From an optimization exercise on the open Yosys and OpenROAD flow, aimed at small area; shortcuts taken in it are not production practice. Where RTL was checked, it was by simulation tests only, not by an equivalence proof against the original. The series may have gaps, and a smaller design here may also do less where the tests do not look. Only the layout flow was run in runs 2 to 4; the RTL was not checked for function there.

File: flow/config.mk
export PLATFORM = sky130hd
export DESIGN_NAME = top
export DESIGN_NICKNAME = top
export VERILOG_FILES = /design/flow/design.v
export SDC_FILE = /design/flow/constraint.sdc
export NUM_CORES = 8
export LEC_CHECK = 0
export CAP_MARGIN = 20
export CORE_AREA = 10 10 790 790
export DIE_AREA = 0 0 800 800
export SLEW_MARGIN = 20
File: flow/constraint.sdc
create_clock -name core_clock -period 10.0 [get_ports {clk}]
set_input_delay 2.0000 -clock core_clock [delete_from_list [all_inputs] [get_ports {clk}]]
set_output_delay 2.0000 -clock core_clock [all_outputs]
set_load 0.01 [all_outputs]
File: flow/design.v
module ring_buffer#(
    parameter DATA_WIDTH = 4,
    parameter BUFFER_SIZE = 4,
    parameter DATA_OF_SET = 4
)(
    input logic                                                     clk,
    input logic                                                     rst,
    input logic                                                     wen,
    input logic                                                     ren,
    input logic [DATA_OF_SET - 1:0][DATA_WIDTH - 1:0]               din,
    output logic                                                    full_flag,
    output logic                                                    empty_flag,
    output logic [DATA_OF_SET - 1:0][DATA_WIDTH - 1:0]              dout
);
    logic [BUFFER_SIZE - 1:0][DATA_OF_SET - 1:0][DATA_WIDTH - 1:0]  buffer;
    logic [$clog2(BUFFER_SIZE) - 1:0]                               wptr, rptr;
    assign dout = buffer[rptr];
    assign full_flag = (rptr == wptr);
    assign empty_flag = (rptr == (wptr - 1'b1));
    always_ff @(posedge clk) begin
        if(wen && !full_flag)
            buffer[wptr] <= din;
    end
    always_ff @(posedge clk or posedge rst) begin
        if(rst) begin
            wptr <= 0;
            rptr <= ~0;
        end else begin
            if(wen && !full_flag) begin
                if(wptr == ~0)
                    wptr <= 0;
                else 
                    wptr <= wptr + 1;
            end
            if(ren && !empty_flag) begin
                if(rptr == ~0)
                    rptr <= 0;
                else
                    rptr <= rptr + 1;
            end
        end
    end
endmodule
module buffer#(
    parameter DATA_WIDTH = 32,
    parameter BUFFER_SIZE = 32,
    parameter DATA_OF_SET = 128,
    parameter IN_NUM_OF_SET = 16,
    parameter OUT_NUM_OF_SET = 3
)(
    input logic                                                                 clk,
    input logic                                                                 rst,
    input logic                                                                 wen,
    input logic [IN_NUM_OF_SET - 1:0][DATA_OF_SET - 1:0][DATA_WIDTH - 1:0]      din,
    output logic full_flag,
    output logic [OUT_NUM_OF_SET - 1:0][DATA_OF_SET - 1:0][DATA_WIDTH - 1:0]    dout,
    output logic [OUT_NUM_OF_SET - 1:0]                                         valid
);
    logic [IN_NUM_OF_SET - 1:0]                                                 full_flag_tmp;
    logic [IN_NUM_OF_SET - 1:0]                                                 empty_flag_tmp;
    logic [IN_NUM_OF_SET - 1:0][DATA_OF_SET - 1:0][DATA_WIDTH - 1:0]            dout_tmp;
    logic [IN_NUM_OF_SET - 1:0]                                                 ren;
    logic [$clog2(IN_NUM_OF_SET) - 1:0]                                         index;
    logic [$clog2(IN_NUM_OF_SET) - 1:0]                                         index_reg;
    logic [$clog2(IN_NUM_OF_SET) - 1:0]                                         index_after;
    assign full_flag = |full_flag_tmp;
    assign index_after = index + OUT_NUM_OF_SET;
    genvar i;
    generate
        for(i = 0;i < IN_NUM_OF_SET;i++) begin
            ring_buffer #(
                .DATA_WIDTH(DATA_WIDTH),
                .BUFFER_SIZE(BUFFER_SIZE),
                .DATA_OF_SET(DATA_OF_SET)
            ) i_buffer(
                                .clk(clk),
                                .rst(rst),
                                .wen(wen),
                                .ren(ren[i]),
                                .din(din[i]),
                                .full_flag(full_flag_tmp[i]),
                                .empty_flag(empty_flag_tmp[i]),
                                .dout(dout_tmp[i])
            );
            assign ren[i] = empty_flag_tmp[i] ? 1'b0 :
                              (index >= index_after) ? 
                              ((i >= index) || (i < index_after)) :  
                              ((i >= index) && (i < index_after));
        end
        for(i = 0;i < OUT_NUM_OF_SET;i++) begin
            assign dout[i] = dout_tmp[(IN_NUM_OF_SET - 1) & (index_reg + i)];
        end                                 
    endgenerate
    always_ff @(posedge clk or posedge rst) begin
        if(rst) begin
            index <= 0;
            index_reg <= 0;
        end else if(&empty_flag_tmp) begin
            index <= 0;
            index_reg <= 0;
        end else begin
            index <= index + OUT_NUM_OF_SET;
            index_reg <= index;
        end
    end
    integer n;
    integer j;
    always_ff @(posedge clk or posedge rst) begin
        if(rst)
            valid <= '0;
        else
            for(j = 0;j < OUT_NUM_OF_SET;j++)
                valid[j] <= ren[(IN_NUM_OF_SET - 1) & (index + j)];
    end
endmodule
module hadamard_product_unit#(
    parameter WIDTH = 32,
    parameter SIZE = 9
)(
    input logic [SIZE - 1:0][WIDTH - 1:0]               kernel,
    input logic [SIZE - 1:0][WIDTH - 1:0]               patch,
    input logic                                         buffer_valid,
    output logic                                        mul_valid,
    output logic [SIZE - 1:0][WIDTH - 1:0]              dout
);
    genvar i;
    generate
        for(i = 0; i < SIZE; i++) begin
            multiple_unit #(
                .WIDTH(WIDTH)
            ) i_multiple(
                .a(kernel[i]),
                .b(patch[i]),
                .y(dout[i])
            );
        end
    endgenerate
    assign mul_valid = buffer_valid;
endmodule
module multiple_unit#(
    parameter WIDTH = 32
)(
    input logic [WIDTH - 1:0] a,
    input logic [WIDTH - 1:0] b,
    output logic [WIDTH - 1:0] y
);
    assign y = a * b;
endmodule
module adder_tree#(
    parameter WIDTH = 32,
    parameter KERNEL_SIZE = 9
)(
    input logic clk,
    input logic rst,
    input logic [KERNEL_SIZE - 1:0][WIDTH - 1:0]            din,
    input logic                                             mul_valid,
    output logic                                            adder_valid,
    output logic [WIDTH - 1:0]                              dout
);
    logic [KERNEL_SIZE - 1:0][WIDTH - 1:0]                  input_pipeline_reg;
    logic [6:0][WIDTH - 1:0]                                midway_adder_wire;
    logic                                                   mul_valid_reg;
    logic [WIDTH - 1:0]                                     dout_tmp; 
    adder #(
        .WIDTH(WIDTH)
    ) adder0(
        .a(     input_pipeline_reg[0]),
        .b(     input_pipeline_reg[1]),
        .y(     midway_adder_wire[3]));
    adder #(
        .WIDTH(WIDTH)
    ) adder1(
        .a(     input_pipeline_reg[2]),
        .b(     input_pipeline_reg[3]),
        .y(     midway_adder_wire[4]));
    adder #(
        .WIDTH(WIDTH)
    ) addder2(
        .a(     input_pipeline_reg[4]),
        .b(     input_pipeline_reg[5]),
        .y(     midway_adder_wire[5]));
    adder #(
        .WIDTH(WIDTH)
    ) addder3(
        .a(     input_pipeline_reg[6]),
        .b(     input_pipeline_reg[7]),
        .y(     midway_adder_wire[6]));
    adder #(
        .WIDTH(WIDTH)
    ) addder4(
        .a(     midway_adder_wire[3]),
        .b(     midway_adder_wire[4]),
        .y(     midway_adder_wire[1]));
    adder #(
        .WIDTH(WIDTH)
    ) addder5(
        .a(     midway_adder_wire[5]),
        .b(     midway_adder_wire[6]),
        .y(     midway_adder_wire[2]));
    adder #(
        .WIDTH(WIDTH)
    ) addder6(
        .a(     midway_adder_wire[1]),
        .b(     midway_adder_wire[2]),
        .y(     midway_adder_wire[0]));
    adder #(
        .WIDTH(WIDTH)
    ) addder7(
        .a(     midway_adder_wire[0]),
        .b(     input_pipeline_reg[8]),
        .y(     dout_tmp));
    assign dout = mul_valid_reg ? dout_tmp : 1'b0;
    assign adder_valid = mul_valid_reg;
    always_ff @(posedge clk or posedge rst) begin
        if(rst) begin
            input_pipeline_reg <= 0;
            mul_valid_reg <= 0;
        end else begin
            input_pipeline_reg <= din;
            mul_valid_reg <= mul_valid;
        end
    end
endmodule
module adder#(
    parameter WIDTH = 32
)(
    input logic [WIDTH - 1:0] a,
    input logic [WIDTH - 1:0] b,
    output logic [WIDTH - 1:0] y);
    assign y = a + b;
endmodule
module for_output #(
    parameter DATA_WIDTH = 32,
    parameter KERNEL_SIZE = 9,
    parameter NUM_OF_MUL = 14,
    parameter DATA_OF_SET = 128,
    parameter OUT_NUM_OF_SET = 3
)(
    input logic                                                                                 clk,
    input logic                                                                                 rst,
    input logic [OUT_NUM_OF_SET - 1:0]                                                          adder_valid, 
    input logic [OUT_NUM_OF_SET - 1:0][NUM_OF_MUL - 1:0][DATA_WIDTH - 1:0]                      din,  
    input logic [1:0]                                                                           op,  
    output logic [7:0][DATA_OF_SET - 1:0][DATA_WIDTH - 1:0]                                     res,  
    output logic [7:0]                                                                          res_valid,  
    output logic                                                                                full_flag
); 
    logic [2:0]                                                                                 res_index;  
    logic                                                                                       dout_valid;  
    logic [DATA_OF_SET - 1:0][DATA_WIDTH - 1:0]                                                 dout;  
    logic [1:0][KERNEL_SIZE - 1:0][NUM_OF_MUL - 1:0][DATA_WIDTH - 1:0]                          dout_buf;  
    logic [$clog2(KERNEL_SIZE) - 1:0]                                                           index;  
    logic                                                                                       dout_buf_flag;  
    logic [1:0]                                                                                 op_reg;
    logic [DATA_OF_SET - 3:0][DATA_WIDTH - 1:0]                                                 dout_body;
    localparam logic [1:0] NONE  = 2'd0;
    localparam logic [1:0] READ  = 2'd1;
    localparam logic [1:0] WRITE = 2'd2;
    always_ff @(posedge clk or posedge rst) begin
        if(rst)
            op_reg <= NONE;
        else
            op_reg <= op;
    end
    always_ff @(posedge clk or posedge rst) begin
        if(rst)
            full_flag <= 1'b0;
        else if(op == WRITE)
            full_flag <= 1'b0;
        else if(res_valid[7] && dout_valid)
            full_flag <= 1'b1;
    end
    always_ff @(posedge clk or posedge rst) begin  
        if(rst) begin
            index <= 1'b0;
            dout_buf_flag <= 1'b0;
            dout_valid <= 1'b0;
        end else if(op == WRITE) begin
            index <= 1'b0;
            dout_buf_flag <= 1'b0;
            dout_valid <= 1'b0;
        end else if(!full_flag) begin
             if((adder_valid == 3'b111)) begin  
                if(index == (KERNEL_SIZE - OUT_NUM_OF_SET)) begin  
                    index <= 2'b00;
                    dout_valid <= 1'b1;
                    dout_buf_flag <= !dout_buf_flag;
                end else if(index == (KERNEL_SIZE - OUT_NUM_OF_SET + 2'b01)) begin  
                    index <= 2'b01;
                    dout_valid <= 1'b1;
                    dout_buf_flag <= !dout_buf_flag;
                end else if(index == (KERNEL_SIZE - OUT_NUM_OF_SET + 2'b10)) begin  
                    index <= 2'b10;
                    dout_valid <= 1'b1;
                    dout_buf_flag <= !dout_buf_flag;
                end else begin  
                    index <= index + 2'b11;
                    dout_valid <= 1'b0;
                end
            end else if(((adder_valid == 3'b011) || (adder_valid == 3'b101) || (adder_valid == 3'b110))) begin  
                if(index == (KERNEL_SIZE - OUT_NUM_OF_SET + 2'b01)) begin  
                    index <= 2'b00;
                    dout_valid <= 1'b1;
                    dout_buf_flag <= !dout_buf_flag;
                end else if(index == (KERNEL_SIZE - OUT_NUM_OF_SET + 2'b10)) begin  
                    index <= 2'b01;
                    dout_valid <= 1'b1;
                    dout_buf_flag <= !dout_buf_flag;
                end else begin  
                    index <= index + 2'b10;
                    dout_valid <= 1'b0;
                end
            end else if((((adder_valid == 3'b001) || (adder_valid == 3'b010) || (adder_valid == 3'b100)))) begin  
                if(index == (KERNEL_SIZE - OUT_NUM_OF_SET + 2'b10)) begin  
                    index <= 2'b00;
                    dout_valid <= 1'b1;
                    dout_buf_flag <= !dout_buf_flag;
                end else begin  
                    index <= index + 2'b01;
                    dout_valid <= 1'b0;
                end
            end
        end
    end
    always_ff @(posedge clk) begin
        if(!rst && (op != WRITE) && !full_flag) begin
            case(adder_valid)
                3'b111: if(index == (KERNEL_SIZE - OUT_NUM_OF_SET + 2'b01)) begin  
                                                    dout_buf[dout_buf_flag][index] <= din[0];
                                                    dout_buf[dout_buf_flag][index + 2'b01] <= din[1];
                                                    dout_buf[!dout_buf_flag][0] <= din[2];
                                                end else if(index == KERNEL_SIZE - OUT_NUM_OF_SET + 2'b10) begin  
                                                    dout_buf[dout_buf_flag][index] <= din[0];
                                                    dout_buf[!dout_buf_flag][0] <= din[1];
                                                    dout_buf[!dout_buf_flag][1] <= din[2];
                                                end else begin  
                                                    dout_buf[dout_buf_flag][index] <= din[0];
                                                    dout_buf[dout_buf_flag][index + 2'b01] <= din[1];
                                                    dout_buf[dout_buf_flag][index + 2'b10] <= din[2];
                                                end
                3'b110: if(index == KERNEL_SIZE - OUT_NUM_OF_SET + 2'b10) begin  
                            dout_buf[dout_buf_flag][index] <= din[1];
                            dout_buf[!dout_buf_flag][0] <= din[2];
                        end else begin
                            dout_buf[dout_buf_flag][index] <= din[1];
                            dout_buf[dout_buf_flag][index + 2'b01] <= din[2];
                        end
                3'b101: if(index == KERNEL_SIZE - OUT_NUM_OF_SET + 2'b10) begin  
                            dout_buf[dout_buf_flag][index] <= din[0];
                            dout_buf[!dout_buf_flag][0] <= din[2];
                        end else begin
                            dout_buf[dout_buf_flag][index] <= din[0];
                            dout_buf[dout_buf_flag][index + 2'b01] <= din[2];
                        end
                3'b011: if(index == KERNEL_SIZE - OUT_NUM_OF_SET + 2'b10) begin  
                            dout_buf[dout_buf_flag][index] <= din[0];
                            dout_buf[!dout_buf_flag][0] <= din[1];
                        end else begin
                            dout_buf[dout_buf_flag][index] <= din[0];
                            dout_buf[dout_buf_flag][index + 2'b01] <= din[1];
                        end
                3'b100: dout_buf[dout_buf_flag][index] <= din[2];
                3'b010: dout_buf[dout_buf_flag][index] <= din[1];
                3'b001: dout_buf[dout_buf_flag][index] <= din[0];
            endcase
        end
    end
    genvar i;
    generate
        for(i = 0;i < KERNEL_SIZE;i++) begin
            always_comb begin
                if(rst) 
                    dout_body[((NUM_OF_MUL * (i + 1)) - 1):(NUM_OF_MUL * i)] = 1'b0;
                else if(dout_valid)
                    dout_body[((NUM_OF_MUL * (i + 1)) - 1):(NUM_OF_MUL * i)] = dout_buf[!dout_buf_flag][i];
                else begin
                    case (index)
                    4'b0000:
                    begin
                        dout_body[((NUM_OF_MUL * (i + 1)) - 1):(NUM_OF_MUL * i)] = dout_buf[!dout_buf_flag][i];
                    end
                    4'b0001:
                    begin
                        if(i < 1)
                            dout_body[((NUM_OF_MUL * (i + 1)) - 1):(NUM_OF_MUL * i)] = dout_buf[dout_buf_flag][i];
                        else
                            dout_body[((NUM_OF_MUL * (i + 1)) - 1):(NUM_OF_MUL * i)] = 1'b0;                    
                    end
                    4'b0010:
                    begin
                        if(i < 2)
                            dout_body[((NUM_OF_MUL * (i + 1)) - 1):(NUM_OF_MUL * i)] = dout_buf[dout_buf_flag][i];
                        else
                            dout_body[((NUM_OF_MUL * (i + 1)) - 1):(NUM_OF_MUL * i)] = 1'b0;                    
                    end
                    4'b0011:
                    begin
                        if(i < 3)
                            dout_body[((NUM_OF_MUL * (i + 1)) - 1):(NUM_OF_MUL * i)] = dout_buf[dout_buf_flag][i];
                        else
                            dout_body[((NUM_OF_MUL * (i + 1)) - 1):(NUM_OF_MUL * i)] = 1'b0;                    
                    end
                    4'b0100:
                    begin
                        if(i < 4)
                            dout_body[((NUM_OF_MUL * (i + 1)) - 1):(NUM_OF_MUL * i)] = dout_buf[dout_buf_flag][i];
                        else
                            dout_body[((NUM_OF_MUL * (i + 1)) - 1):(NUM_OF_MUL * i)] = 1'b0;                    
                    end
                    4'b0101:
                    begin
                        if(i < 5)
                            dout_body[((NUM_OF_MUL * (i + 1)) - 1):(NUM_OF_MUL * i)] = dout_buf[dout_buf_flag][i];
                        else
                            dout_body[((NUM_OF_MUL * (i + 1)) - 1):(NUM_OF_MUL * i)] = 1'b0;                    
                    end
                    4'b0110:
                    begin
                        if(i < 6)
                            dout_body[((NUM_OF_MUL * (i + 1)) - 1):(NUM_OF_MUL * i)] = dout_buf[dout_buf_flag][i];
                        else
                            dout_body[((NUM_OF_MUL * (i + 1)) - 1):(NUM_OF_MUL * i)] = 1'b0;                    
                    end
                    4'b0111:
                    begin
                        if(i < 7)
                            dout_body[((NUM_OF_MUL * (i + 1)) - 1):(NUM_OF_MUL * i)] = dout_buf[dout_buf_flag][i];
                        else
                            dout_body[((NUM_OF_MUL * (i + 1)) - 1):(NUM_OF_MUL * i)] = 1'b0;                    
                    end
                    4'b1000:
                    begin
                        if(i < 8)
                            dout_body[((NUM_OF_MUL * (i + 1)) - 1):(NUM_OF_MUL * i)] = dout_buf[dout_buf_flag][i];
                        else
                            dout_body[((NUM_OF_MUL * (i + 1)) - 1):(NUM_OF_MUL * i)] = 1'b0;                    
                    end
                    default:
                        dout_body[((NUM_OF_MUL * (i + 1)) - 1):(NUM_OF_MUL * i)] = 1'b0;
                    endcase
                end
            end
        end
    endgenerate
    assign dout[DATA_OF_SET - 3:0] = dout_body;
    assign dout[DATA_OF_SET - 1] = 1'b0;
    assign dout[DATA_OF_SET - 2] = 1'b0;
    always_ff @(posedge clk or posedge rst) begin
        if(rst)
            res_index <= 1'b0;
        else if(op_reg == WRITE)
            res_index <= 1'b0;
        else if(dout_valid && res_index != 4'b0111)
            res_index <= res_index + 1'b1;
    end
    always_ff @(posedge clk or posedge rst) begin
        if(rst) begin
            res <= 0;
            res_valid <= 0;
        end else if(op_reg == WRITE) begin
            res <= 0;
            res_valid <= 0;
        end
        else if(!full_flag) begin 
            case(res_index)
                3'b000: 
                begin
                    res[0] <= dout;
                    if(dout_valid || index != 0)
                        res_valid[0] <= 1'b1;
                end
                3'b001: 
                begin
                    res[1] <= dout;
                    if(dout_valid || index != 0)
                        res_valid[1] <= 1'b1;
                end
                3'b010:
                begin 
                    res[2] <= dout;
                    if(dout_valid || index != 0)
                        res_valid[2] <= 1'b1; 
                end
                3'b011: 
                begin
                    res[3] <= dout;
                    if(dout_valid || index != 0)
                        res_valid[3] <= 1'b1;
                end
                3'b100: 
                begin
                    res[4] <= dout;
                    if(dout_valid || index != 0)
                        res_valid[4] <= 1'b1;
                end
                3'b101:
                begin
                    res[5] <= dout;
                    if(dout_valid || index != 0)
                        res_valid[5] <= 1'b1;
                end
                3'b110: 
                begin
                    res[6] <= dout;
                    if(dout_valid || index != 0)
                        res_valid[6] <= 1'b1;
                end
                3'b111: 
                begin
                    res[7] <= dout;
                    if(dout_valid || index != 0)
                        res_valid[7] <= 1'b1;
                end
                default:
                    res_valid <= 0;
            endcase
        end    
    end
endmodule
module top #(
    parameter DATA_WIDTH = 8,
    parameter BUFFER_SIZE = 2,
    parameter KERNEL_SIZE = 9,
    parameter NUM_OF_MUL = 2,
    parameter DATA_OF_SET = 20,
    parameter IN_NUM_OF_SET = 4,
    parameter OUT_NUM_OF_SET = 3
)(
    input logic                                                                         clk,
    input logic                                                                         rst,
    input logic [IN_NUM_OF_SET * DATA_OF_SET * DATA_WIDTH - 1:0]                        din,
    input logic [KERNEL_SIZE * DATA_WIDTH - 1:0]                                        kernel,
    input logic [1:0]                                                                   op,
    output logic [8 * DATA_OF_SET * DATA_WIDTH - 1:0]                                   dout,
    output logic                                                                        dout_valid
);
    localparam logic [1:0] NONE  = 2'd0;
    localparam logic [1:0] READ  = 2'd1;
    localparam logic [1:0] WRITE = 2'd2;
    logic [IN_NUM_OF_SET - 1:0][DATA_OF_SET - 1:0][DATA_WIDTH - 1:0]                    din_a;
    logic [KERNEL_SIZE - 1:0][DATA_WIDTH - 1:0]                                         kernel_a;
    logic [7:0][DATA_OF_SET - 1:0][DATA_WIDTH - 1:0]                                    dout_a;
    assign din_a = din;
    assign kernel_a = kernel;
    assign dout = dout_a;
    logic                                                                               wen;
    logic                                                                               full_flag;
    logic [OUT_NUM_OF_SET - 1:0]                                                        buffer_valid;
    logic [OUT_NUM_OF_SET - 1:0]                                                        mul_valid;
    logic [OUT_NUM_OF_SET - 1:0]                                                        adder_valid;
    logic [OUT_NUM_OF_SET - 1:0][NUM_OF_MUL - 1:0]                                      mul_valid_u;
    logic [OUT_NUM_OF_SET - 1:0][NUM_OF_MUL - 1:0]                                      adder_valid_u;
    logic [OUT_NUM_OF_SET - 1:0][DATA_OF_SET - 1:0][DATA_WIDTH - 1:0]                   dout_buffer;
    logic [OUT_NUM_OF_SET - 1:0][NUM_OF_MUL - 1:0][KERNEL_SIZE - 1:0][DATA_WIDTH - 1:0] dout_mul_unit;
    logic [OUT_NUM_OF_SET - 1:0][NUM_OF_MUL - 1:0][DATA_WIDTH - 1:0]                    dout_adder_tree;
    logic [7:0][DATA_OF_SET - 1:0][DATA_WIDTH - 1:0]                                    res;
    logic [7:0]                                                                         res_valid;
    logic [1:0]                                                                         op_reg;
    logic                                                                               full_flag_for_output;
    logic [5:0] cnt;
    always_ff @(posedge clk or posedge rst) begin
        if(rst) begin
            op_reg <= NONE;
            cnt <= 6'b0;
        end else begin
            op_reg <= op;
            if(cnt == 6'b100000 || ((op == READ) && (op_reg == READ)))
                cnt <= 6'b0;
            else if((op == READ) && (op_reg != READ))
                cnt <= cnt + 6'b1;
        end
    end
    assign wen = ((op == READ) && (op_reg != READ) && (cnt == 6'b0));
    assign dout_valid = ((op == WRITE) && (op_reg != WRITE));
    buffer #(
                                    .DATA_WIDTH(DATA_WIDTH),
                                    .BUFFER_SIZE(BUFFER_SIZE),
                                    .DATA_OF_SET(DATA_OF_SET),
                                    .IN_NUM_OF_SET(IN_NUM_OF_SET),
                                    .OUT_NUM_OF_SET(OUT_NUM_OF_SET)
    ) buffer_first(
                                    .clk(clk),
                                    .rst(rst),
                                    .wen(wen),
                                    .din(din_a),
                                    .full_flag(full_flag),
                                    .dout(dout_buffer),
                                    .valid(buffer_valid)
    );
    genvar i, j;
    generate
        for(i = 0;i < OUT_NUM_OF_SET;i++) begin : g_set
            for(j = 0;j < NUM_OF_MUL;j++) begin : g_mul
                hadamard_product_unit #(
                                    .WIDTH(DATA_WIDTH),
                                    .SIZE(KERNEL_SIZE)
                ) mul_i(
                                    .kernel(kernel_a),
                                    .patch(dout_buffer[i][(9 * j + 8):9 * j]),
                                    .dout(dout_mul_unit[i][j]),
                                    .buffer_valid(buffer_valid[i]),
                                    .mul_valid(mul_valid_u[i][j])
                );
                adder_tree #(
                                    .WIDTH(DATA_WIDTH),
                                    .KERNEL_SIZE(KERNEL_SIZE)
                ) adder_tree_i (
                                    .clk(clk),
                                    .rst(rst),
                                    .din(dout_mul_unit[i][j]),
                                    .dout(dout_adder_tree[i][j]),
                                    .mul_valid(mul_valid[i]),
                                    .adder_valid(adder_valid_u[i][j])
                );
            end
            assign mul_valid[i] = mul_valid_u[i][0];
            assign adder_valid[i] = adder_valid_u[i][0];
        end
        for(i = 0;i < 8;i++) begin : g_out
            assign dout_a[i] = res_valid[i] ? res[i] : '0;
        end
    endgenerate
    for_output #(
                                    .DATA_WIDTH(DATA_WIDTH),
                                    .KERNEL_SIZE(KERNEL_SIZE),
                                    .NUM_OF_MUL(NUM_OF_MUL),
                                    .DATA_OF_SET(DATA_OF_SET),
                                    .OUT_NUM_OF_SET(OUT_NUM_OF_SET)
    ) out(
                                    .clk(clk),
                                    .rst(rst),
                                    .adder_valid(adder_valid),
                                    .din(dout_adder_tree),
                                    .op(op),
                                    .res(res),
                                    .res_valid(res_valid),
                                    .full_flag(full_flag_for_output)
    );
endmodule
File: flow/run.sh
#!/bin/bash
# synth_recipe.tcl (not shown) runs the flow's synth.tcl, then flattens the netlist and writes it again
# the make line also repeats each setting of config.mk as NAME=value (left out here)
make -C /OpenROAD-flow-scripts/flow DESIGN_CONFIG=/design/flow/config.mk WORK_HOME=/design/flow/orfs CLKGATE_MAP_FILE= SYNTH_SCRIPT=/design/flow/synth_recipe.tcl finish
==> results.toml, run 1 <==
[run_status]
status = "timing/DRC/antenna clean"

[hold_path]
hold_path_end = "g_set[1].g_mul[0].adder_tree_i.mul_valid_reg$_DFF_PP0_"
min_path_type = "flop to flop"
hold_start = "buffer_first.valid[1]$_DFF_PP0_"

[grt]
grt_max_degree = 184
grt_pass1_vias = 174805
grt_first_pass_wirelength_mm = 1416
antenna_found_initial = 171
globalRoute.totalOverflow = 0
track_usage = 0.3112

[worst_setup_path]
crit_path_cell_trace = "buf_4 > ha_1 > nand2_1 > xnor2_1 > ha_1 > a31oi_1 > o21a_1 > nor2_1 > nor3_1 > ha_1 > nand2_1 > or3_1 > a21oi_1 > o21a_1 > nor2_1 > a2111oi_0 > a21oi_1"
startpoint = "out.index[2]$_DFFE_PP0P_"
crit_path_max_fanout = 25
worstSetupPathType = "flop to flop"
cp-endpoint = "out.dout_buf[165]$_DFFE_PP_"
reg2regPathDepth = 17
path_depth = 17
cp.required_ns = 10.75
slowest_stage = "a21oi_1"
path_common_cell = "ha_1"
cpPeakStageDelay_ns = 1.02
end_kind = "flop"
r2r-end = "out.dout_buf[165]$_DFFE_PP_"
path_buf_inv = 1
start_kind = "flop"

[final_layout]
biggestCellCategory = "multi-input combinational cells"
nFillCells = 59091
clkbuf_count = 487
drive_gt1_frac = 0.07623
fin_nets = 26275
multi_input_area_share = 0.4668
antenna_cells_inserted = 162
flops_and_latches = 3068
buf_share = 0.09106
clk_share = 0.04752
inverters = 1561
area_growth_syn_to_layout_pct = 18.84
num-multi-input-gates = 16296
fin_area_mm2 = 0.2545
buffers = 2404

[clock_tree]
cts-root-buf = "clkbuf_16"
postCtsSetupBuffers = 0
ctsHoldBuffers = 0
clkTransAtPathRegs_ns = 0.07
cts_buffer_depth = 4
cts_tree = "yes"
numCtsBuffers = 365
clock_sinks = 3068

[sta]
holdWs_ns = 0.3516
rsz0062_at_grt = "false"
worst_slew_pin_slew_ns = 1.387
setup_viol = 0
period_share = 0.7352
hold_viol = 0
max_freq_ghz = 0.1360
fin_tns_setup_ns = 0

[placed_design]
hpwl_mm = 742.9
placed_area_mm2 = 0.2417
place_inst = 31383
pre_cts_ws_ns = 2.880

[synth]
synth_seq_cells = 3068
synthArstFlopShare = 0.5306
yosysMostFrequentCell = "nand2_1"
synth_largest_area_cell = "edfxtp_1"
yosysWarnings = 5
synth_enable_flop_cells = 1440
synth_ff_type = "dfrtp_1"
ys_types = 110
ys_seq_area_frac = 0.3922
netlist_top_cells_area = "edfxtp_1 20%, dfrtp_1 19%, fa_1 8.6%"
syn_area_per_cell_um2 = 9.506

[drt]
first_pass_iters = 14
drtIter0Drc = 25842
drtAntennaViolNets = 0

[die]
taps = 8064
die-area_mm2 = 0.6400
die_w_um = 800
die_y_um = 800
pin_count = 1997
initial_core_util = 0.3531

[flow_run]
cap_viol_max_count = 0
-- run 1: layer usage --
metal | wire length (um) | share of wire | GRT usage | vias to the layer above
met3 | 120700 | 0.12 | 0.1001 | 3140
met1 | 393200 | 0.38 | 0.3879 | 91456
met4 | 80580 | 0.078 | 0.1977 | 52
met5 | 471 | 0.00045 | 0.0003716 | -
met2 | 444600 | 0.43 | 0.4647 | 12550
li1 | - | - | - | 79026
-- run 1: logic make-up (layout without fill, tap and decap cells) --
logic type,count (synthesis),in the layout,synth area share
muxes,941,941,0.04881
AOI/OAI and AO/OA,5100,5100,0.1445
and+or+nand+nor,7277,7277,0.1700
buffers and inverters,3291,4630,0.06091
DFF,3068,3068,0.3922
other,1,290,0.00001751
xor gates and xnor gates,981,981,0.04223
adders and majority gates,1869,1869,0.1413
-- run 1: cell usage in the layout (no fill, tap or decap), types with 945 or more instances in the layout --
cell             netlist  routed
nand2_1             2549    2507
o21ai_0             1954    1899
clkdlybuf4s50_1        0    1796
and2_1              1632    1608
dfrtp_1             1624    1606
inv_1               1558    1555
edfxtp_1            1440    1440
a21oi_1             1240    1216
nor2b_1             1179    1175
ha_1                 945     945
==> run_1/met3.png <==
Bar = 200 um.
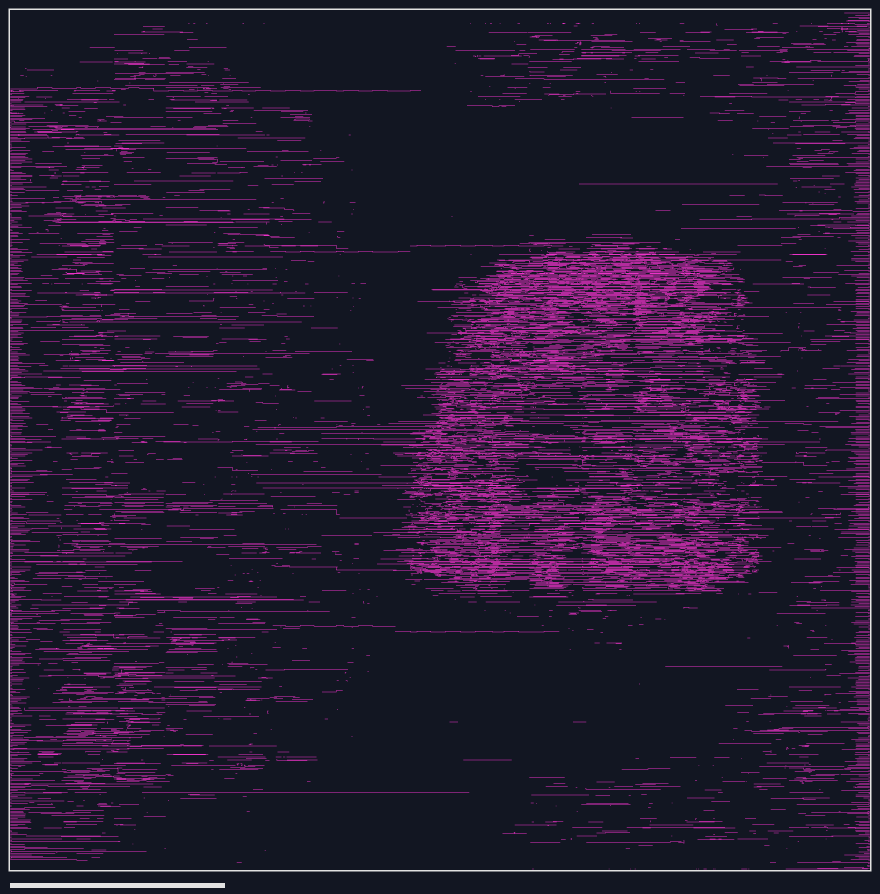
nets with wire on the layer: 3485
main direction: horizontal
wire length on this layer: 121 mm
share of all routed wire: 12%
Via Count: 186224
GR met3 Demand/Resource: 0.1001
Post-Route WL: 1040 mm

==> run_1/registers.png <==
Other sequential cells in the stronger gray, the rest of the logic in the fainter gray.
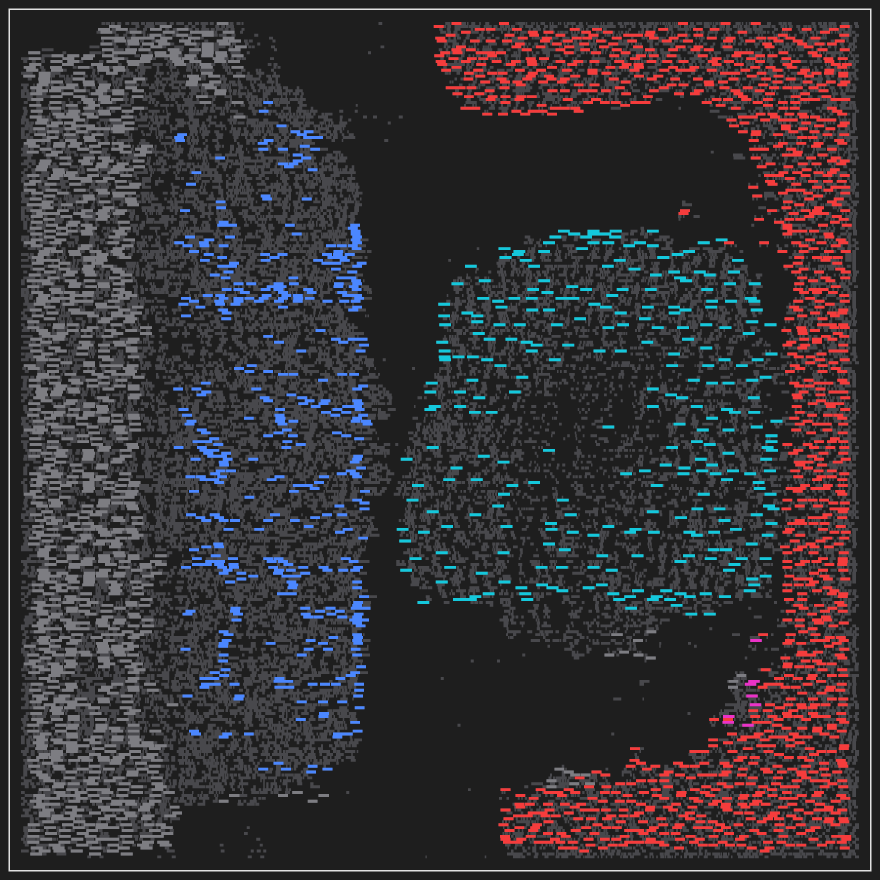
legend:
  magenta:
    signal: out.res_valid
    flops: 8
    where: south-east
  blue:
    signal: g_set.g_mul.adder_tree_i.input_pipeline_reg
    flops: 432
  cyan:
    signal: out.dout_buf
    flops: 288
  red:
    signal: out.res
    flops: 1152
not colored: 1188
Reg area: 0.08405 mm^2
final core utilization: 0.4196
Seq/total area: 0.3303

==> run_1/clock_map.png <==
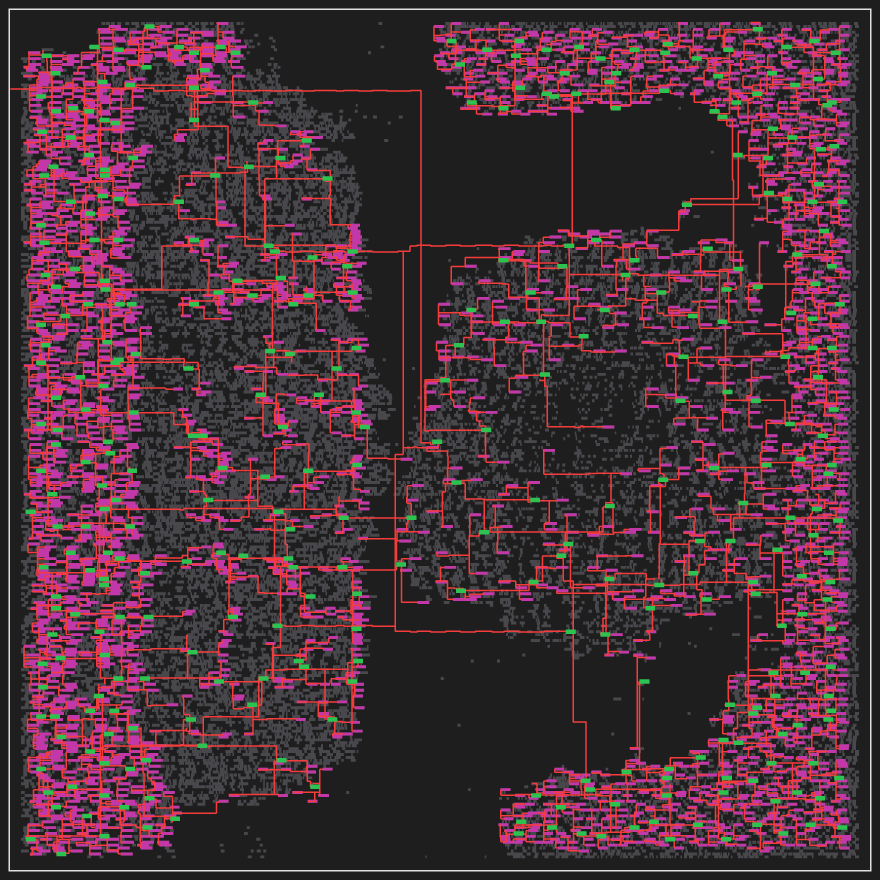
legend:
  green:
    item: cells driving clock nets
    count: 365
  magenta:
    item: flip-flops
    count: 3068
  red:
    item: clock wires
    length: 47.5 mm
routed clock nets: 366
flops lie: all over the die
clock latency at the later pin of the worst-skew pair: 1.07 ns
clk_skew: 0.09814 ns

==> run_1/final_placement.png <==
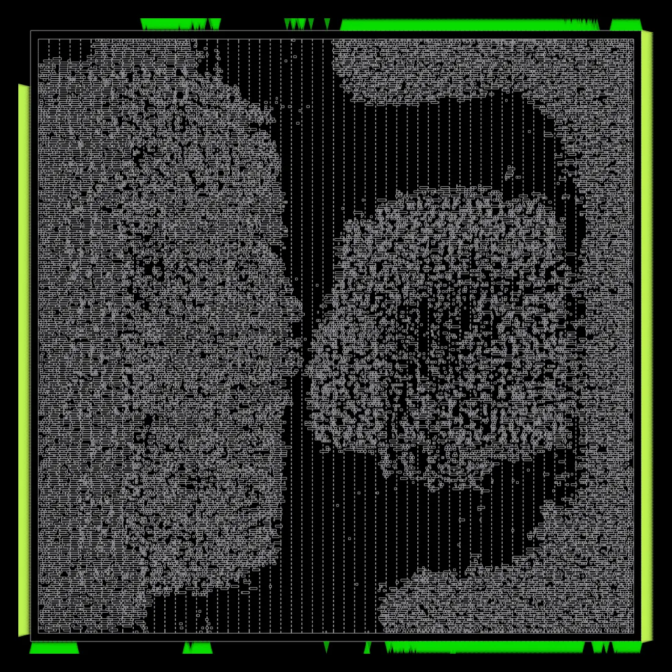
# rows: 286
Non-Filler Instances: 32220

## Run 2: files that changed since run 1, shown whole
removed: flow/run.sh
==> flow/design.v <==
module buffer (
    input  logic             clk,
    input  logic             wen,
    input  logic [639:0]     din,
    output logic [3:0][143:0] dout
);
    always_ff @(posedge clk) begin
        for (int s = 0; s < 4; s++)
            if (wen) dout[s] <= din[s*160 +: 144];
    end
endmodule
module hadamard_product_unit (
    input  logic [71:0]  kernel,
    input  logic [143:0] patch,
    output logic [15:0]  dout
);
    logic [71:0] kernel3;
    times3 u_k3 (.k(kernel), .k3(kernel3));
    for (genvar j = 0; j < 2; j++) begin : g_dp
        logic [35:0] d1, d2, d3;
        r4dec u_dec (.p(patch[j*72 +: 72]), .d1(d1), .d2(d2), .d3(d3));
        dot9 u_dp (.k(kernel), .k3(kernel3), .p(patch[j*72 +: 72]),
                   .d1(d1), .d2(d2), .d3(d3), .y(dout[j*8 +: 8]));
    end
endmodule
module dot9 (
    input  logic [71:0] k,     
    input  logic [71:0] k3,    
    input  logic [71:0] p,     
    input  logic [35:0] d1,    
    input  logic [35:0] d2,    
    input  logic [35:0] d3,    
    output logic [7:0]  y
);
    logic pn1, pn2, pn3, pn4, pn5, pn6, pn7, pn8, pn9, pn10, pn11, pn12, pn13, pn14, pn15, pn16;
    logic pn17, pn18, pn19, pn20, pn21, pn22, pn23, pn24, pn25, pn26, pn27, pn28, pn29, pn30, pn31, pn32;
    logic pn33, pn34, pn35, pn36, pn37, pn38, pn39, pn40, pn41, pn42, pn43, pn44, pn45, pn46, pn47, pn48;
    logic pn49, pn50, pn51, pn52, pn53, pn54, pn55, pn56, pn57, pn58, pn59, pn60, pn61, pn62, pn63, pn64;
    logic pn65, pn66, pn67, pn68, pn69, pn70, pn71, pn72, pn73, pn74, pn75, pn76, pn77, pn78, pn79, pn80;
    logic pn81, pn82, pn83, pn84, pn85, pn86, pn87, pn88, pn89, pn90, pn91, pn92, pn93, pn94, pn95, pn96;
    logic pn97, pn98, pn99, pn100, pn101, pn102, pn103, pn104, pn105, pn106, pn107, pn108, pn109, pn110, pn111, pn112;
    logic pn113, pn114, pn115, pn116, pn117, pn118, pn119, pn120, pn121, pn122, pn123, pn124, pn125, pn126, pn127, pn128;
    logic pn129, pn130, pn131, pn132, pn133, pn134, pn135, pn136, pn137, pn138, pn139, pn140, pn141, pn142, pn143, pn144;
    logic pn145, pn146, pn147, pn148, pn149, pn150, pn151, pn152, pn153, pn154, pn155, pn156, pn157, pn158, pn159, pn160;
    logic pn161, pn162, pn163, pn164, pn165, pn166, pn167, pn168, pn169, pn170, pn171, pn172, pn173, pn174, pn175, pn176;
    logic pn177, pn178, pn179, pn180, s181, c182, s183, c184, s185, c186, s187, c188, s189, c190, s191, c192;
    logic s193, c194, s195, c196, s197, c198, s199, c200, s201, c202, s203, c204, s205, c206, s207, c208;
    logic s209, c210, s211, c212, s213, c214, s215, c216, s217, c218, s219, c220, s221, c222, s223, c224;
    logic s225, c226, s227, c228, s229, c230, s231, c232, s233, c234, s235, c236, s237, c238, s239, c240;
    logic s241, c242, s243, c244, s245, c246, s247, c248, s249, c250, s251, c252, s253, c254, s255, c256;
    logic s257, c258, s259, c260, s261, c262, s263, c264, s265, c266, s267, c268, s269, c270, s271, c272;
    logic s273, c274, s275, c276, s277, c278, s279, c280, s281, c282, s283, c284, s285, c286, s287, c288;
    logic s289, c290, s291, c292, s293, c294, s295, c296, s297, c298, s299, c300, s301, c302, s303, c304;
    logic s305, c306, s307, c308, s309, c310, s311, c312, s313, c314, s315, c316, s317, c318, s319, c320;
    logic s321, c322, s323, c324, s325, c326, s327, c328, s329, c330, s331, c332, s333, c334, s335, c336;
    logic s337, c338, s339, c340, s341, c342, s343, c344, s345, c346, s347, c348, s349, c350, s351, c352;
    logic s353, c354, s355, c356, s357, c358, s359, c360, s361, c362, s363, c364, s365, c366, s367, c368;
    logic s369, c370, s371, c372, s373, c374, s375, c376, s377, c378, s379, c380, s381, c382, s383, c384;
    logic s385, c386, s387, c388, s389, c390, s391, c392, s393, c394, s395, c396, s397, c398, s399, c400;
    logic s401, c402, s403, c404, x405, x406, x407, x408, x409, x410, x411, x412, x413, x414, x415, x416;
    logic x417, x418, x419, x420, x421, x422, x423, x424, x425, x426, x427, x428, x429, x430, x431, x432;
    logic x433, x434, x435, x436, x437, x438, x439, x440, x441, x442, x443, x444, x445, x446, x447, x448;
    logic x449, x450, x451, x452, x453, x454, x455, x456, x457, x458, x459, x460, x461, x462, x463, x464;
    logic x465, x466, x467, x468, x469;
    assign pn1 = ~(k[0] & p[0]);
    assign pn2 = ~((d1[0] & k[1]) | (d2[0] & k[0]) | (d3[0] & k3[1]));
    assign pn3 = ~((d1[0] & k[2]) | (d2[0] & k[1]) | (d3[0] & k3[2]));
    assign pn4 = ~((d1[0] & k[3]) | (d2[0] & k[2]) | (d3[0] & k3[3]));
    assign pn5 = ~((d1[0] & k[4]) | (d2[0] & k[3]) | (d3[0] & k3[4]));
    assign pn6 = ~((d1[0] & k[5]) | (d2[0] & k[4]) | (d3[0] & k3[5]));
    assign pn7 = ~((d1[0] & k[6]) | (d2[0] & k[5]) | (d3[0] & k3[6]));
    assign pn8 = ~((d1[0] & k[7]) | (d2[0] & k[6]) | (d3[0] & k3[7]));
    assign pn9 = ~(k[0] & p[2]);
    assign pn10 = ~((d1[1] & k[1]) | (d2[1] & k[0]) | (d3[1] & k3[1]));
    assign pn11 = ~((d1[1] & k[2]) | (d2[1] & k[1]) | (d3[1] & k3[2]));
    assign pn12 = ~((d1[1] & k[3]) | (d2[1] & k[2]) | (d3[1] & k3[3]));
    assign pn13 = ~((d1[1] & k[4]) | (d2[1] & k[3]) | (d3[1] & k3[4]));
    assign pn14 = ~((d1[1] & k[5]) | (d2[1] & k[4]) | (d3[1] & k3[5]));
    assign pn15 = ~(k[0] & p[4]);
    assign pn16 = ~((d1[2] & k[1]) | (d2[2] & k[0]) | (d3[2] & k3[1]));
    assign pn17 = ~((d1[2] & k[2]) | (d2[2] & k[1]) | (d3[2] & k3[2]));
    assign pn18 = ~((d1[2] & k[3]) | (d2[2] & k[2]) | (d3[2] & k3[3]));
    assign pn19 = ~(k[0] & p[6]);
    assign pn20 = ~((d1[3] & k[1]) | (d2[3] & k[0]) | (d3[3] & k3[1]));
    assign pn21 = ~(k[8] & p[8]);
    assign pn22 = ~((d1[4] & k[9]) | (d2[4] & k[8]) | (d3[4] & k3[9]));
    assign pn23 = ~((d1[4] & k[10]) | (d2[4] & k[9]) | (d3[4] & k3[10]));
    assign pn24 = ~((d1[4] & k[11]) | (d2[4] & k[10]) | (d3[4] & k3[11]));
    assign pn25 = ~((d1[4] & k[12]) | (d2[4] & k[11]) | (d3[4] & k3[12]));
    assign pn26 = ~((d1[4] & k[13]) | (d2[4] & k[12]) | (d3[4] & k3[13]));
    assign pn27 = ~((d1[4] & k[14]) | (d2[4] & k[13]) | (d3[4] & k3[14]));
    assign pn28 = ~((d1[4] & k[15]) | (d2[4] & k[14]) | (d3[4] & k3[15]));
    assign pn29 = ~(k[8] & p[10]);
    assign pn30 = ~((d1[5] & k[9]) | (d2[5] & k[8]) | (d3[5] & k3[9]));
    assign pn31 = ~((d1[5] & k[10]) | (d2[5] & k[9]) | (d3[5] & k3[10]));
    assign pn32 = ~((d1[5] & k[11]) | (d2[5] & k[10]) | (d3[5] & k3[11]));
    assign pn33 = ~((d1[5] & k[12]) | (d2[5] & k[11]) | (d3[5] & k3[12]));
    assign pn34 = ~((d1[5] & k[13]) | (d2[5] & k[12]) | (d3[5] & k3[13]));
    assign pn35 = ~(k[8] & p[12]);
    assign pn36 = ~((d1[6] & k[9]) | (d2[6] & k[8]) | (d3[6] & k3[9]));
    assign pn37 = ~((d1[6] & k[10]) | (d2[6] & k[9]) | (d3[6] & k3[10]));
    assign pn38 = ~((d1[6] & k[11]) | (d2[6] & k[10]) | (d3[6] & k3[11]));
    assign pn39 = ~(k[8] & p[14]);
    assign pn40 = ~((d1[7] & k[9]) | (d2[7] & k[8]) | (d3[7] & k3[9]));
    assign pn41 = ~(k[16] & p[16]);
    assign pn42 = ~((d1[8] & k[17]) | (d2[8] & k[16]) | (d3[8] & k3[17]));
    assign pn43 = ~((d1[8] & k[18]) | (d2[8] & k[17]) | (d3[8] & k3[18]));
    assign pn44 = ~((d1[8] & k[19]) | (d2[8] & k[18]) | (d3[8] & k3[19]));
    assign pn45 = ~((d1[8] & k[20]) | (d2[8] & k[19]) | (d3[8] & k3[20]));
    assign pn46 = ~((d1[8] & k[21]) | (d2[8] & k[20]) | (d3[8] & k3[21]));
    assign pn47 = ~((d1[8] & k[22]) | (d2[8] & k[21]) | (d3[8] & k3[22]));
    assign pn48 = ~((d1[8] & k[23]) | (d2[8] & k[22]) | (d3[8] & k3[23]));
    assign pn49 = ~(k[16] & p[18]);
    assign pn50 = ~((d1[9] & k[17]) | (d2[9] & k[16]) | (d3[9] & k3[17]));
    assign pn51 = ~((d1[9] & k[18]) | (d2[9] & k[17]) | (d3[9] & k3[18]));
    assign pn52 = ~((d1[9] & k[19]) | (d2[9] & k[18]) | (d3[9] & k3[19]));
    assign pn53 = ~((d1[9] & k[20]) | (d2[9] & k[19]) | (d3[9] & k3[20]));
    assign pn54 = ~((d1[9] & k[21]) | (d2[9] & k[20]) | (d3[9] & k3[21]));
    assign pn55 = ~(k[16] & p[20]);
    assign pn56 = ~((d1[10] & k[17]) | (d2[10] & k[16]) | (d3[10] & k3[17]));
    assign pn57 = ~((d1[10] & k[18]) | (d2[10] & k[17]) | (d3[10] & k3[18]));
    assign pn58 = ~((d1[10] & k[19]) | (d2[10] & k[18]) | (d3[10] & k3[19]));
    assign pn59 = ~(k[16] & p[22]);
    assign pn60 = ~((d1[11] & k[17]) | (d2[11] & k[16]) | (d3[11] & k3[17]));
    assign pn61 = ~(k[24] & p[24]);
    assign pn62 = ~((d1[12] & k[25]) | (d2[12] & k[24]) | (d3[12] & k3[25]));
    assign pn63 = ~((d1[12] & k[26]) | (d2[12] & k[25]) | (d3[12] & k3[26]));
    assign pn64 = ~((d1[12] & k[27]) | (d2[12] & k[26]) | (d3[12] & k3[27]));
    assign pn65 = ~((d1[12] & k[28]) | (d2[12] & k[27]) | (d3[12] & k3[28]));
    assign pn66 = ~((d1[12] & k[29]) | (d2[12] & k[28]) | (d3[12] & k3[29]));
    assign pn67 = ~((d1[12] & k[30]) | (d2[12] & k[29]) | (d3[12] & k3[30]));
    assign pn68 = ~((d1[12] & k[31]) | (d2[12] & k[30]) | (d3[12] & k3[31]));
    assign pn69 = ~(k[24] & p[26]);
    assign pn70 = ~((d1[13] & k[25]) | (d2[13] & k[24]) | (d3[13] & k3[25]));
    assign pn71 = ~((d1[13] & k[26]) | (d2[13] & k[25]) | (d3[13] & k3[26]));
    assign pn72 = ~((d1[13] & k[27]) | (d2[13] & k[26]) | (d3[13] & k3[27]));
    assign pn73 = ~((d1[13] & k[28]) | (d2[13] & k[27]) | (d3[13] & k3[28]));
    assign pn74 = ~((d1[13] & k[29]) | (d2[13] & k[28]) | (d3[13] & k3[29]));
    assign pn75 = ~(k[24] & p[28]);
    assign pn76 = ~((d1[14] & k[25]) | (d2[14] & k[24]) | (d3[14] & k3[25]));
    assign pn77 = ~((d1[14] & k[26]) | (d2[14] & k[25]) | (d3[14] & k3[26]));
    assign pn78 = ~((d1[14] & k[27]) | (d2[14] & k[26]) | (d3[14] & k3[27]));
    assign pn79 = ~(k[24] & p[30]);
    assign pn80 = ~((d1[15] & k[25]) | (d2[15] & k[24]) | (d3[15] & k3[25]));
    assign pn81 = ~(k[32] & p[32]);
    assign pn82 = ~((d1[16] & k[33]) | (d2[16] & k[32]) | (d3[16] & k3[33]));
    assign pn83 = ~((d1[16] & k[34]) | (d2[16] & k[33]) | (d3[16] & k3[34]));
    assign pn84 = ~((d1[16] & k[35]) | (d2[16] & k[34]) | (d3[16] & k3[35]));
    assign pn85 = ~((d1[16] & k[36]) | (d2[16] & k[35]) | (d3[16] & k3[36]));
    assign pn86 = ~((d1[16] & k[37]) | (d2[16] & k[36]) | (d3[16] & k3[37]));
    assign pn87 = ~((d1[16] & k[38]) | (d2[16] & k[37]) | (d3[16] & k3[38]));
    assign pn88 = ~((d1[16] & k[39]) | (d2[16] & k[38]) | (d3[16] & k3[39]));
    assign pn89 = ~(k[32] & p[34]);
    assign pn90 = ~((d1[17] & k[33]) | (d2[17] & k[32]) | (d3[17] & k3[33]));
    assign pn91 = ~((d1[17] & k[34]) | (d2[17] & k[33]) | (d3[17] & k3[34]));
    assign pn92 = ~((d1[17] & k[35]) | (d2[17] & k[34]) | (d3[17] & k3[35]));
    assign pn93 = ~((d1[17] & k[36]) | (d2[17] & k[35]) | (d3[17] & k3[36]));
    assign pn94 = ~((d1[17] & k[37]) | (d2[17] & k[36]) | (d3[17] & k3[37]));
    assign pn95 = ~(k[32] & p[36]);
    assign pn96 = ~((d1[18] & k[33]) | (d2[18] & k[32]) | (d3[18] & k3[33]));
    assign pn97 = ~((d1[18] & k[34]) | (d2[18] & k[33]) | (d3[18] & k3[34]));
    assign pn98 = ~((d1[18] & k[35]) | (d2[18] & k[34]) | (d3[18] & k3[35]));
    assign pn99 = ~(k[32] & p[38]);
    assign pn100 = ~((d1[19] & k[33]) | (d2[19] & k[32]) | (d3[19] & k3[33]));
    assign pn101 = ~(k[40] & p[40]);
    assign pn102 = ~((d1[20] & k[41]) | (d2[20] & k[40]) | (d3[20] & k3[41]));
    assign pn103 = ~((d1[20] & k[42]) | (d2[20] & k[41]) | (d3[20] & k3[42]));
    assign pn104 = ~((d1[20] & k[43]) | (d2[20] & k[42]) | (d3[20] & k3[43]));
    assign pn105 = ~((d1[20] & k[44]) | (d2[20] & k[43]) | (d3[20] & k3[44]));
    assign pn106 = ~((d1[20] & k[45]) | (d2[20] & k[44]) | (d3[20] & k3[45]));
    assign pn107 = ~((d1[20] & k[46]) | (d2[20] & k[45]) | (d3[20] & k3[46]));
    assign pn108 = ~((d1[20] & k[47]) | (d2[20] & k[46]) | (d3[20] & k3[47]));
    assign pn109 = ~(k[40] & p[42]);
    assign pn110 = ~((d1[21] & k[41]) | (d2[21] & k[40]) | (d3[21] & k3[41]));
    assign pn111 = ~((d1[21] & k[42]) | (d2[21] & k[41]) | (d3[21] & k3[42]));
    assign pn112 = ~((d1[21] & k[43]) | (d2[21] & k[42]) | (d3[21] & k3[43]));
    assign pn113 = ~((d1[21] & k[44]) | (d2[21] & k[43]) | (d3[21] & k3[44]));
    assign pn114 = ~((d1[21] & k[45]) | (d2[21] & k[44]) | (d3[21] & k3[45]));
    assign pn115 = ~(k[40] & p[44]);
    assign pn116 = ~((d1[22] & k[41]) | (d2[22] & k[40]) | (d3[22] & k3[41]));
    assign pn117 = ~((d1[22] & k[42]) | (d2[22] & k[41]) | (d3[22] & k3[42]));
    assign pn118 = ~((d1[22] & k[43]) | (d2[22] & k[42]) | (d3[22] & k3[43]));
    assign pn119 = ~(k[40] & p[46]);
    assign pn120 = ~((d1[23] & k[41]) | (d2[23] & k[40]) | (d3[23] & k3[41]));
    assign pn121 = ~(k[48] & p[48]);
    assign pn122 = ~((d1[24] & k[49]) | (d2[24] & k[48]) | (d3[24] & k3[49]));
    assign pn123 = ~((d1[24] & k[50]) | (d2[24] & k[49]) | (d3[24] & k3[50]));
    assign pn124 = ~((d1[24] & k[51]) | (d2[24] & k[50]) | (d3[24] & k3[51]));
    assign pn125 = ~((d1[24] & k[52]) | (d2[24] & k[51]) | (d3[24] & k3[52]));
    assign pn126 = ~((d1[24] & k[53]) | (d2[24] & k[52]) | (d3[24] & k3[53]));
    assign pn127 = ~((d1[24] & k[54]) | (d2[24] & k[53]) | (d3[24] & k3[54]));
    assign pn128 = ~((d1[24] & k[55]) | (d2[24] & k[54]) | (d3[24] & k3[55]));
    assign pn129 = ~(k[48] & p[50]);
    assign pn130 = ~((d1[25] & k[49]) | (d2[25] & k[48]) | (d3[25] & k3[49]));
    assign pn131 = ~((d1[25] & k[50]) | (d2[25] & k[49]) | (d3[25] & k3[50]));
    assign pn132 = ~((d1[25] & k[51]) | (d2[25] & k[50]) | (d3[25] & k3[51]));
    assign pn133 = ~((d1[25] & k[52]) | (d2[25] & k[51]) | (d3[25] & k3[52]));
    assign pn134 = ~((d1[25] & k[53]) | (d2[25] & k[52]) | (d3[25] & k3[53]));
    assign pn135 = ~(k[48] & p[52]);
    assign pn136 = ~((d1[26] & k[49]) | (d2[26] & k[48]) | (d3[26] & k3[49]));
    assign pn137 = ~((d1[26] & k[50]) | (d2[26] & k[49]) | (d3[26] & k3[50]));
    assign pn138 = ~((d1[26] & k[51]) | (d2[26] & k[50]) | (d3[26] & k3[51]));
    assign pn139 = ~(k[48] & p[54]);
    assign pn140 = ~((d1[27] & k[49]) | (d2[27] & k[48]) | (d3[27] & k3[49]));
    assign pn141 = ~(k[56] & p[56]);
    assign pn142 = ~((d1[28] & k[57]) | (d2[28] & k[56]) | (d3[28] & k3[57]));
    assign pn143 = ~((d1[28] & k[58]) | (d2[28] & k[57]) | (d3[28] & k3[58]));
    assign pn144 = ~((d1[28] & k[59]) | (d2[28] & k[58]) | (d3[28] & k3[59]));
    assign pn145 = ~((d1[28] & k[60]) | (d2[28] & k[59]) | (d3[28] & k3[60]));
    assign pn146 = ~((d1[28] & k[61]) | (d2[28] & k[60]) | (d3[28] & k3[61]));
    assign pn147 = ~((d1[28] & k[62]) | (d2[28] & k[61]) | (d3[28] & k3[62]));
    assign pn148 = ~((d1[28] & k[63]) | (d2[28] & k[62]) | (d3[28] & k3[63]));
    assign pn149 = ~(k[56] & p[58]);
    assign pn150 = ~((d1[29] & k[57]) | (d2[29] & k[56]) | (d3[29] & k3[57]));
    assign pn151 = ~((d1[29] & k[58]) | (d2[29] & k[57]) | (d3[29] & k3[58]));
    assign pn152 = ~((d1[29] & k[59]) | (d2[29] & k[58]) | (d3[29] & k3[59]));
    assign pn153 = ~((d1[29] & k[60]) | (d2[29] & k[59]) | (d3[29] & k3[60]));
    assign pn154 = ~((d1[29] & k[61]) | (d2[29] & k[60]) | (d3[29] & k3[61]));
    assign pn155 = ~(k[56] & p[60]);
    assign pn156 = ~((d1[30] & k[57]) | (d2[30] & k[56]) | (d3[30] & k3[57]));
    assign pn157 = ~((d1[30] & k[58]) | (d2[30] & k[57]) | (d3[30] & k3[58]));
    assign pn158 = ~((d1[30] & k[59]) | (d2[30] & k[58]) | (d3[30] & k3[59]));
    assign pn159 = ~(k[56] & p[62]);
    assign pn160 = ~((d1[31] & k[57]) | (d2[31] & k[56]) | (d3[31] & k3[57]));
    assign pn161 = ~(k[64] & p[64]);
    assign pn162 = ~((d1[32] & k[65]) | (d2[32] & k[64]) | (d3[32] & k3[65]));
    assign pn163 = ~((d1[32] & k[66]) | (d2[32] & k[65]) | (d3[32] & k3[66]));
    assign pn164 = ~((d1[32] & k[67]) | (d2[32] & k[66]) | (d3[32] & k3[67]));
    assign pn165 = ~((d1[32] & k[68]) | (d2[32] & k[67]) | (d3[32] & k3[68]));
    assign pn166 = ~((d1[32] & k[69]) | (d2[32] & k[68]) | (d3[32] & k3[69]));
    assign pn167 = ~((d1[32] & k[70]) | (d2[32] & k[69]) | (d3[32] & k3[70]));
    assign pn168 = ~((d1[32] & k[71]) | (d2[32] & k[70]) | (d3[32] & k3[71]));
    assign pn169 = ~(k[64] & p[66]);
    assign pn170 = ~((d1[33] & k[65]) | (d2[33] & k[64]) | (d3[33] & k3[65]));
    assign pn171 = ~((d1[33] & k[66]) | (d2[33] & k[65]) | (d3[33] & k3[66]));
    assign pn172 = ~((d1[33] & k[67]) | (d2[33] & k[66]) | (d3[33] & k3[67]));
    assign pn173 = ~((d1[33] & k[68]) | (d2[33] & k[67]) | (d3[33] & k3[68]));
    assign pn174 = ~((d1[33] & k[69]) | (d2[33] & k[68]) | (d3[33] & k3[69]));
    assign pn175 = ~(k[64] & p[68]);
    assign pn176 = ~((d1[34] & k[65]) | (d2[34] & k[64]) | (d3[34] & k3[65]));
    assign pn177 = ~((d1[34] & k[66]) | (d2[34] & k[65]) | (d3[34] & k3[66]));
    assign pn178 = ~((d1[34] & k[67]) | (d2[34] & k[66]) | (d3[34] & k3[67]));
    assign pn179 = ~(k[64] & p[70]);
    assign pn180 = ~((d1[35] & k[65]) | (d2[35] & k[64]) | (d3[35] & k3[65]));
    fa u_s181 (.a(pn1), .b(pn21), .c(pn41), .s(s181), .co(c182));
    fa u_s183 (.a(pn61), .b(pn81), .c(pn101), .s(s183), .co(c184));
    fa u_s185 (.a(pn121), .b(pn141), .c(pn161), .s(s185), .co(c186));
    fa u_s187 (.a(s181), .b(s183), .c(s185), .s(s187), .co(c188));
    fa u_s189 (.a(pn2), .b(pn22), .c(pn42), .s(s189), .co(c190));
    fa u_s191 (.a(pn62), .b(pn82), .c(pn102), .s(s191), .co(c192));
    fa u_s193 (.a(pn122), .b(pn142), .c(pn162), .s(s193), .co(c194));
    fa u_s195 (.a(c182), .b(c184), .c(c186), .s(s195), .co(c196));
    fa u_s197 (.a(c188), .b(s189), .c(s191), .s(s197), .co(c198));
    fa u_s199 (.a(s193), .b(s195), .c(s197), .s(s199), .co(c200));
    fa u_s201 (.a(pn9), .b(pn29), .c(pn49), .s(s201), .co(c202));
    fa u_s203 (.a(pn69), .b(pn89), .c(pn109), .s(s203), .co(c204));
    fa u_s205 (.a(pn129), .b(pn149), .c(pn169), .s(s205), .co(c206));
    fa u_s207 (.a(s201), .b(s203), .c(s205), .s(s207), .co(c208));
    fa u_s209 (.a(pn3), .b(pn23), .c(pn43), .s(s209), .co(c210));
    fa u_s211 (.a(pn63), .b(pn83), .c(pn103), .s(s211), .co(c212));
    fa u_s213 (.a(pn123), .b(pn143), .c(pn163), .s(s213), .co(c214));
    fa u_s215 (.a(c190), .b(c192), .c(c194), .s(s215), .co(c216));
    fa u_s217 (.a(c196), .b(s207), .c(c198), .s(s217), .co(c218));
    fa u_s219 (.a(s209), .b(s211), .c(s213), .s(s219), .co(c220));
    fa u_s221 (.a(s215), .b(c200), .c(s217), .s(s221), .co(c222));
    assign s223 = ~(s219 ^ s221);
    assign c224 = s219 | s221;
    fa u_s225 (.a(pn10), .b(pn30), .c(pn50), .s(s225), .co(c226));
    fa u_s227 (.a(pn70), .b(pn90), .c(pn110), .s(s227), .co(c228));
    fa u_s229 (.a(pn130), .b(pn150), .c(pn170), .s(s229), .co(c230));
    fa u_s231 (.a(c202), .b(c204), .c(c206), .s(s231), .co(c232));
    fa u_s233 (.a(c208), .b(s225), .c(s227), .s(s233), .co(c234));
    fa u_s235 (.a(s229), .b(s231), .c(pn4), .s(s235), .co(c236));
    fa u_s237 (.a(pn24), .b(pn44), .c(pn64), .s(s237), .co(c238));
    fa u_s239 (.a(pn84), .b(pn104), .c(pn124), .s(s239), .co(c240));
    fa u_s241 (.a(pn144), .b(pn164), .c(c210), .s(s241), .co(c242));
    fa u_s243 (.a(c212), .b(c214), .c(c216), .s(s243), .co(c244));
    fa u_s245 (.a(s233), .b(c218), .c(c220), .s(s245), .co(c246));
    fa u_s247 (.a(s235), .b(s237), .c(s239), .s(s247), .co(c248));
    fa u_s249 (.a(s241), .b(s243), .c(c222), .s(s249), .co(c250));
    fa u_s251 (.a(s245), .b(s247), .c(c224), .s(s251), .co(c252));
    assign s253 = ~(s249 ^ s251);
    assign c254 = s249 | s251;
    fa u_s255 (.a(pn15), .b(pn35), .c(pn55), .s(s255), .co(c256));
    fa u_s257 (.a(pn75), .b(pn95), .c(pn115), .s(s257), .co(c258));
    fa u_s259 (.a(pn135), .b(pn155), .c(pn175), .s(s259), .co(c260));
    fa u_s261 (.a(s255), .b(s257), .c(s259), .s(s261), .co(c262));
    fa u_s263 (.a(pn11), .b(pn31), .c(pn51), .s(s263), .co(c264));
    fa u_s265 (.a(pn71), .b(pn91), .c(pn111), .s(s265), .co(c266));
    fa u_s267 (.a(pn131), .b(pn151), .c(pn171), .s(s267), .co(c268));
    fa u_s269 (.a(c226), .b(c228), .c(c230), .s(s269), .co(c270));
    fa u_s271 (.a(c232), .b(s261), .c(c234), .s(s271), .co(c272));
    fa u_s273 (.a(s263), .b(s265), .c(s267), .s(s273), .co(c274));
    fa u_s275 (.a(s269), .b(pn5), .c(pn25), .s(s275), .co(c276));
    fa u_s277 (.a(pn45), .b(pn65), .c(pn85), .s(s277), .co(c278));
    fa u_s279 (.a(pn105), .b(pn125), .c(pn145), .s(s279), .co(c280));
    fa u_s281 (.a(pn165), .b(c236), .c(c238), .s(s281), .co(c282));
    fa u_s283 (.a(c240), .b(c242), .c(c244), .s(s283), .co(c284));
    fa u_s285 (.a(s271), .b(s273), .c(c246), .s(s285), .co(c286));
    fa u_s287 (.a(c248), .b(s275), .c(s277), .s(s287), .co(c288));
    fa u_s289 (.a(s279), .b(s281), .c(s283), .s(s289), .co(c290));
    fa u_s291 (.a(c250), .b(s285), .c(s287), .s(s291), .co(c292));
    fa u_s293 (.a(s289), .b(c252), .c(s291), .s(s293), .co(c294));
    assign s295 = ~(c254 ^ s293);
    assign c296 = c254 | s293;
    fa u_s297 (.a(pn16), .b(pn36), .c(pn56), .s(s297), .co(c298));
    fa u_s299 (.a(pn76), .b(pn96), .c(pn116), .s(s299), .co(c300));
    fa u_s301 (.a(pn136), .b(pn156), .c(pn176), .s(s301), .co(c302));
    fa u_s303 (.a(c256), .b(c258), .c(c260), .s(s303), .co(c304));
    fa u_s305 (.a(c262), .b(s297), .c(s299), .s(s305), .co(c306));
    fa u_s307 (.a(s301), .b(s303), .c(pn12), .s(s307), .co(c308));
    fa u_s309 (.a(pn32), .b(pn52), .c(pn72), .s(s309), .co(c310));
    fa u_s311 (.a(pn92), .b(pn112), .c(pn132), .s(s311), .co(c312));
    fa u_s313 (.a(pn152), .b(pn172), .c(c264), .s(s313), .co(c314));
    fa u_s315 (.a(c266), .b(c268), .c(c270), .s(s315), .co(c316));
    fa u_s317 (.a(s305), .b(c272), .c(c274), .s(s317), .co(c318));
    fa u_s319 (.a(s307), .b(s309), .c(s311), .s(s319), .co(c320));
    fa u_s321 (.a(s313), .b(s315), .c(pn6), .s(s321), .co(c322));
    fa u_s323 (.a(pn26), .b(pn46), .c(pn66), .s(s323), .co(c324));
    fa u_s325 (.a(pn86), .b(pn106), .c(pn126), .s(s325), .co(c326));
    fa u_s327 (.a(pn146), .b(pn166), .c(c276), .s(s327), .co(c328));
    fa u_s329 (.a(c278), .b(c280), .c(c282), .s(s329), .co(c330));
    fa u_s331 (.a(c284), .b(s317), .c(s319), .s(s331), .co(c332));
    fa u_s333 (.a(c286), .b(c288), .c(c290), .s(s333), .co(c334));
    fa u_s335 (.a(s321), .b(s323), .c(s325), .s(s335), .co(c336));
    fa u_s337 (.a(s327), .b(s329), .c(s331), .s(s337), .co(c338));
    fa u_s339 (.a(c292), .b(s333), .c(s335), .s(s339), .co(c340));
    fa u_s341 (.a(s337), .b(c294), .c(s339), .s(s341), .co(c342));
    assign s343 = ~(c296 ^ s341);
    assign c344 = c296 | s341;
    fa u_s345 (.a(pn19), .b(pn39), .c(pn59), .s(s345), .co(c346));
    fa u_s347 (.a(pn79), .b(pn99), .c(pn119), .s(s347), .co(c348));
    fa u_s349 (.a(pn139), .b(pn159), .c(pn179), .s(s349), .co(c350));
    fa u_s351 (.a(s345), .b(s347), .c(s349), .s(s351), .co(c352));
    fa u_s353 (.a(pn17), .b(pn37), .c(pn57), .s(s353), .co(c354));
    fa u_s355 (.a(pn77), .b(pn97), .c(pn117), .s(s355), .co(c356));
    fa u_s357 (.a(pn137), .b(pn157), .c(pn177), .s(s357), .co(c358));
    fa u_s359 (.a(c298), .b(c300), .c(c302), .s(s359), .co(c360));
    fa u_s361 (.a(c304), .b(s351), .c(c306), .s(s361), .co(c362));
    fa u_s363 (.a(s353), .b(s355), .c(s357), .s(s363), .co(c364));
    fa u_s365 (.a(s359), .b(pn13), .c(pn33), .s(s365), .co(c366));
    fa u_s367 (.a(pn53), .b(pn73), .c(pn93), .s(s367), .co(c368));
    fa u_s369 (.a(pn113), .b(pn133), .c(pn153), .s(s369), .co(c370));
    fa u_s371 (.a(pn173), .b(c308), .c(c310), .s(s371), .co(c372));
    fa u_s373 (.a(c312), .b(c314), .c(c316), .s(s373), .co(c374));
    fa u_s375 (.a(s361), .b(s363), .c(c318), .s(s375), .co(c376));
    fa u_s377 (.a(c320), .b(s365), .c(s367), .s(s377), .co(c378));
    fa u_s379 (.a(s369), .b(s371), .c(s373), .s(s379), .co(c380));
    fa u_s381 (.a(c322), .b(c324), .c(c326), .s(s381), .co(c382));
    fa u_s383 (.a(c328), .b(c330), .c(pn7), .s(s383), .co(c384));
    fa u_s385 (.a(pn27), .b(pn47), .c(pn67), .s(s385), .co(c386));
    fa u_s387 (.a(pn87), .b(pn107), .c(pn127), .s(s387), .co(c388));
    fa u_s389 (.a(pn147), .b(pn167), .c(c332), .s(s389), .co(c390));
    fa u_s391 (.a(s375), .b(s377), .c(s379), .s(s391), .co(c392));
    fa u_s393 (.a(c334), .b(c336), .c(s381), .s(s393), .co(c394));
    fa u_s395 (.a(s383), .b(s385), .c(s387), .s(s395), .co(c396));
    fa u_s397 (.a(c338), .b(s389), .c(s391), .s(s397), .co(c398));
    fa u_s399 (.a(c340), .b(s393), .c(s395), .s(s399), .co(c400));
    fa u_s401 (.a(s397), .b(c342), .c(s399), .s(s401), .co(c402));
    assign s403 = ~(c344 ^ s401);
    assign c404 = c344 | s401;
    assign x405 = pn20 ^ pn40;
    assign x406 = pn60 ^ pn80;
    assign x407 = pn100 ^ pn120;
    assign x408 = pn140 ^ pn160;
    assign x409 = pn180 ^ c346;
    assign x410 = c348 ^ c350;
    assign x411 = x405 ^ x406;
    assign x412 = x407 ^ x408;
    assign x413 = x409 ^ x410;
    assign x414 = c352 ^ x411;
    assign x415 = x412 ^ x413;
    assign x416 = pn18 ^ pn38;
    assign x417 = pn58 ^ pn78;
    assign x418 = pn98 ^ pn118;
    assign x419 = pn138 ^ pn158;
    assign x420 = pn178 ^ c354;
    assign x421 = c356 ^ c358;
    assign x422 = c360 ^ x414;
    assign x423 = x415 ^ x416;
    assign x424 = x417 ^ x418;
    assign x425 = x419 ^ x420;
    assign x426 = x421 ^ x422;
    assign x427 = c362 ^ c364;
    assign x428 = x423 ^ x424;
    assign x429 = x425 ^ x426;
    assign x430 = pn14 ^ pn34;
    assign x431 = pn54 ^ pn74;
    assign x432 = pn94 ^ pn114;
    assign x433 = pn134 ^ pn154;
    assign x434 = pn174 ^ c366;
    assign x435 = c368 ^ c370;
    assign x436 = c372 ^ c374;
    assign x437 = x427 ^ x428;
    assign x438 = x429 ^ x430;
    assign x439 = x431 ^ x432;
    assign x440 = x433 ^ x434;
    assign x441 = x435 ^ x436;
    assign x442 = x437 ^ c376;
    assign x443 = c378 ^ c380;
    assign x444 = x438 ^ x439;
    assign x445 = x440 ^ x441;
    assign x446 = c382 ^ x442;
    assign x447 = x443 ^ pn8;
    assign x448 = pn28 ^ pn48;
    assign x449 = pn68 ^ pn88;
    assign x450 = pn108 ^ pn128;
    assign x451 = pn148 ^ pn168;
    assign x452 = c384 ^ c386;
    assign x453 = c388 ^ x444;
    assign x454 = x445 ^ c390;
    assign x455 = c392 ^ x446;
    assign x456 = x447 ^ x448;
    assign x457 = x449 ^ x450;
    assign x458 = x451 ^ x452;
    assign x459 = x453 ^ c394;
    assign x460 = x454 ^ c396;
    assign x461 = x455 ^ x456;
    assign x462 = x457 ^ x458;
    assign x463 = c398 ^ x459;
    assign x464 = x460 ^ x461;
    assign x465 = x462 ^ c400;
    assign x466 = x463 ^ x464;
    assign x467 = x465 ^ x466;
    assign x468 = c402 ^ x467;
    assign x469 = c404 ^ x468;
    assign y[0] = ~s187;
    assign y[1] = ~s199;
    assign y[2] = ~s223;
    assign y[3] = ~s253;
    assign y[4] = ~s295;
    assign y[5] = ~s343;
    assign y[6] = ~s403;
    assign y[7] = x469;
endmodule
module r4dec (
    input  logic [71:0] p,
    output logic [35:0] d1,
    output logic [35:0] d2,
    output logic [35:0] d3
);
    for (genvar i = 0; i < 36; i++) begin : g_d
        assign d1[i] = p[2*i] & ~p[2*i+1];
        assign d2[i] = ~p[2*i] & p[2*i+1];
        assign d3[i] = p[2*i] & p[2*i+1];
    end
endmodule
module times3 (
    input  logic [71:0] k,
    output logic [71:0] k3
);
    for (genvar m = 0; m < 9; m++) begin : g_m
        logic [7:0] a, y;
        logic [7:1] c;
        assign a = k[m*8 +: 8];
        assign y[0] = a[0];
        assign y[1] = a[1] ^ a[0];
        assign c[1] = a[1] & a[0];
        for (genvar b = 2; b < 7; b++) begin : g_b
            fa u_fa (.a(a[b]), .b(a[b-1]), .c(c[b-1]), .s(y[b]), .co(c[b]));
        end
        assign y[7] = a[7] ^ a[6] ^ c[6];
        assign k3[m*8 +: 8] = y;
    end
endmodule
module fa (input logic a, input logic b, input logic c, output logic s, output logic co);
    assign s  = a ^ b ^ c;
    assign co = (a & b) | (c & (a ^ b));
endmodule
module for_output (
    input  logic          clk,
    input  logic          rst,
    input  logic [1:0]    op,
    input  logic          wr_reg,    
    input  logic          arr3,      
    input  logic          arr1,      
    input  logic [15:0]   lane0,     
    input  logic [15:0]   lane1,
    input  logic [15:0]   lane2,
    output logic [1279:0] dout
);
    localparam logic [1:0] WRITE = 2'd2;
    logic [3:0] index;       
    logic       dv;          
    logic       full;
    logic [2:0] res_index;
    logic [7:0] res_valid;
    logic [7:0] res_inval;   
    always_ff @(posedge clk or posedge rst) begin
        if (rst)
            full <= 1'b0;
        else if (op == WRITE)
            full <= 1'b0;
        else if (res_valid[7] && dv)
            full <= 1'b1;
    end
    logic [4:0] sum;
    assign sum = index + (arr3 ? 5'd3 : 5'd1);
    always_ff @(posedge clk or posedge rst) begin
        if (rst) begin
            index <= 4'd0;
            dv    <= 1'b0;
        end else if (op == WRITE) begin
            index <= 4'd0;
            dv    <= 1'b0;
        end else if (!full && (arr3 || arr1)) begin
            if (sum >= 5'd9) begin
                index <= 4'(sum - 5'd9);
                dv    <= 1'b1;
            end else begin
                index <= sum[3:0];
                dv    <= 1'b0;
            end
        end
    end
    always_ff @(posedge clk or posedge rst) begin
        if (rst)
            res_index <= 3'd0;
        else if (wr_reg)
            res_index <= 3'd0;
        else if (dv && res_index != 3'd7)
            res_index <= res_index + 3'd1;
    end
    always_ff @(posedge clk or posedge rst) begin
        if (rst) begin
            res_valid <= '0;
            res_inval <= '1;
        end else if (wr_reg) begin
            res_valid <= '0;
            res_inval <= '1;
        end else if (!full && (dv || index != 4'd0)) begin
            res_valid[res_index] <= 1'b1;
            res_inval[res_index] <= 1'b0;
        end
    end
    logic       acc_d;       
    logic       n3_d;        
    logic [3:0] i_d;         
    always_ff @(posedge clk or posedge rst) begin
        if (rst) begin
            acc_d <= 1'b0;
            n3_d  <= 1'b0;
            i_d   <= 4'd0;
        end else begin
            acc_d <= (arr3 || arr1) && (op != WRITE) && !full;
            n3_d  <= arr3;
            i_d   <= index;
        end
    end
    logic wr_now;
    assign wr_now = acc_d && !full && !wr_reg;
    logic [8:0][15:0] bus;
    logic [8:0]       to_cur;     
    logic [8:0]       to_next;    
    always_comb begin
        for (int e = 0; e < 9; e++) begin
            bus[e]     = '0;
            to_cur[e]  = 1'b0;
            to_next[e] = 1'b0;
            for (int k = 0; k < 3; k++) begin
                if ((k == 0 || n3_d) && (32'(i_d) + k == e)) begin
                    bus[e]    = (k == 0) ? lane0 : (k == 1) ? lane1 : lane2;
                    to_cur[e] = 1'b1;
                end
                if ((k == 0 || n3_d) && (32'(i_d) + k == e + 9)) begin
                    bus[e]     = (k == 0) ? lane0 : (k == 1) ? lane1 : lane2;
                    to_next[e] = 1'b1;
                end
            end
            if (e >= 32'(i_d) + (n3_d ? 3 : 1))
                to_cur[e] = 1'b1;    
        end
    end
    logic [7:0][8:0][15:0] rows_n;
    always_ff @(posedge clk) begin
        for (int r = 0; r < 8; r++)
            for (int e = 0; e < 9; e++)
                if (wr_now && ((to_cur[e] && r >= res_index) || (to_next[e] && r > res_index)))
                    rows_n[r][e] <= ~bus[e];
    end
    for (genvar r = 0; r < 8; r++) begin : g_row
        assign dout[r*160 +: 144]       = ~(rows_n[r] | {144{res_inval[r]}});
        assign dout[r*160 + 144 +: 16]  = 16'd0;
    end
endmodule
module top #(
    parameter DATA_WIDTH = 8,
    parameter BUFFER_SIZE = 2,
    parameter KERNEL_SIZE = 9,
    parameter NUM_OF_MUL = 2,
    parameter DATA_OF_SET = 20,
    parameter IN_NUM_OF_SET = 4,
    parameter OUT_NUM_OF_SET = 3
)(
    input  logic          clk,
    input  logic          rst,
    input  logic [639:0]  din,
    input  logic [71:0]   kernel,
    input  logic [1:0]    op,
    output logic [1279:0] dout,
    output logic          dout_valid
);
    localparam logic [1:0] READ  = 2'd1;
    localparam logic [1:0] WRITE = 2'd2;
    logic       rd_reg, wr_reg;    
    logic [5:0] cnt;               
    logic       wen;
    always_ff @(posedge clk or posedge rst) begin
        if (rst) begin
            rd_reg <= 1'b0;
            wr_reg <= 1'b0;
            cnt    <= 6'd0;
        end else begin
            rd_reg <= (op == READ);
            wr_reg <= (op == WRITE);
            if (cnt == 6'd32 || ((op == READ) && rd_reg))
                cnt <= 6'd0;
            else if ((op == READ) && !rd_reg)
                cnt <= cnt + 6'd1;
        end
    end
    assign wen        = (op == READ) && !rd_reg && (cnt == 6'd0);
    assign dout_valid = (op == WRITE) && !wr_reg;
    logic [4:1] ph;
    always_ff @(posedge clk or posedge rst) begin
        if (rst) ph <= '0;
        else     ph <= {ph[3:1], wen};
    end
    logic [3:0][143:0] set_q;
    buffer u_buf (.clk(clk), .wen(wen), .din(din), .dout(set_q));
    logic [71:0] kernel_d;
    always_ff @(posedge clk) kernel_d <= kernel;
    logic [15:0] x_res, y_res;
    hadamard_product_unit u_y (
        .kernel(kernel),
        .patch(ph[3] ? set_q[3] : set_q[0]),
        .dout(y_res)
    );
    hadamard_product_unit u_x (
        .kernel(ph[3] ? kernel_d : kernel),
        .patch(ph[3] ? set_q[2] : set_q[1]),
        .dout(x_res)
    );
    logic [15:0] ry, ry_d, rx, rx_d;
    always_ff @(posedge clk) begin
        ry   <= y_res;
        ry_d <= ry;
        rx   <= x_res;
        rx_d <= rx;
    end
    for_output u_out (
        .clk(clk),
        .rst(rst),
        .op(op),
        .wr_reg(wr_reg),
        .arr3(ph[3]),
        .arr1(ph[4]),
        .lane0(ry_d),
        .lane1(rx_d),
        .lane2(rx),
        .dout(dout)
    );
endmodule
==> flow/flow/run.sh <==
#!/bin/bash
# The standard layout (standard.sh), with two placement settings changed:
#  - plain buf_1 cells as the port buffers (every port still gets one);
#  - pins may sit one routing track apart, so a smaller die holds them.
set -o pipefail
export BUFFER_PORTS_ARGS="-buffer_cell sky130_fd_sc_hd__buf_1"
export PLACE_PINS_ARGS="-min_distance 1 -min_distance_in_tracks"
bash standard.sh > standard.log 2>&1
==> flow/standard.sh <==
#!/bin/bash
# synth_recipe.tcl (not shown) runs the flow's synth.tcl, then flattens the netlist and writes it again
# the make line also repeats each setting of config.mk as NAME=value (left out here)
make -C /OpenROAD-flow-scripts/flow DESIGN_CONFIG=/design/flow/config.mk WORK_HOME=/design/flow/orfs CLKGATE_MAP_FILE= SYNTH_SCRIPT=/design/flow/synth_recipe.tcl "${@:-finish}"
==> flow/config.mk <==
export PLATFORM = sky130hd
export DESIGN_NAME = top
export DESIGN_NICKNAME = top
export VERILOG_FILES = /design/flow/design.v
export SDC_FILE = /design/flow/constraint.sdc
export NUM_CORES = 8
export LEC_CHECK = 0
export CAP_MARGIN = 20
export CORE_AREA = 10 10 450 450
export CTS_BUF_LIST = sky130_fd_sc_hd__clkbuf_4 sky130_fd_sc_hd__clkbuf_8
export DIE_AREA = 0 0 460 460
export PLACE_DENSITY = 0.65
export SLEW_MARGIN = 20
export SYNTH_HIERARCHICAL = 1
==> run_2/clock_map.png <==
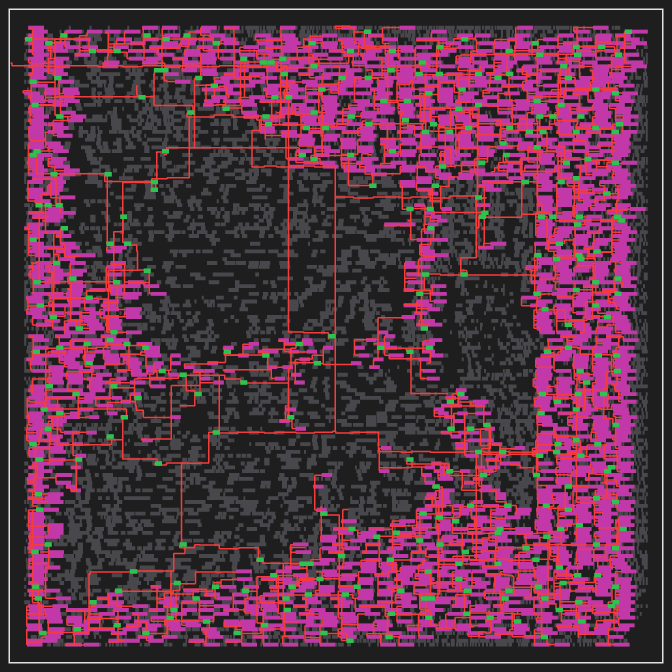
legend:
  green:
    item: cells driving clock nets
    count: 322
  red:
    item: clock wires
    length: 23.9 mm
  magenta:
    item: flip-flops
    count: 1900
flops lie: all over the die
routed clock nets: 323
clock latency at the later pin of the worst-skew pair: 1.11 ns
clk_skew: 0.09040 ns

==> run 2 against run 1 <==
Against the previous run: clock skew down 0.0077 ns; first-iteration DRC count down 42%; still clean; critical path type unchanged; critical endpoint is now rx[7]$_DFF_P_; clock-buffer cell count down 55; highest routed layer unchanged.
==> results.toml, run 2 <==
[drt]
via_count = 73751
drt-wirelength-per-cell_um = 37.47
drtIter0Drc = 14909
first_pass_iters = 15
routed_wl_mm = 434.1
drc = 0
vias_per_cell = 6.366
drtAntennaViolNets = 0

[sta]
max_freq_ghz = 0.1142
setup_ws_ns = 1.244
relSlewSlack = 0.09627
layout_min_cycle_time_ns = 8.756
drv_slew = 0
fin_tns_setup_ns = 0
rsz0062_at_grt = "false"
setup_viol = 0
hold_viol = 0
worst_slew_pin_slew_ns = 1.356
period_share = 0.8756
holdWs_ns = 0.2949

[hold_path]
hold_start = "ry[0]$_DFF_P_"
hold_depth = 0
hold_path_end = "ry_d[0]$_DFF_P_"
min_path_type = "flop to flop"

[final_layout]
largestRegisters = "u_out.rows_n x1152, u_buf.dout x576, kernel_d x72"
finish.utilization = 0.5859
layout_commonest_cell = "buf_1"
area_growth_syn_to_layout_pct = 19.58
fin_area_mm2 = 0.1128
fin_nets = 10090
drive_gt1_frac = 0.2077
largest-register = "u_out.rows_n"
largest_register_ffs = 1152
mostFrequentLayoutCells = "1804 x buf_1, 1728 x edfxtp_1, 1191 x nor2_1"

[placed_design]
routabilityCongestion = 1.078
place_inst = 10989
hpwl_mm = 338.3
pre_cts_ws_ns = 0.3194
io_buffer_count = 1804
placed_area_mm2 = 0.1064

[synth]
syn_area_per_cell_um2 = 14.50
syn-instance-count = 6509
syn-cell-area_mm2 = 0.09436
yosysWarnings = 9

[worst_setup_path]
path_common_cell = "fa_1"
cpPeakStageDelay_ns = 0.76
slowest_stage = "a222oi_1"
path_delay_family = "adder cells"
cp-endpoint = "rx[7]$_DFF_P_"
path_buf_inv = 2
cp.required_ns = 10.96
path_depth = 20
startpoint = "ph[3]$_DFF_PP0_"
worstSetupPathType = "flop to flop"
crit_arrival_ns = 9.71
start_kind = "flop"
reg2regPathDepth = 20
end_kind = "flop"
crit_path_max_fanout = 45
r2r-end = "rx[7]$_DFF_P_"
worst-r2r-setup-slack_ns = 1.24
reg2reg_from = "ph[3]$_DFF_PP0_"
crit_path_cell_trace = "buf_12 > mux2_2 > ha_1 > a222oi_1 > fa_1 > fa_1 > fa_1 > fa_1 > fa_1 > fa_1 > fa_1 > fa_1 > inv_1 > ha_1 > xor2_1 > xnor2_1 > xnor2_1 > xnor2_1 > xnor2_1 > xnor3_1"

[clock_tree]
cts_buffer_depth = 4
ctsHoldBuffers = 0
postCtsSetupBuffers = 0
clkTransAtPathRegs_ns = 0.06
cts_tree = "yes"
cts-root-buf = "clkbuf_8"
htree_levels = 5
clock_sinks = 1900
cts_resized = 0
numCtsBuffers = 322

[die]
die_y_um = 460
die-area_mm2 = 0.2116
initial_core_util = 0.4900
pin_count = 1997
num_rows = 161
core_mm2 = 0.1926
die_w_um = 460

[flow_run]
cap_viol_max_count = 0

[grt]
antenna_found_initial = 54
globalRoute.totalOverflow = 0
grt_max_degree = 156
track_usage = 0.3945
grt_first_pass_wirelength_mm = 582.8
grt_pass1_vias = 71489

[run_status]
status = "timing/DRC/antenna clean"
==> run_2/gate_families.png <==
Bar = 100 um.
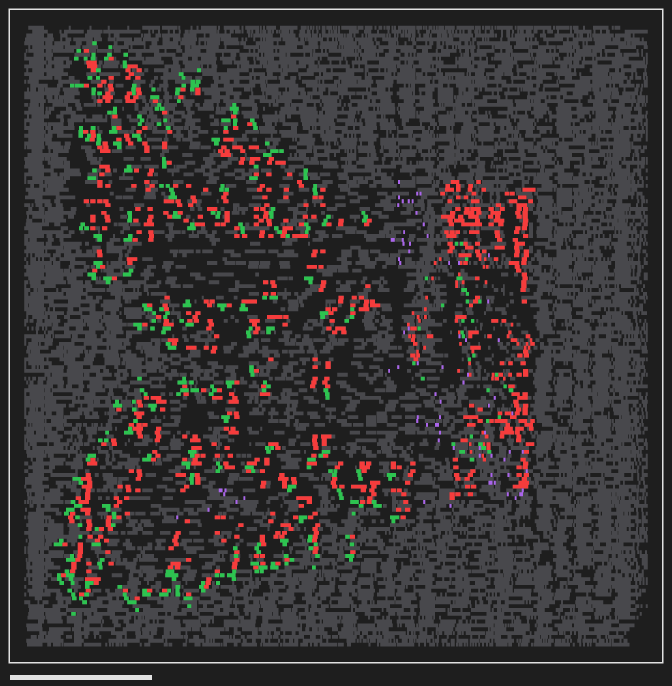
legend:
  red:
    family: inverting AOI/OAI gates
    cells: 847
  green:
    family: AND and OR gates
    cells: 464
  purple:
    family: inverters
    cells: 77
multi-input combinational area share: 0.3294
Non-Filler Instances: 11585

run 2: worst reg2reg max path, delay by kind of cell, from the launching register on:
kind,cells,cell delay (ns)
DFF,1,0.73
muxes,1,0.56
AOI/OAI and AO/OA,1,0.76
xor gates and xnor gates,6,1.22
adders and majority gates,10,5.00
buffers and inverters,2,0.39
run 2: routing by layer:
| layer | part of all wire | global-route usage | vias to the layer above |
|---|---|---|---|
| li1 | - | - | 29173 |
| met1 | 0.37 | 0.5114 | 36661 |
| met2 | 0.43 | 0.5765 | 6562 |
| met3 | 0.13 | 0.1379 | 1329 |
| met4 | 0.070 | 0.2237 | 26 |
| met5 | 0.00042 | 0.006333 | - |
run 2: area by class of cell:
type,count,area [um^2]
fillers,15664,79750
repair buffers,2278,10430
multi-input cells,4219,37170
flip-flops and latches,1900,55560
well taps,2526,3161
inverters,77,289.0
diodes,40,100.1
clock buffers,432,5301
clock inverters,113,828.3
--- run 3: outline of the changes from run 2 ---
flow/design.v: 663 -> 684 lines; modules unchanged: 5
  hadamard_product_unit: edited, 14 -> 14 lines
  dot9: edited, 410 -> 429 lines
  r4dec: edited, 12 -> 14 lines
==> module hadamard_product_unit as of run 3 <==
module hadamard_product_unit (
    input  logic [71:0]  kernel,
    input  logic [143:0] patch,
    output logic [15:0]  dout
);
    logic [71:0] kernel3;
    times3 u_k3 (.k(kernel), .k3(kernel3));
    for (genvar j = 0; j < 2; j++) begin : g_dp
        logic [26:0] d1, d2, d3;
        r4dec u_dec (.p(patch[j*72 +: 72]), .d1(d1), .d2(d2), .d3(d3));
        dot9 u_dp (.k(kernel), .k3(kernel3), .p(patch[j*72 +: 72]),
                   .d1(d1), .d2(d2), .d3(d3), .y(dout[j*8 +: 8]));
    end
endmodule
==> module r4dec as of run 3 <==
module r4dec (
    input  logic [71:0] p,
    output logic [26:0] d1,
    output logic [26:0] d2,
    output logic [26:0] d3
);
    for (genvar m = 0; m < 9; m++) begin : g_m
        for (genvar i = 0; i < 3; i++) begin : g_d
            assign d1[m*3+i] = p[m*8+2*i] & ~p[m*8+2*i+1];
            assign d2[m*3+i] = ~p[m*8+2*i] & p[m*8+2*i+1];
            assign d3[m*3+i] = p[m*8+2*i] & p[m*8+2*i+1];
        end
    end
endmodule
==> flow/flow/run.sh (replaced) <==
#!/bin/bash
# The standard layout (standard.sh) with these placement settings changed:
#  - plain buf_1 cells as the port buffers (every port still gets one);
#  - pins may sit one routing track apart, so a smaller die holds them;
#  - clock tree: larger sink clusters, small clock buffers, no dummy loads;
#  - one tie cell for the constant outputs (as synthesis leaves it).
set -o pipefail
export BUFFER_PORTS_ARGS="-buffer_cell sky130_fd_sc_hd__buf_1"
export PLACE_PINS_ARGS="-min_distance 1 -min_distance_in_tracks"
export CTS_ARGS="-sink_clustering_enable -repair_clock_nets -dont_use_dummy_load -buf_list {sky130_fd_sc_hd__clkbuf_4 sky130_fd_sc_hd__clkbuf_8} -sink_clustering_size 18 -sink_clustering_max_diameter 40"
export SKIP_REPAIR_TIE_FANOUT=1
bash standard.sh > standard.log 2>&1
--- a/flow/config.mk
+++ b/flow/config.mk
@@ -6,9 +6,9 @@
 export NUM_CORES = 8
 export LEC_CHECK = 0
-export CAP_MARGIN = 20
+export CAP_MARGIN = 10
 export CORE_AREA = 10 10 450 450
 export CTS_BUF_LIST = sky130_fd_sc_hd__clkbuf_4 sky130_fd_sc_hd__clkbuf_8
 export DIE_AREA = 0 0 460 460
 export PLACE_DENSITY = 0.65
-export SLEW_MARGIN = 20
+export SLEW_MARGIN = 10
 export SYNTH_HIERARCHICAL = 1
==> run_3/gate_families.png <==
Bar = 100 um.
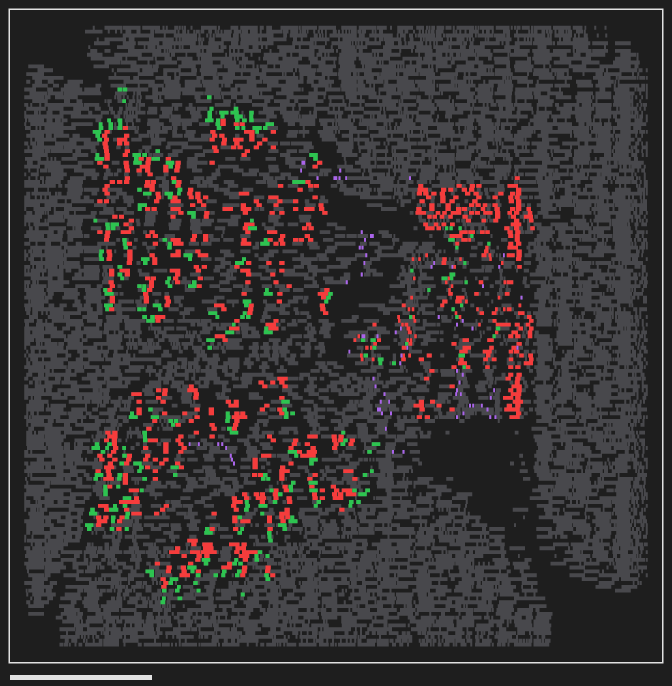
legend:
  red:
    family: inverting AOI/OAI gates
    cells: 811
  purple:
    family: inverters
    cells: 77
  green:
    family: AND and OR gates
    cells: 356
multi-input combinational area share: 0.3334
commonest non-fill, non-tap cell in the layout: buf_1
Non-Filler Instances: 10991

==> run 3 against run 2 <==
Against the previous run: non-clock buffer count is 112 lower; fmax shrank 1.6%; first-iteration DRC count shrank 1.4%; synthesized area fell by 0.76%; final cell count is 5.1% lower; via count shrank 3.6%; flip-flop and latch count unchanged; setup slack got worse by 0.14 ns.
==> results.toml, run 3 <==
[run_status]
status = "timing/DRC/antenna clean"

[drt]
drt-wirelength-per-cell_um = 37.73
first_pass_iters = 21
drtIter0Drc = 14696
routed_wl_mm = 414.7
vias_per_cell = 6.469
via_count = 71098
drc = 0
drtAntennaViolNets = 0

[final_layout]
largestRegisters = "u_out.rows_n x1152, u_buf.dout x576, kernel_d x72"
fin_area_mm2 = 0.1078
finish.utilization = 0.5595
drive_gt1_frac = 0.1654
nFillCells = 15917
fin_nets = 9712
mostFrequentLayoutCells = "1804 x buf_1, 1728 x edfxtp_1, 1192 x nor2_1"
largest-register = "u_out.rows_n"
area_growth_syn_to_layout_pct = 15.07

[sta]
hold_viol = 0
relSlewSlack = 0.06897
layout_min_cycle_time_ns = 8.896
setup_ws_ns = 1.104
drv_slew = 0
setup_viol = 0
rsz0062_at_grt = "false"
period_share = 0.8896
worst_slew_pin_slew_ns = 1.397
max_freq_ghz = 0.1124

[die]
num_rows = 161
die-area_mm2 = 0.2116
core_mm2 = 0.1926
die_y_um = 460
die_w_um = 460
pin_count = 1997
initial_core_util = 0.4862

[worst_setup_path]
path_depth = 22
crit_path_max_fanout = 32
worst-r2r-setup-slack_ns = 1.10
reg2regPathDepth = 22
cp-endpoint = "ry[15]$_DFF_P_"
path_buf_inv = 3
crit_path_cell_trace = "buf_4 > buf_4 > mux2_2 > nand2_1 > fa_1 > fa_1 > fa_1 > fa_1 > fa_1 > fa_1 > fa_1 > fa_1 > fa_1 > fa_1 > inv_1 > ha_1 > xnor2_1 > xnor2_1 > xnor2_1 > xnor2_1 > xnor2_1 > xnor3_1"
slowest_stage = "dfrtp_4"
path_common_cell = "fa_1"
end_kind = "flop"
cpPeakStageDelay_ns = 0.79
startpoint = "ph[3]$_DFF_PP0_"
worstSetupPathType = "flop to flop"
crit_arrival_ns = 9.76
cp.required_ns = 10.86

[placed_design]
placed_area_mm2 = 0.1045
place_inst = 10712
routabilityCongestion = 1.070
io_buffer_count = 1804
hpwl_mm = 317.9
pre_cts_ws_ns = 0.4494

[clock_tree]
cts_tree = "yes"
htree_levels = 4
clock_sinks = 1900
cts_buffer_depth = 3
postCtsSetupBuffers = 0
ctsHoldBuffers = 0
clkTransAtPathRegs_ns = 0.09

[grt]
track_usage = 0.3768
antenna_found_initial = 63
grt_max_degree = 197

[hold_path]
hold_depth = 0
hold_start = "ry[7]$_DFF_P_"

[flow_run]
cap_viol_max_count = 0

[synth]
yosysWarnings = 9
syn_area_per_cell_um2 = 14.49
==> run_3/clock_map.png <==
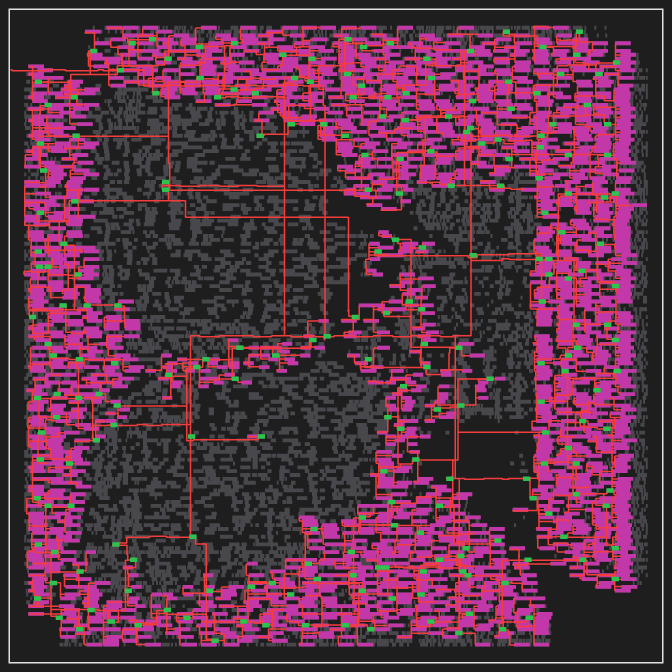
legend:
  green:
    item: cells driving clock nets
    count: 227
  magenta:
    item: flip-flops
    count: 1900
  red:
    item: clock wires
    length: 21.0 mm
flops lie: all over the die
routed clock nets: 228
clock latency at the later pin of the worst-skew pair: 1.09 ns
clk_skew: 0.1316 ns

-- run 3: area by class of cell --
class / instances / area [um^2] / share of cell area
Tap cell: 2526 / 3161 / 0.02933
Antenna cell: 47 / 117.6 / 0.001091
Inverter: 77 / 289.0 / 0.002682
Clock buffer: 227 / 3124 / 0.02899
Multi-Input combinational cell: 4048 / 35930 / 0.3334
Timing Repair Buffer: 2166 / 9577 / 0.08887
Sequential cell: 1900 / 55560 / 0.5156
-- run 3: stage by stage --
step           hold WS (ns)  setup TNS, ns
2_1_floorplan        0.3096       -3758.91
3_3_place_gp         0.3158              0
3_5_place_dp         0.3121              0
4_1_cts              0.2786              0
5_1_grt              0.2861              0
6_report             0.2794              0
-- run 3: layer usage --
metal  GRT usage  share of wire  vias to the layer above
li1            -              -                    28108
met1      0.4692           0.35                    35190
met2      0.5431           0.42                     6442
met3      0.1426           0.15                     1330
met4      0.2567          0.084                       28
met5     0.01040        0.00069                        -
==> run_3/registers.png <==
Other sequential cells in the stronger gray, the rest of the logic in the fainter gray.
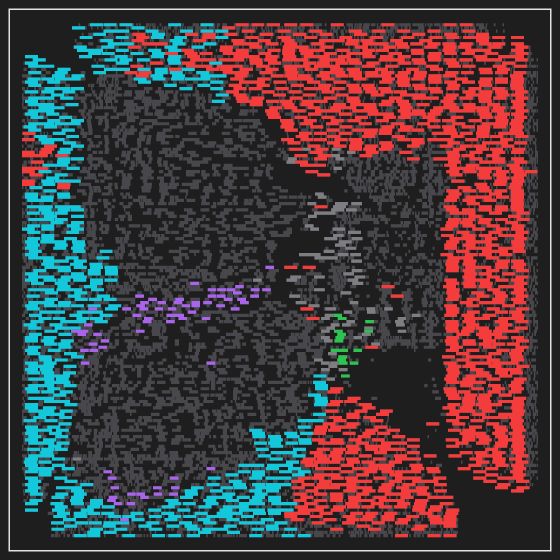

==> run 4: changes to the inputs <==
==> flow/flow/run.sh (replaced) <==
#!/bin/bash
# The standard layout (standard.sh) with these placement settings changed:
#  - plain buf_1 cells as the port buffers (every port still gets one);
#  - pins may sit one routing track apart, so a smaller die holds them;
#  - clock tree: larger sink clusters, small clock buffers, no dummy loads.
set -o pipefail
export BUFFER_PORTS_ARGS="-buffer_cell sky130_fd_sc_hd__buf_1"
export PLACE_PINS_ARGS="-min_distance 1 -min_distance_in_tracks"
export CTS_ARGS="-sink_clustering_enable -repair_clock_nets -dont_use_dummy_load -buf_list {sky130_fd_sc_hd__clkbuf_4 sky130_fd_sc_hd__clkbuf_8} -sink_clustering_size 16 -sink_clustering_max_diameter 50"
bash standard.sh > standard.log 2>&1
--- a/flow/config.mk
+++ b/flow/config.mk
@@ -7,3 +7,3 @@
 export LEC_CHECK = 0
-export CAP_MARGIN = 10
+export CAP_MARGIN = 20
 export CORE_AREA = 10 10 450 450
@@ -12,3 +12,3 @@
 export PLACE_DENSITY = 0.65
-export SLEW_MARGIN = 10
+export SLEW_MARGIN = 20
 export SYNTH_HIERARCHICAL = 1
==> run_4/registers.png <==
Other sequential cells in the stronger gray, the rest of the logic in the fainter gray.
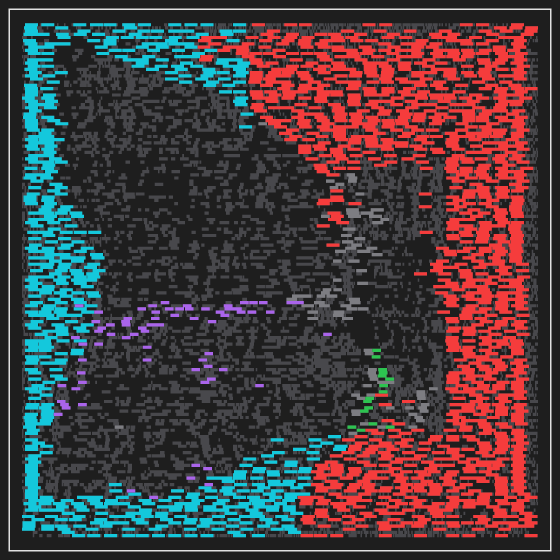
legend:
  red:
    signal: u_out.rows_n
    flops: 1152
  cyan:
    signal: u_buf.dout
    flops: 576
  purple:
    signal: kernel_d
    flops: 72
  green:
    signal: ry_d
    flops: 16
not colored: 84
Reg area: 0.05556 mm^2
Seq/total area: 0.5159

==> run 4 against run 3 <==
Against the previous run: still clean on timing, DRC and antenna; global-route usage increased by 2.5 points; flip-flop and latch count unchanged; design area about the same; non-clock buffer count increased by 19; synthesized cell count unchanged; die area unchanged; highest routed layer unchanged.
==> results.toml, run 4 <==
[clock_tree]
ctsHoldBuffers = 0
cts_resized = 0
postCtsSetupBuffers = 0
htree_levels = 4
clock_sinks = 1900
numCtsBuffers = 168
cts-root-buf = "clkbuf_8"
clkTransAtPathRegs_ns = 0.10
cts_buffer_depth = 3
cts_tree = "yes"

[drt]
wl_met1_mm = 157.4
routed_wl_mm = 439.9
wl_met2_mm = 190.3
drc = 0
vias_per_cell = 6.499
drtIter0Drc = 14646
via_count = 71937
top_layer = "met5"
first_pass_iters = 19
route.met3.wl_mm = 62.05
drt-wirelength-per-cell_um = 39.74
drtAntennaViolNets = 0

[run_status]
status = "timing/DRC/antenna clean"

[worst_setup_path]
crit_arrival_ns = 9.83
worstSetupPathType = "flop to flop"
end_kind = "flop"
worst-r2r-setup-slack_ns = 0.98
cp-endpoint = "rx[7]$_DFF_P_"
reg2regPathDepth = 22
reg2reg_from = "ph[3]$_DFF_PP0_"
start_kind = "flop"
startpoint = "ph[3]$_DFF_PP0_"
r2r-end = "rx[7]$_DFF_P_"
crit_path_max_fanout = 42
cp.required_ns = 10.80

[die]
initial_core_util = 0.4862
die_w_um = 460
die-area_mm2 = 0.2116
core_mm2 = 0.1926
die_y_um = 460
pin_count = 1997
num_rows = 161

[placed_design]
routabilityCongestion = 1.037
hpwl_mm = 342.2
placed_area_mm2 = 0.1050
place_inst = 10848
pre_cts_ws_ns = 0.4261
io_buffer_count = 1804

[grt]
track_usage = 0.4014
grt_pass1_vias = 70391
top_usage_layer = "met2"
globalRouteMet1Util = 0.5162
grt_max_degree = 181
globalRoute.totalOverflow = 0
grt_first_pass_wirelength_mm = 589.0
met3_usage = 0.1411
antenna_found_initial = 52
globalRouteMet2Util = 0.5915

[final_layout]
largest-register = "u_out.rows_n"
layout_commonest_cell = "buf_1"
finish.utilization = 0.5592
multi_input_area_mm2 = 0.03661
largest_register_ffs = 1152
nFillCells = 15900
mostFrequentLayoutCells = "1804 x buf_1, 1728 x edfxtp_1, 1192 x nor2_1"
area_growth_syn_to_layout_pct = 15.00
stdcell_count = 11069
fin_area_mm2 = 0.1077
fin_nets = 9799
largestRegisters = "u_out.rows_n x1152, u_buf.dout x576, kernel_d x72"
drive_gt1_frac = 0.1590

[synth]
yosysWarnings = 9
syn-instance-count = 6461
syn_area_per_cell_um2 = 14.49
syn-cell-area_mm2 = 0.09364

[sta]
worst_slew_pin_slew_ns = 1.226
setup_ws_ns = 0.9754
fin_tns_setup_ns = 0
holdWs_ns = 0.2515
layout_min_cycle_time_ns = 9.025
max_freq_ghz = 0.1108
relSlewSlack = 0.1830
period_share = 0.9025
setup_viol = 0
drv_slew = 0
rsz0062_at_grt = "false"
hold_viol = 0

[hold_path]
hold_path_end = "ry_d[12]$_DFF_P_"
hold_start = "ry[12]$_DFF_P_"
hold_depth = 0
min_path_type = "flop to flop"

[flow_run]
cap_viol_max_count = 0
==> run_4/clock_map.png <==
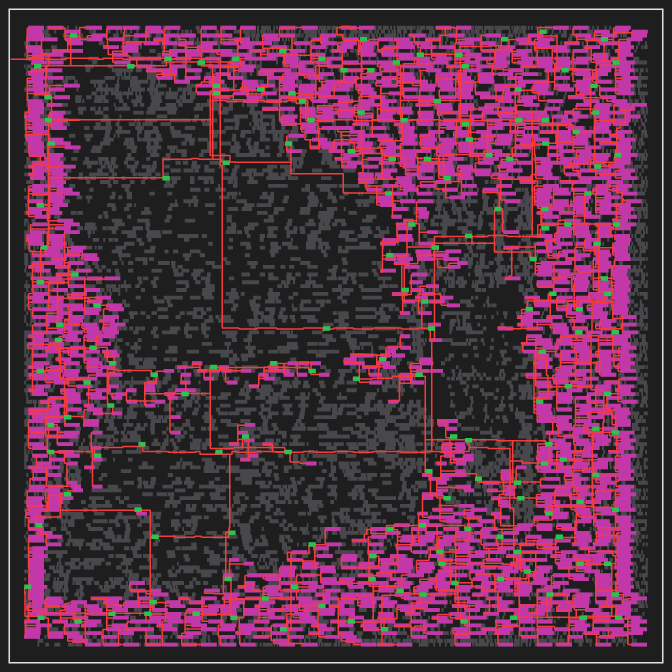
legend:
  red:
    item: clock wires
    length: 20.3 mm
  green:
    item: cells driving clock nets
    count: 168
  magenta:
    item: flip-flops
    count: 1900
flops lie: all over the die
routed clock nets: 169
clk_skew: 0.1314 ns
clock latency at the later pin of the worst-skew pair: 1.05 ns

## run 4: cell type report
type	instances	share of cell area
sequential	1900	0.5159
multi-input combinational	4175	0.3399
antenna	38	0.0008830
timing repair buffer	2185	0.08976
inverter	77	0.002684
tap	2526	0.02935
clock buffer	168	0.02147
## run 4: worst max-delay path: stages (launching register included)
cell      delay [ns]
dfrtp_4         0.87
buf_12          0.31
buf_4           0.31
mux2_2          0.46
and2b_2         0.28
a222oi_1        0.66
fa_1            0.59
fa_1            0.53
fa_1            0.42
fa_1            0.44
fa_1            0.43
fa_1            0.47
fa_1            0.47
fa_1            0.50
fa_1            0.49
inv_1           0.04
ha_1            0.20
xnor2_1         0.19
xnor2_1         0.17
xnor2_1         0.12
xnor2_1         0.24
xnor2_1         0.14
xnor3_1         0.41
==> run 5: changes to the inputs <==
--- a/flow/design.v
+++ b/flow/design.v
@@ -645,5 +645,11 @@
     logic [4:1] ph;
+    logic       ph3_n;     
     always_ff @(posedge clk or posedge rst) begin
-        if (rst) ph <= '0;
-        else     ph <= {ph[3:1], wen};
+        if (rst) begin
+            ph    <= '0;
+            ph3_n <= 1'b1;
+        end else begin
+            ph    <= {ph[3:1], wen};
+            ph3_n <= !ph[2];
+        end
     end
@@ -654,5 +660,10 @@
     logic [15:0] x_res, y_res;
+    logic [143:0] y_patch, x_patch;
+    logic [71:0]  x_kernel;
+    assign y_patch  = ({144{ph[3]}} & set_q[3]) | ({144{ph3_n}} & set_q[0]);
+    assign x_patch  = ({144{ph[3]}} & set_q[2]) | ({144{ph3_n}} & set_q[1]);
+    assign x_kernel = ({72{ph[3]}} & kernel_d)  | ({72{ph3_n}} & kernel);
     hadamard_product_unit u_y (
         .kernel(kernel),
-        .patch(ph[3] ? set_q[3] : set_q[0]),
+        .patch(y_patch),
         .dout(y_res)
@@ -660,4 +671,4 @@
     hadamard_product_unit u_x (
-        .kernel(ph[3] ? kernel_d : kernel),
-        .patch(ph[3] ? set_q[2] : set_q[1]),
+        .kernel(x_kernel),
+        .patch(x_patch),
         .dout(x_res)
==> flow/flow/run.sh (replaced) <==
#!/bin/bash
# The standard layout (standard.sh) with these placement settings changed:
#  - plain buf_1 cells as the port buffers (every port still gets one);
#  - pins may sit one routing track apart, so a smaller die holds them;
#  - clock tree: larger sink clusters, small clock buffers, no dummy loads;
#  - one tie cell for the constant outputs (as synthesis leaves it).
set -o pipefail
export BUFFER_PORTS_ARGS="-buffer_cell sky130_fd_sc_hd__buf_1"
export PLACE_PINS_ARGS="-min_distance 1 -min_distance_in_tracks"
export CTS_ARGS="-sink_clustering_enable -repair_clock_nets -dont_use_dummy_load -buf_list {sky130_fd_sc_hd__clkbuf_4 sky130_fd_sc_hd__clkbuf_8} -sink_clustering_size 18 -sink_clustering_max_diameter 40"
export SKIP_REPAIR_TIE_FANOUT=1
bash standard.sh > standard.log 2>&1
--- a/flow/config.mk
+++ b/flow/config.mk
@@ -7,3 +7,3 @@
 export LEC_CHECK = 0
-export CAP_MARGIN = 20
+export CAP_MARGIN = 10
 export CORE_AREA = 10 10 450 450
@@ -12,3 +12,3 @@
 export PLACE_DENSITY = 0.65
-export SLEW_MARGIN = 20
+export SLEW_MARGIN = 10
 export SYNTH_HIERARCHICAL = 1
==> run_5/gate_families.png <==
Bar = 100 um.
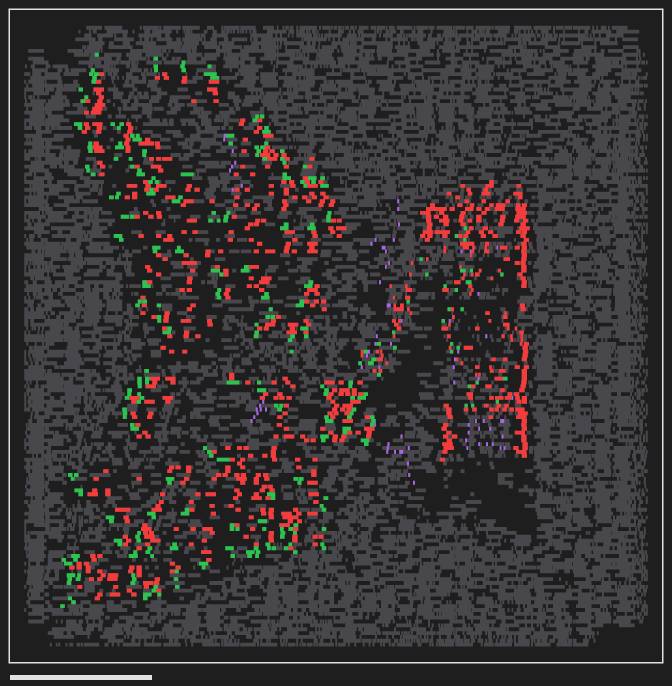
legend:
  purple:
    family: inverters
    cells: 78
  green:
    family: AND and OR gates
    cells: 356
  red:
    family: inverting AOI/OAI gates
    cells: 811
multi-input combinational area share: 0.3255
Non-Filler Instances: 11055

==> run_5/met3.png <==
Bar = 100 um.
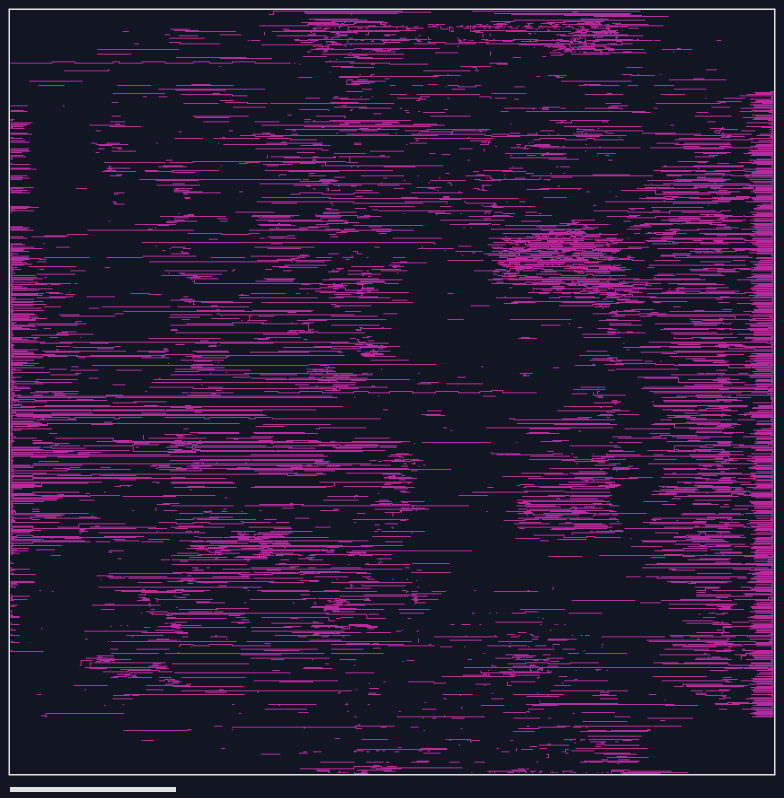
main direction: horizontal
longest straight run: 194 um
wire length on this layer: 58.4 mm
nets with wire on the layer: 2737
share of all routed wire: 14%
Via Count: 72852
Post-Route WL: 428.7 mm

==> run 5 against run 4 <==
Against the previous run: sequential share of layout area increased by 0.10 points; setup slack improved by 0.035 ns; wire length decreased by 2.5%; critical path depth unchanged.
==> results.toml, run 5 <==
[final_layout]
largestRegisters = "u_out.rows_n x1152, u_buf.dout x576, kernel_d x72"
drive_gt1_frac = 0.1298
mostFrequentLayoutCells = "1804 x buf_1, 1728 x edfxtp_1, 1192 x nor2_1"
area_growth_syn_to_layout_pct = 15.71
finish.utilization = 0.5584
largest-register = "u_out.rows_n"
layout_commonest_cell = "buf_1"
nFillCells = 16143
fin_nets = 9793
multi_input_area_mm2 = 0.03500
largest_register_ffs = 1152
seq_area_mm2 = 0.05559

[worst_setup_path]
startpoint = "ph[3]$_DFF_PP0_"
end_kind = "flop"
r2r-end = "ry[15]$_DFF_P_"
crit_path_max_fanout = 53
cpPeakStageDelay_ns = 1.07
reg2regPathDepth = 22
worstSetupPathType = "flop to flop"
cp-endpoint = "ry[15]$_DFF_P_"
path_common_cell = "fa_1"
slowest_stage = "dfrtp_4"
path_depth = 22
reg2reg_from = "ph[3]$_DFF_PP0_"
start_kind = "flop"
path_delay_family = "adder cells"
worst-r2r-setup-slack_ns = 1.01
crit_path_cell_trace = "buf_4 > a22o_1 > nand2_1 > fa_1 > fa_1 > fa_1 > fa_1 > fa_1 > fa_1 > fa_1 > fa_1 > fa_1 > fa_1 > inv_1 > ha_1 > xnor2_1 > buf_4 > xnor2_1 > xnor2_1 > xnor2_1 > xnor2_1 > xnor3_1"
path_buf_inv = 3
crit_arrival_ns = 9.81
cp.required_ns = 10.82

[grt]
grt_first_pass_wirelength_mm = 575.1
grt_pass1_vias = 70494
track_usage = 0.3895
globalRoute.totalOverflow = 0
antenna_found_initial = 38
grt_max_degree = 172

[run_status]
status = "timing/DRC/antenna clean"

[sta]
holdWs_ns = 0.3019
worst_slew_pin_slew_ns = 1.412
max_freq_ghz = 0.1112
hold_viol = 0
relSlewSlack = 0.05839
fin_tns_setup_ns = 0
skew_ns = 0.1498
period_share = 0.8990
layout_min_cycle_time_ns = 8.990
setup_ws_ns = 1.010
rsz0062_at_grt = "false"
drv_slew = 0
setup_viol = 0

[die]
num_rows = 161
core_mm2 = 0.1926
pin_count = 1997
die_w_um = 460
initial_core_util = 0.4825
die_y_um = 460
die-area_mm2 = 0.2116

[synth]
syn_area_per_cell_um2 = 14.29
syn-instance-count = 6503
yosysWarnings = 9
syn-cell-area_mm2 = 0.09293

[clock_tree]
postCtsSetupBuffers = 0
clkTransAtPathRegs_ns = 0.08
clock_latency_ns = 1.09
ctsHoldBuffers = 0
numCtsBuffers = 229
cts_resized = 0
cts_buffer_depth = 3
clock_sinks = 1901
cts-root-buf = "clkbuf_8"
cts_tree = "yes"
htree_levels = 4

[hold_path]
hold_depth = 0
hold_path_end = "ry_d[8]$_DFF_P_"
hold_start = "ry[8]$_DFF_P_"
min_path_type = "flop to flop"

[drt]
drc = 0
vias_per_cell = 6.590
drt-wirelength-per-cell_um = 38.78
first_pass_iters = 19
drtAntennaViolNets = 0
drtIter0Drc = 15723

[flow_run]
cap_viol_max_count = 0

[placed_design]
pre_cts_ws_ns = 0.3554
hpwl_mm = 330.7
io_buffer_count = 1804
routabilityCongestion = 1.017
run 5: area by class of cell:
type / count / share of cell area
diodes: 30 / 0.0006982
clock buffers: 229 / 0.02931
inverters: 78 / 0.002723
multi-input cells: 4048 / 0.3255
flip-flops and latches: 1901 / 0.5170
well taps: 2526 / 0.02939
repair buffers: 2243 / 0.09546
run 5: metrics by stage:
stage,instances,area [um^2]
after floorplan,6503,92940
after global placement,10784,104200
after detailed placement,10787,104200
after CTS,11016,107400
after global routing,11048,107500
final,11055,107500
run 5: routing by layer:
metal	routed length (um)	global-route usage	vias to the layer above	part of all wire
li1	-	-	28628	-
met3	58380	0.1337	1269	0.14
met2	186900	0.5772	6563	0.44
met5	218	0.02692	-	0.00051
met1	154300	0.4989	36368	0.36
met4	28890	0.2177	24	0.067
==> run 6: changes to the inputs <==
--- a/flow/flow/run.sh
+++ b/flow/flow/run.sh
@@ -9,3 +9,3 @@
 export PLACE_PINS_ARGS="-min_distance 1 -min_distance_in_tracks"
-export CTS_ARGS="-sink_clustering_enable -repair_clock_nets -dont_use_dummy_load -buf_list {sky130_fd_sc_hd__clkbuf_4 sky130_fd_sc_hd__clkbuf_8} -sink_clustering_size 18 -sink_clustering_max_diameter 40"
+export CTS_ARGS="-sink_clustering_enable -repair_clock_nets -dont_use_dummy_load -buf_list {sky130_fd_sc_hd__clkbuf_4 sky130_fd_sc_hd__clkbuf_8} -sink_clustering_size 20 -sink_clustering_max_diameter 45"
 export SKIP_REPAIR_TIE_FANOUT=1
--- a/flow/config.mk
+++ b/flow/config.mk
@@ -9,3 +9,2 @@
 export CORE_AREA = 10 10 450 450
-export CTS_BUF_LIST = sky130_fd_sc_hd__clkbuf_4 sky130_fd_sc_hd__clkbuf_8
 export DIE_AREA = 0 0 460 460
==> run_6/met3.png <==
Bar = 100 um.
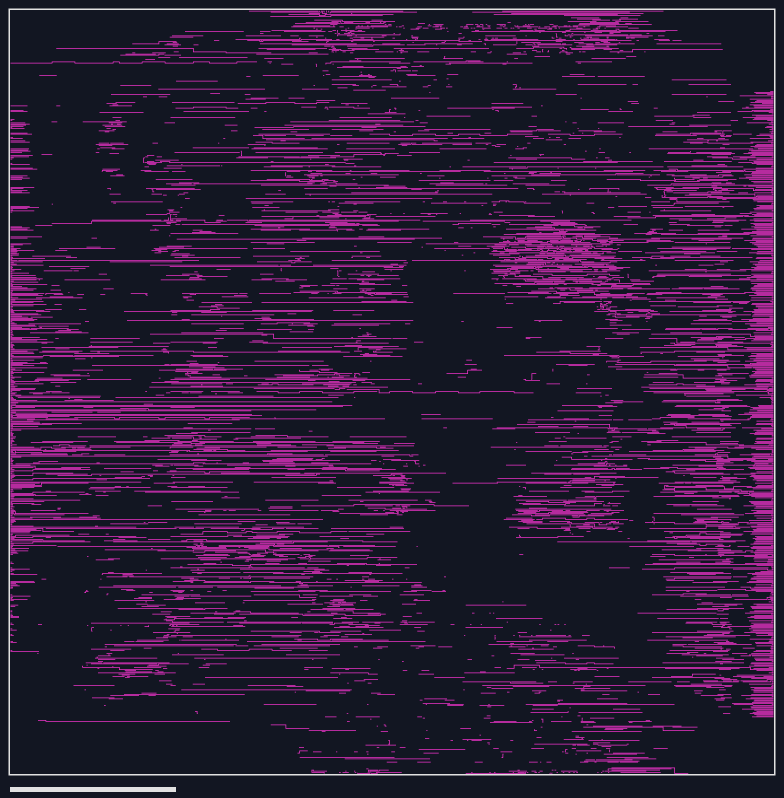
wire length on this layer: 59.5 mm
nets with wire on the layer: 2706
share of all routed wire: 14%
main direction: horizontal
longest straight run: 205 um
Via Count: 72433
GR met3 Demand/Resource: 0.1388
Post-Route WL: 429.2 mm

==> run 6 against run 5 <==
Against the previous run: design area is 0.52% lower; fmax is 0.16% higher; register-to-register slack hardly changed; wire length hardly changed; first-iteration DRC count is 2.5% higher; sequential share of layout area is 0.27 points higher; utilization is 0.29 points lower; highest routed layer unchanged.
==> results.toml, run 6 <==
[run_status]
status = "timing/DRC/antenna clean"

[sta]
skew_ns = 0.1508
setup_ws_ns = 1.024
period_share = 0.8976
hold_viol = 0
rsz0062_at_grt = "false"
layout_min_cycle_time_ns = 8.976
worst_slew_pin_slew_ns = 1.355
holdWs_ns = 0.3251
relSlewSlack = 0.09510
drv_slew = 0
max_freq_ghz = 0.1114

[worst_setup_path]
worstSetupPathType = "flop to flop"
worst-r2r-setup-slack_ns = 1.02
slowest_stage = "dfrtp_4"
crit_path_cell_trace = "buf_4 > a22o_1 > nand2_1 > fa_1 > fa_1 > fa_1 > fa_1 > fa_1 > fa_1 > fa_1 > fa_1 > fa_1 > fa_1 > inv_1 > ha_1 > xnor2_1 > buf_4 > xnor2_1 > xnor2_1 > xnor2_1 > xnor2_1 > xnor3_1"
crit_path_max_fanout = 53
path_buf_inv = 3
cp.required_ns = 10.82
end_kind = "flop"
path_common_cell = "fa_1"
cpPeakStageDelay_ns = 1.08

[final_layout]
drive_gt1_frac = 0.1257
area_growth_syn_to_layout_pct = 15.11
largestRegisters = "u_out.rows_n x1152, u_buf.dout x576, kernel_d x72"
layout_commonest_cell = "buf_1"
largest-register = "u_out.rows_n"
fin_area_mm2 = 0.1070
finish.utilization = 0.5555
fin_nets = 9753
largest_register_ffs = 1152

[clock_tree]
cts_resized = 0
htree_levels = 4
cts_tree = "yes"
ctsHoldBuffers = 0
clkTransAtPathRegs_ns = 0.09
cts-root-buf = "clkbuf_8"
cts_buffer_depth = 3

[placed_design]
pre_cts_ws_ns = 0.3554
routabilityCongestion = 1.017
io_buffer_count = 1804
hpwl_mm = 330.7

[grt]
antenna_found_initial = 45
globalRoute.totalOverflow = 0
grt_max_degree = 172
grt_pass1_vias = 69870

[drt]
first_pass_iters = 17
drc = 0
vias_per_cell = 6.575
drt-wirelength-per-cell_um = 38.95

[synth]
syn_area_per_cell_um2 = 14.29
yosysWarnings = 9
syn-cell-area_mm2 = 0.09293

[die]
die-area_mm2 = 0.2116
die_y_um = 460
initial_core_util = 0.4825
die_w_um = 460
==> run_6/gate_families.png <==
Bar = 100 um.
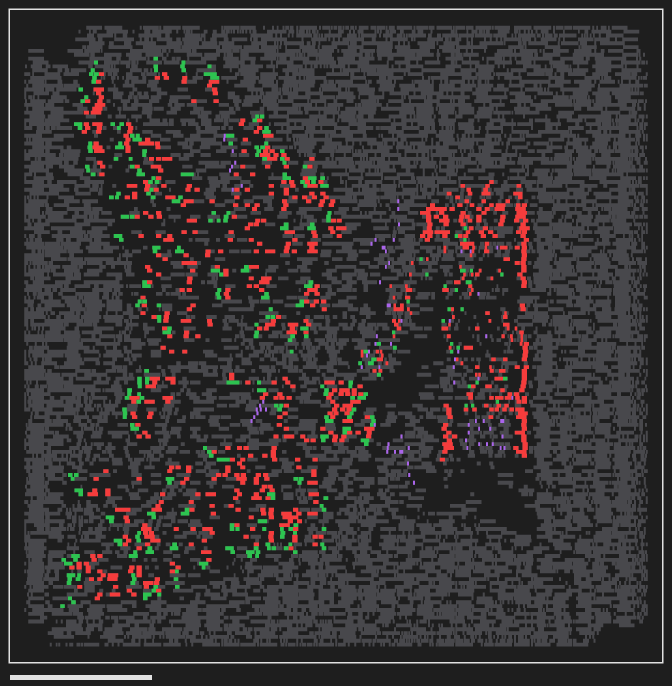
legend:
  green:
    family: AND and OR gates
    cells: 356
  purple:
    family: inverters
    cells: 78
  red:
    family: inverting AOI/OAI gates
    cells: 811
multi-input combinational area share: 0.3270
Non-Filler Instances: 11017

## run 6: final timing paths
kind,start,end,cells past startpoint
max,ph[3]$_DFF_PP0_,ry[15]$_DFF_P_,22
min,ry[2]$_DFF_P_,ry_d[2]$_DFF_P_,0
max reg2reg,ph[3]$_DFF_PP0_,ry[15]$_DFF_P_,22
min reg2reg,ry[2]$_DFF_P_,ry_d[2]$_DFF_P_,0
max in group asynchronous,rst,u_out.index[2]$_DFFE_PP0P_,2
min in group asynchronous,rst,cnt[0]$_DFFE_PP0P_,2
## run 6: final cells by class
type,instances,area (um^2)
sequential,1901,55590
multi-input combinational,4048,34980
fill,16207,85610
antenna,32,80.08
inverter,78,292.8
tap,2526,3161
clock buffer,188,2587
timing repair buffer,2244,10280
## run 6: per-layer routing
metal  track usage  share of wire  up-vias
met5       0.03732        0.00084        -
met4        0.2051          0.066       34
met3        0.1388           0.14     1244
met2        0.5810           0.44     6434
met1        0.4955           0.36    36168
li1              -              -    28553
## run 6: stage by stage
step,TNS [ns],cells
2_1_floorplan,-3758.91,6503
3_3_place_gp,0,10784
3_5_place_dp,0,10787
4_1_cts,0,10975
5_1_grt,0,11010
6_report,0,11017

==> gallery <==
Cell placement.
(a)
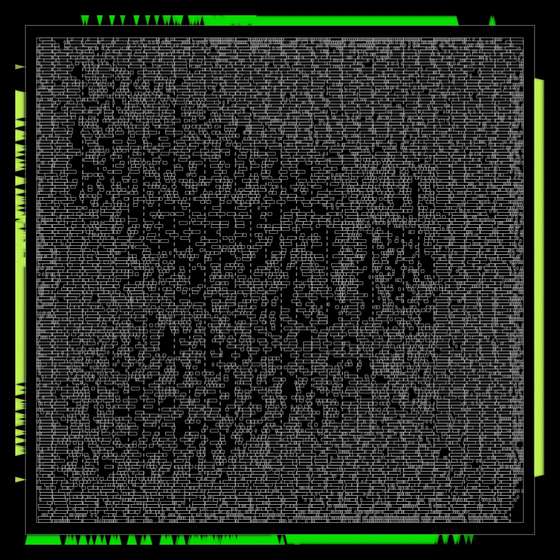
(b)
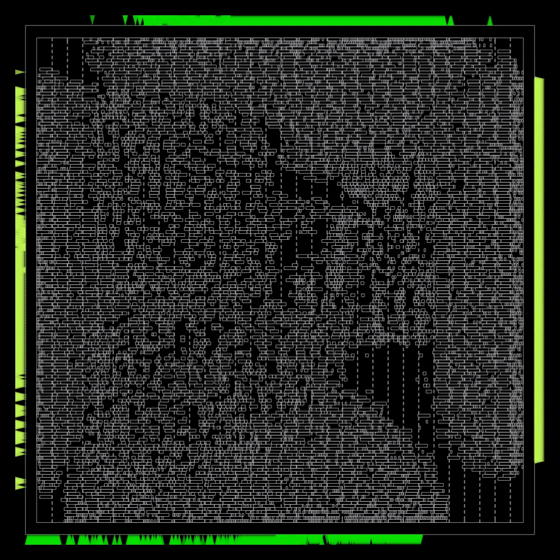
- (a) = run 2
- (b) = run 3

[port drivers added, routing unchanged]
No port has a modelled driver above. Below, the same layouts with a new extraction and two added sets of constraints. Step 1, drivers: a clkbuf_16 drives clk and a buf_2 each remaining input, both assumed. Step 2, shift: input delay + t, output delay - t, t = (earliest + latest rising clock arrival at the registers) / 2. This alone moves slack from input paths to output paths. Slacks: ideal ports / drivers / drivers and shift; pairs: ideal ports / drivers.
run | shift t [ns] | slack for setup (ns) | hold slack, ns
run 1 | 1.149 | 2.648 / 2.648 / 2.648 | 0.352 / 0.352 / 0.352
run 2 | 1.172 | 1.244 / 1.244 / 0.163 | 0.295 / 0.295 / 0.295
run 3 | 1.107 | 1.104 / 1.104 / 0.167 | 0.279 / 0.279 / 0.279
run 4 | 1.059 | 0.975 / 0.975 / 0.201 | 0.251 / 0.251 / 0.251
run 5 | 1.094 | 1.010 / 1.010 / 0.219 | 0.302 / 0.302 / 0.302
run 6 | 1.105 | 1.024 / 1.024 / 0.155 | 0.325 / 0.325 / 0.325
After both steps setup and hold are still met in every run listed. The setup slack of run 2, which loses most, moves by 0.000 ns with the drivers and by -1.081 ns with both steps.
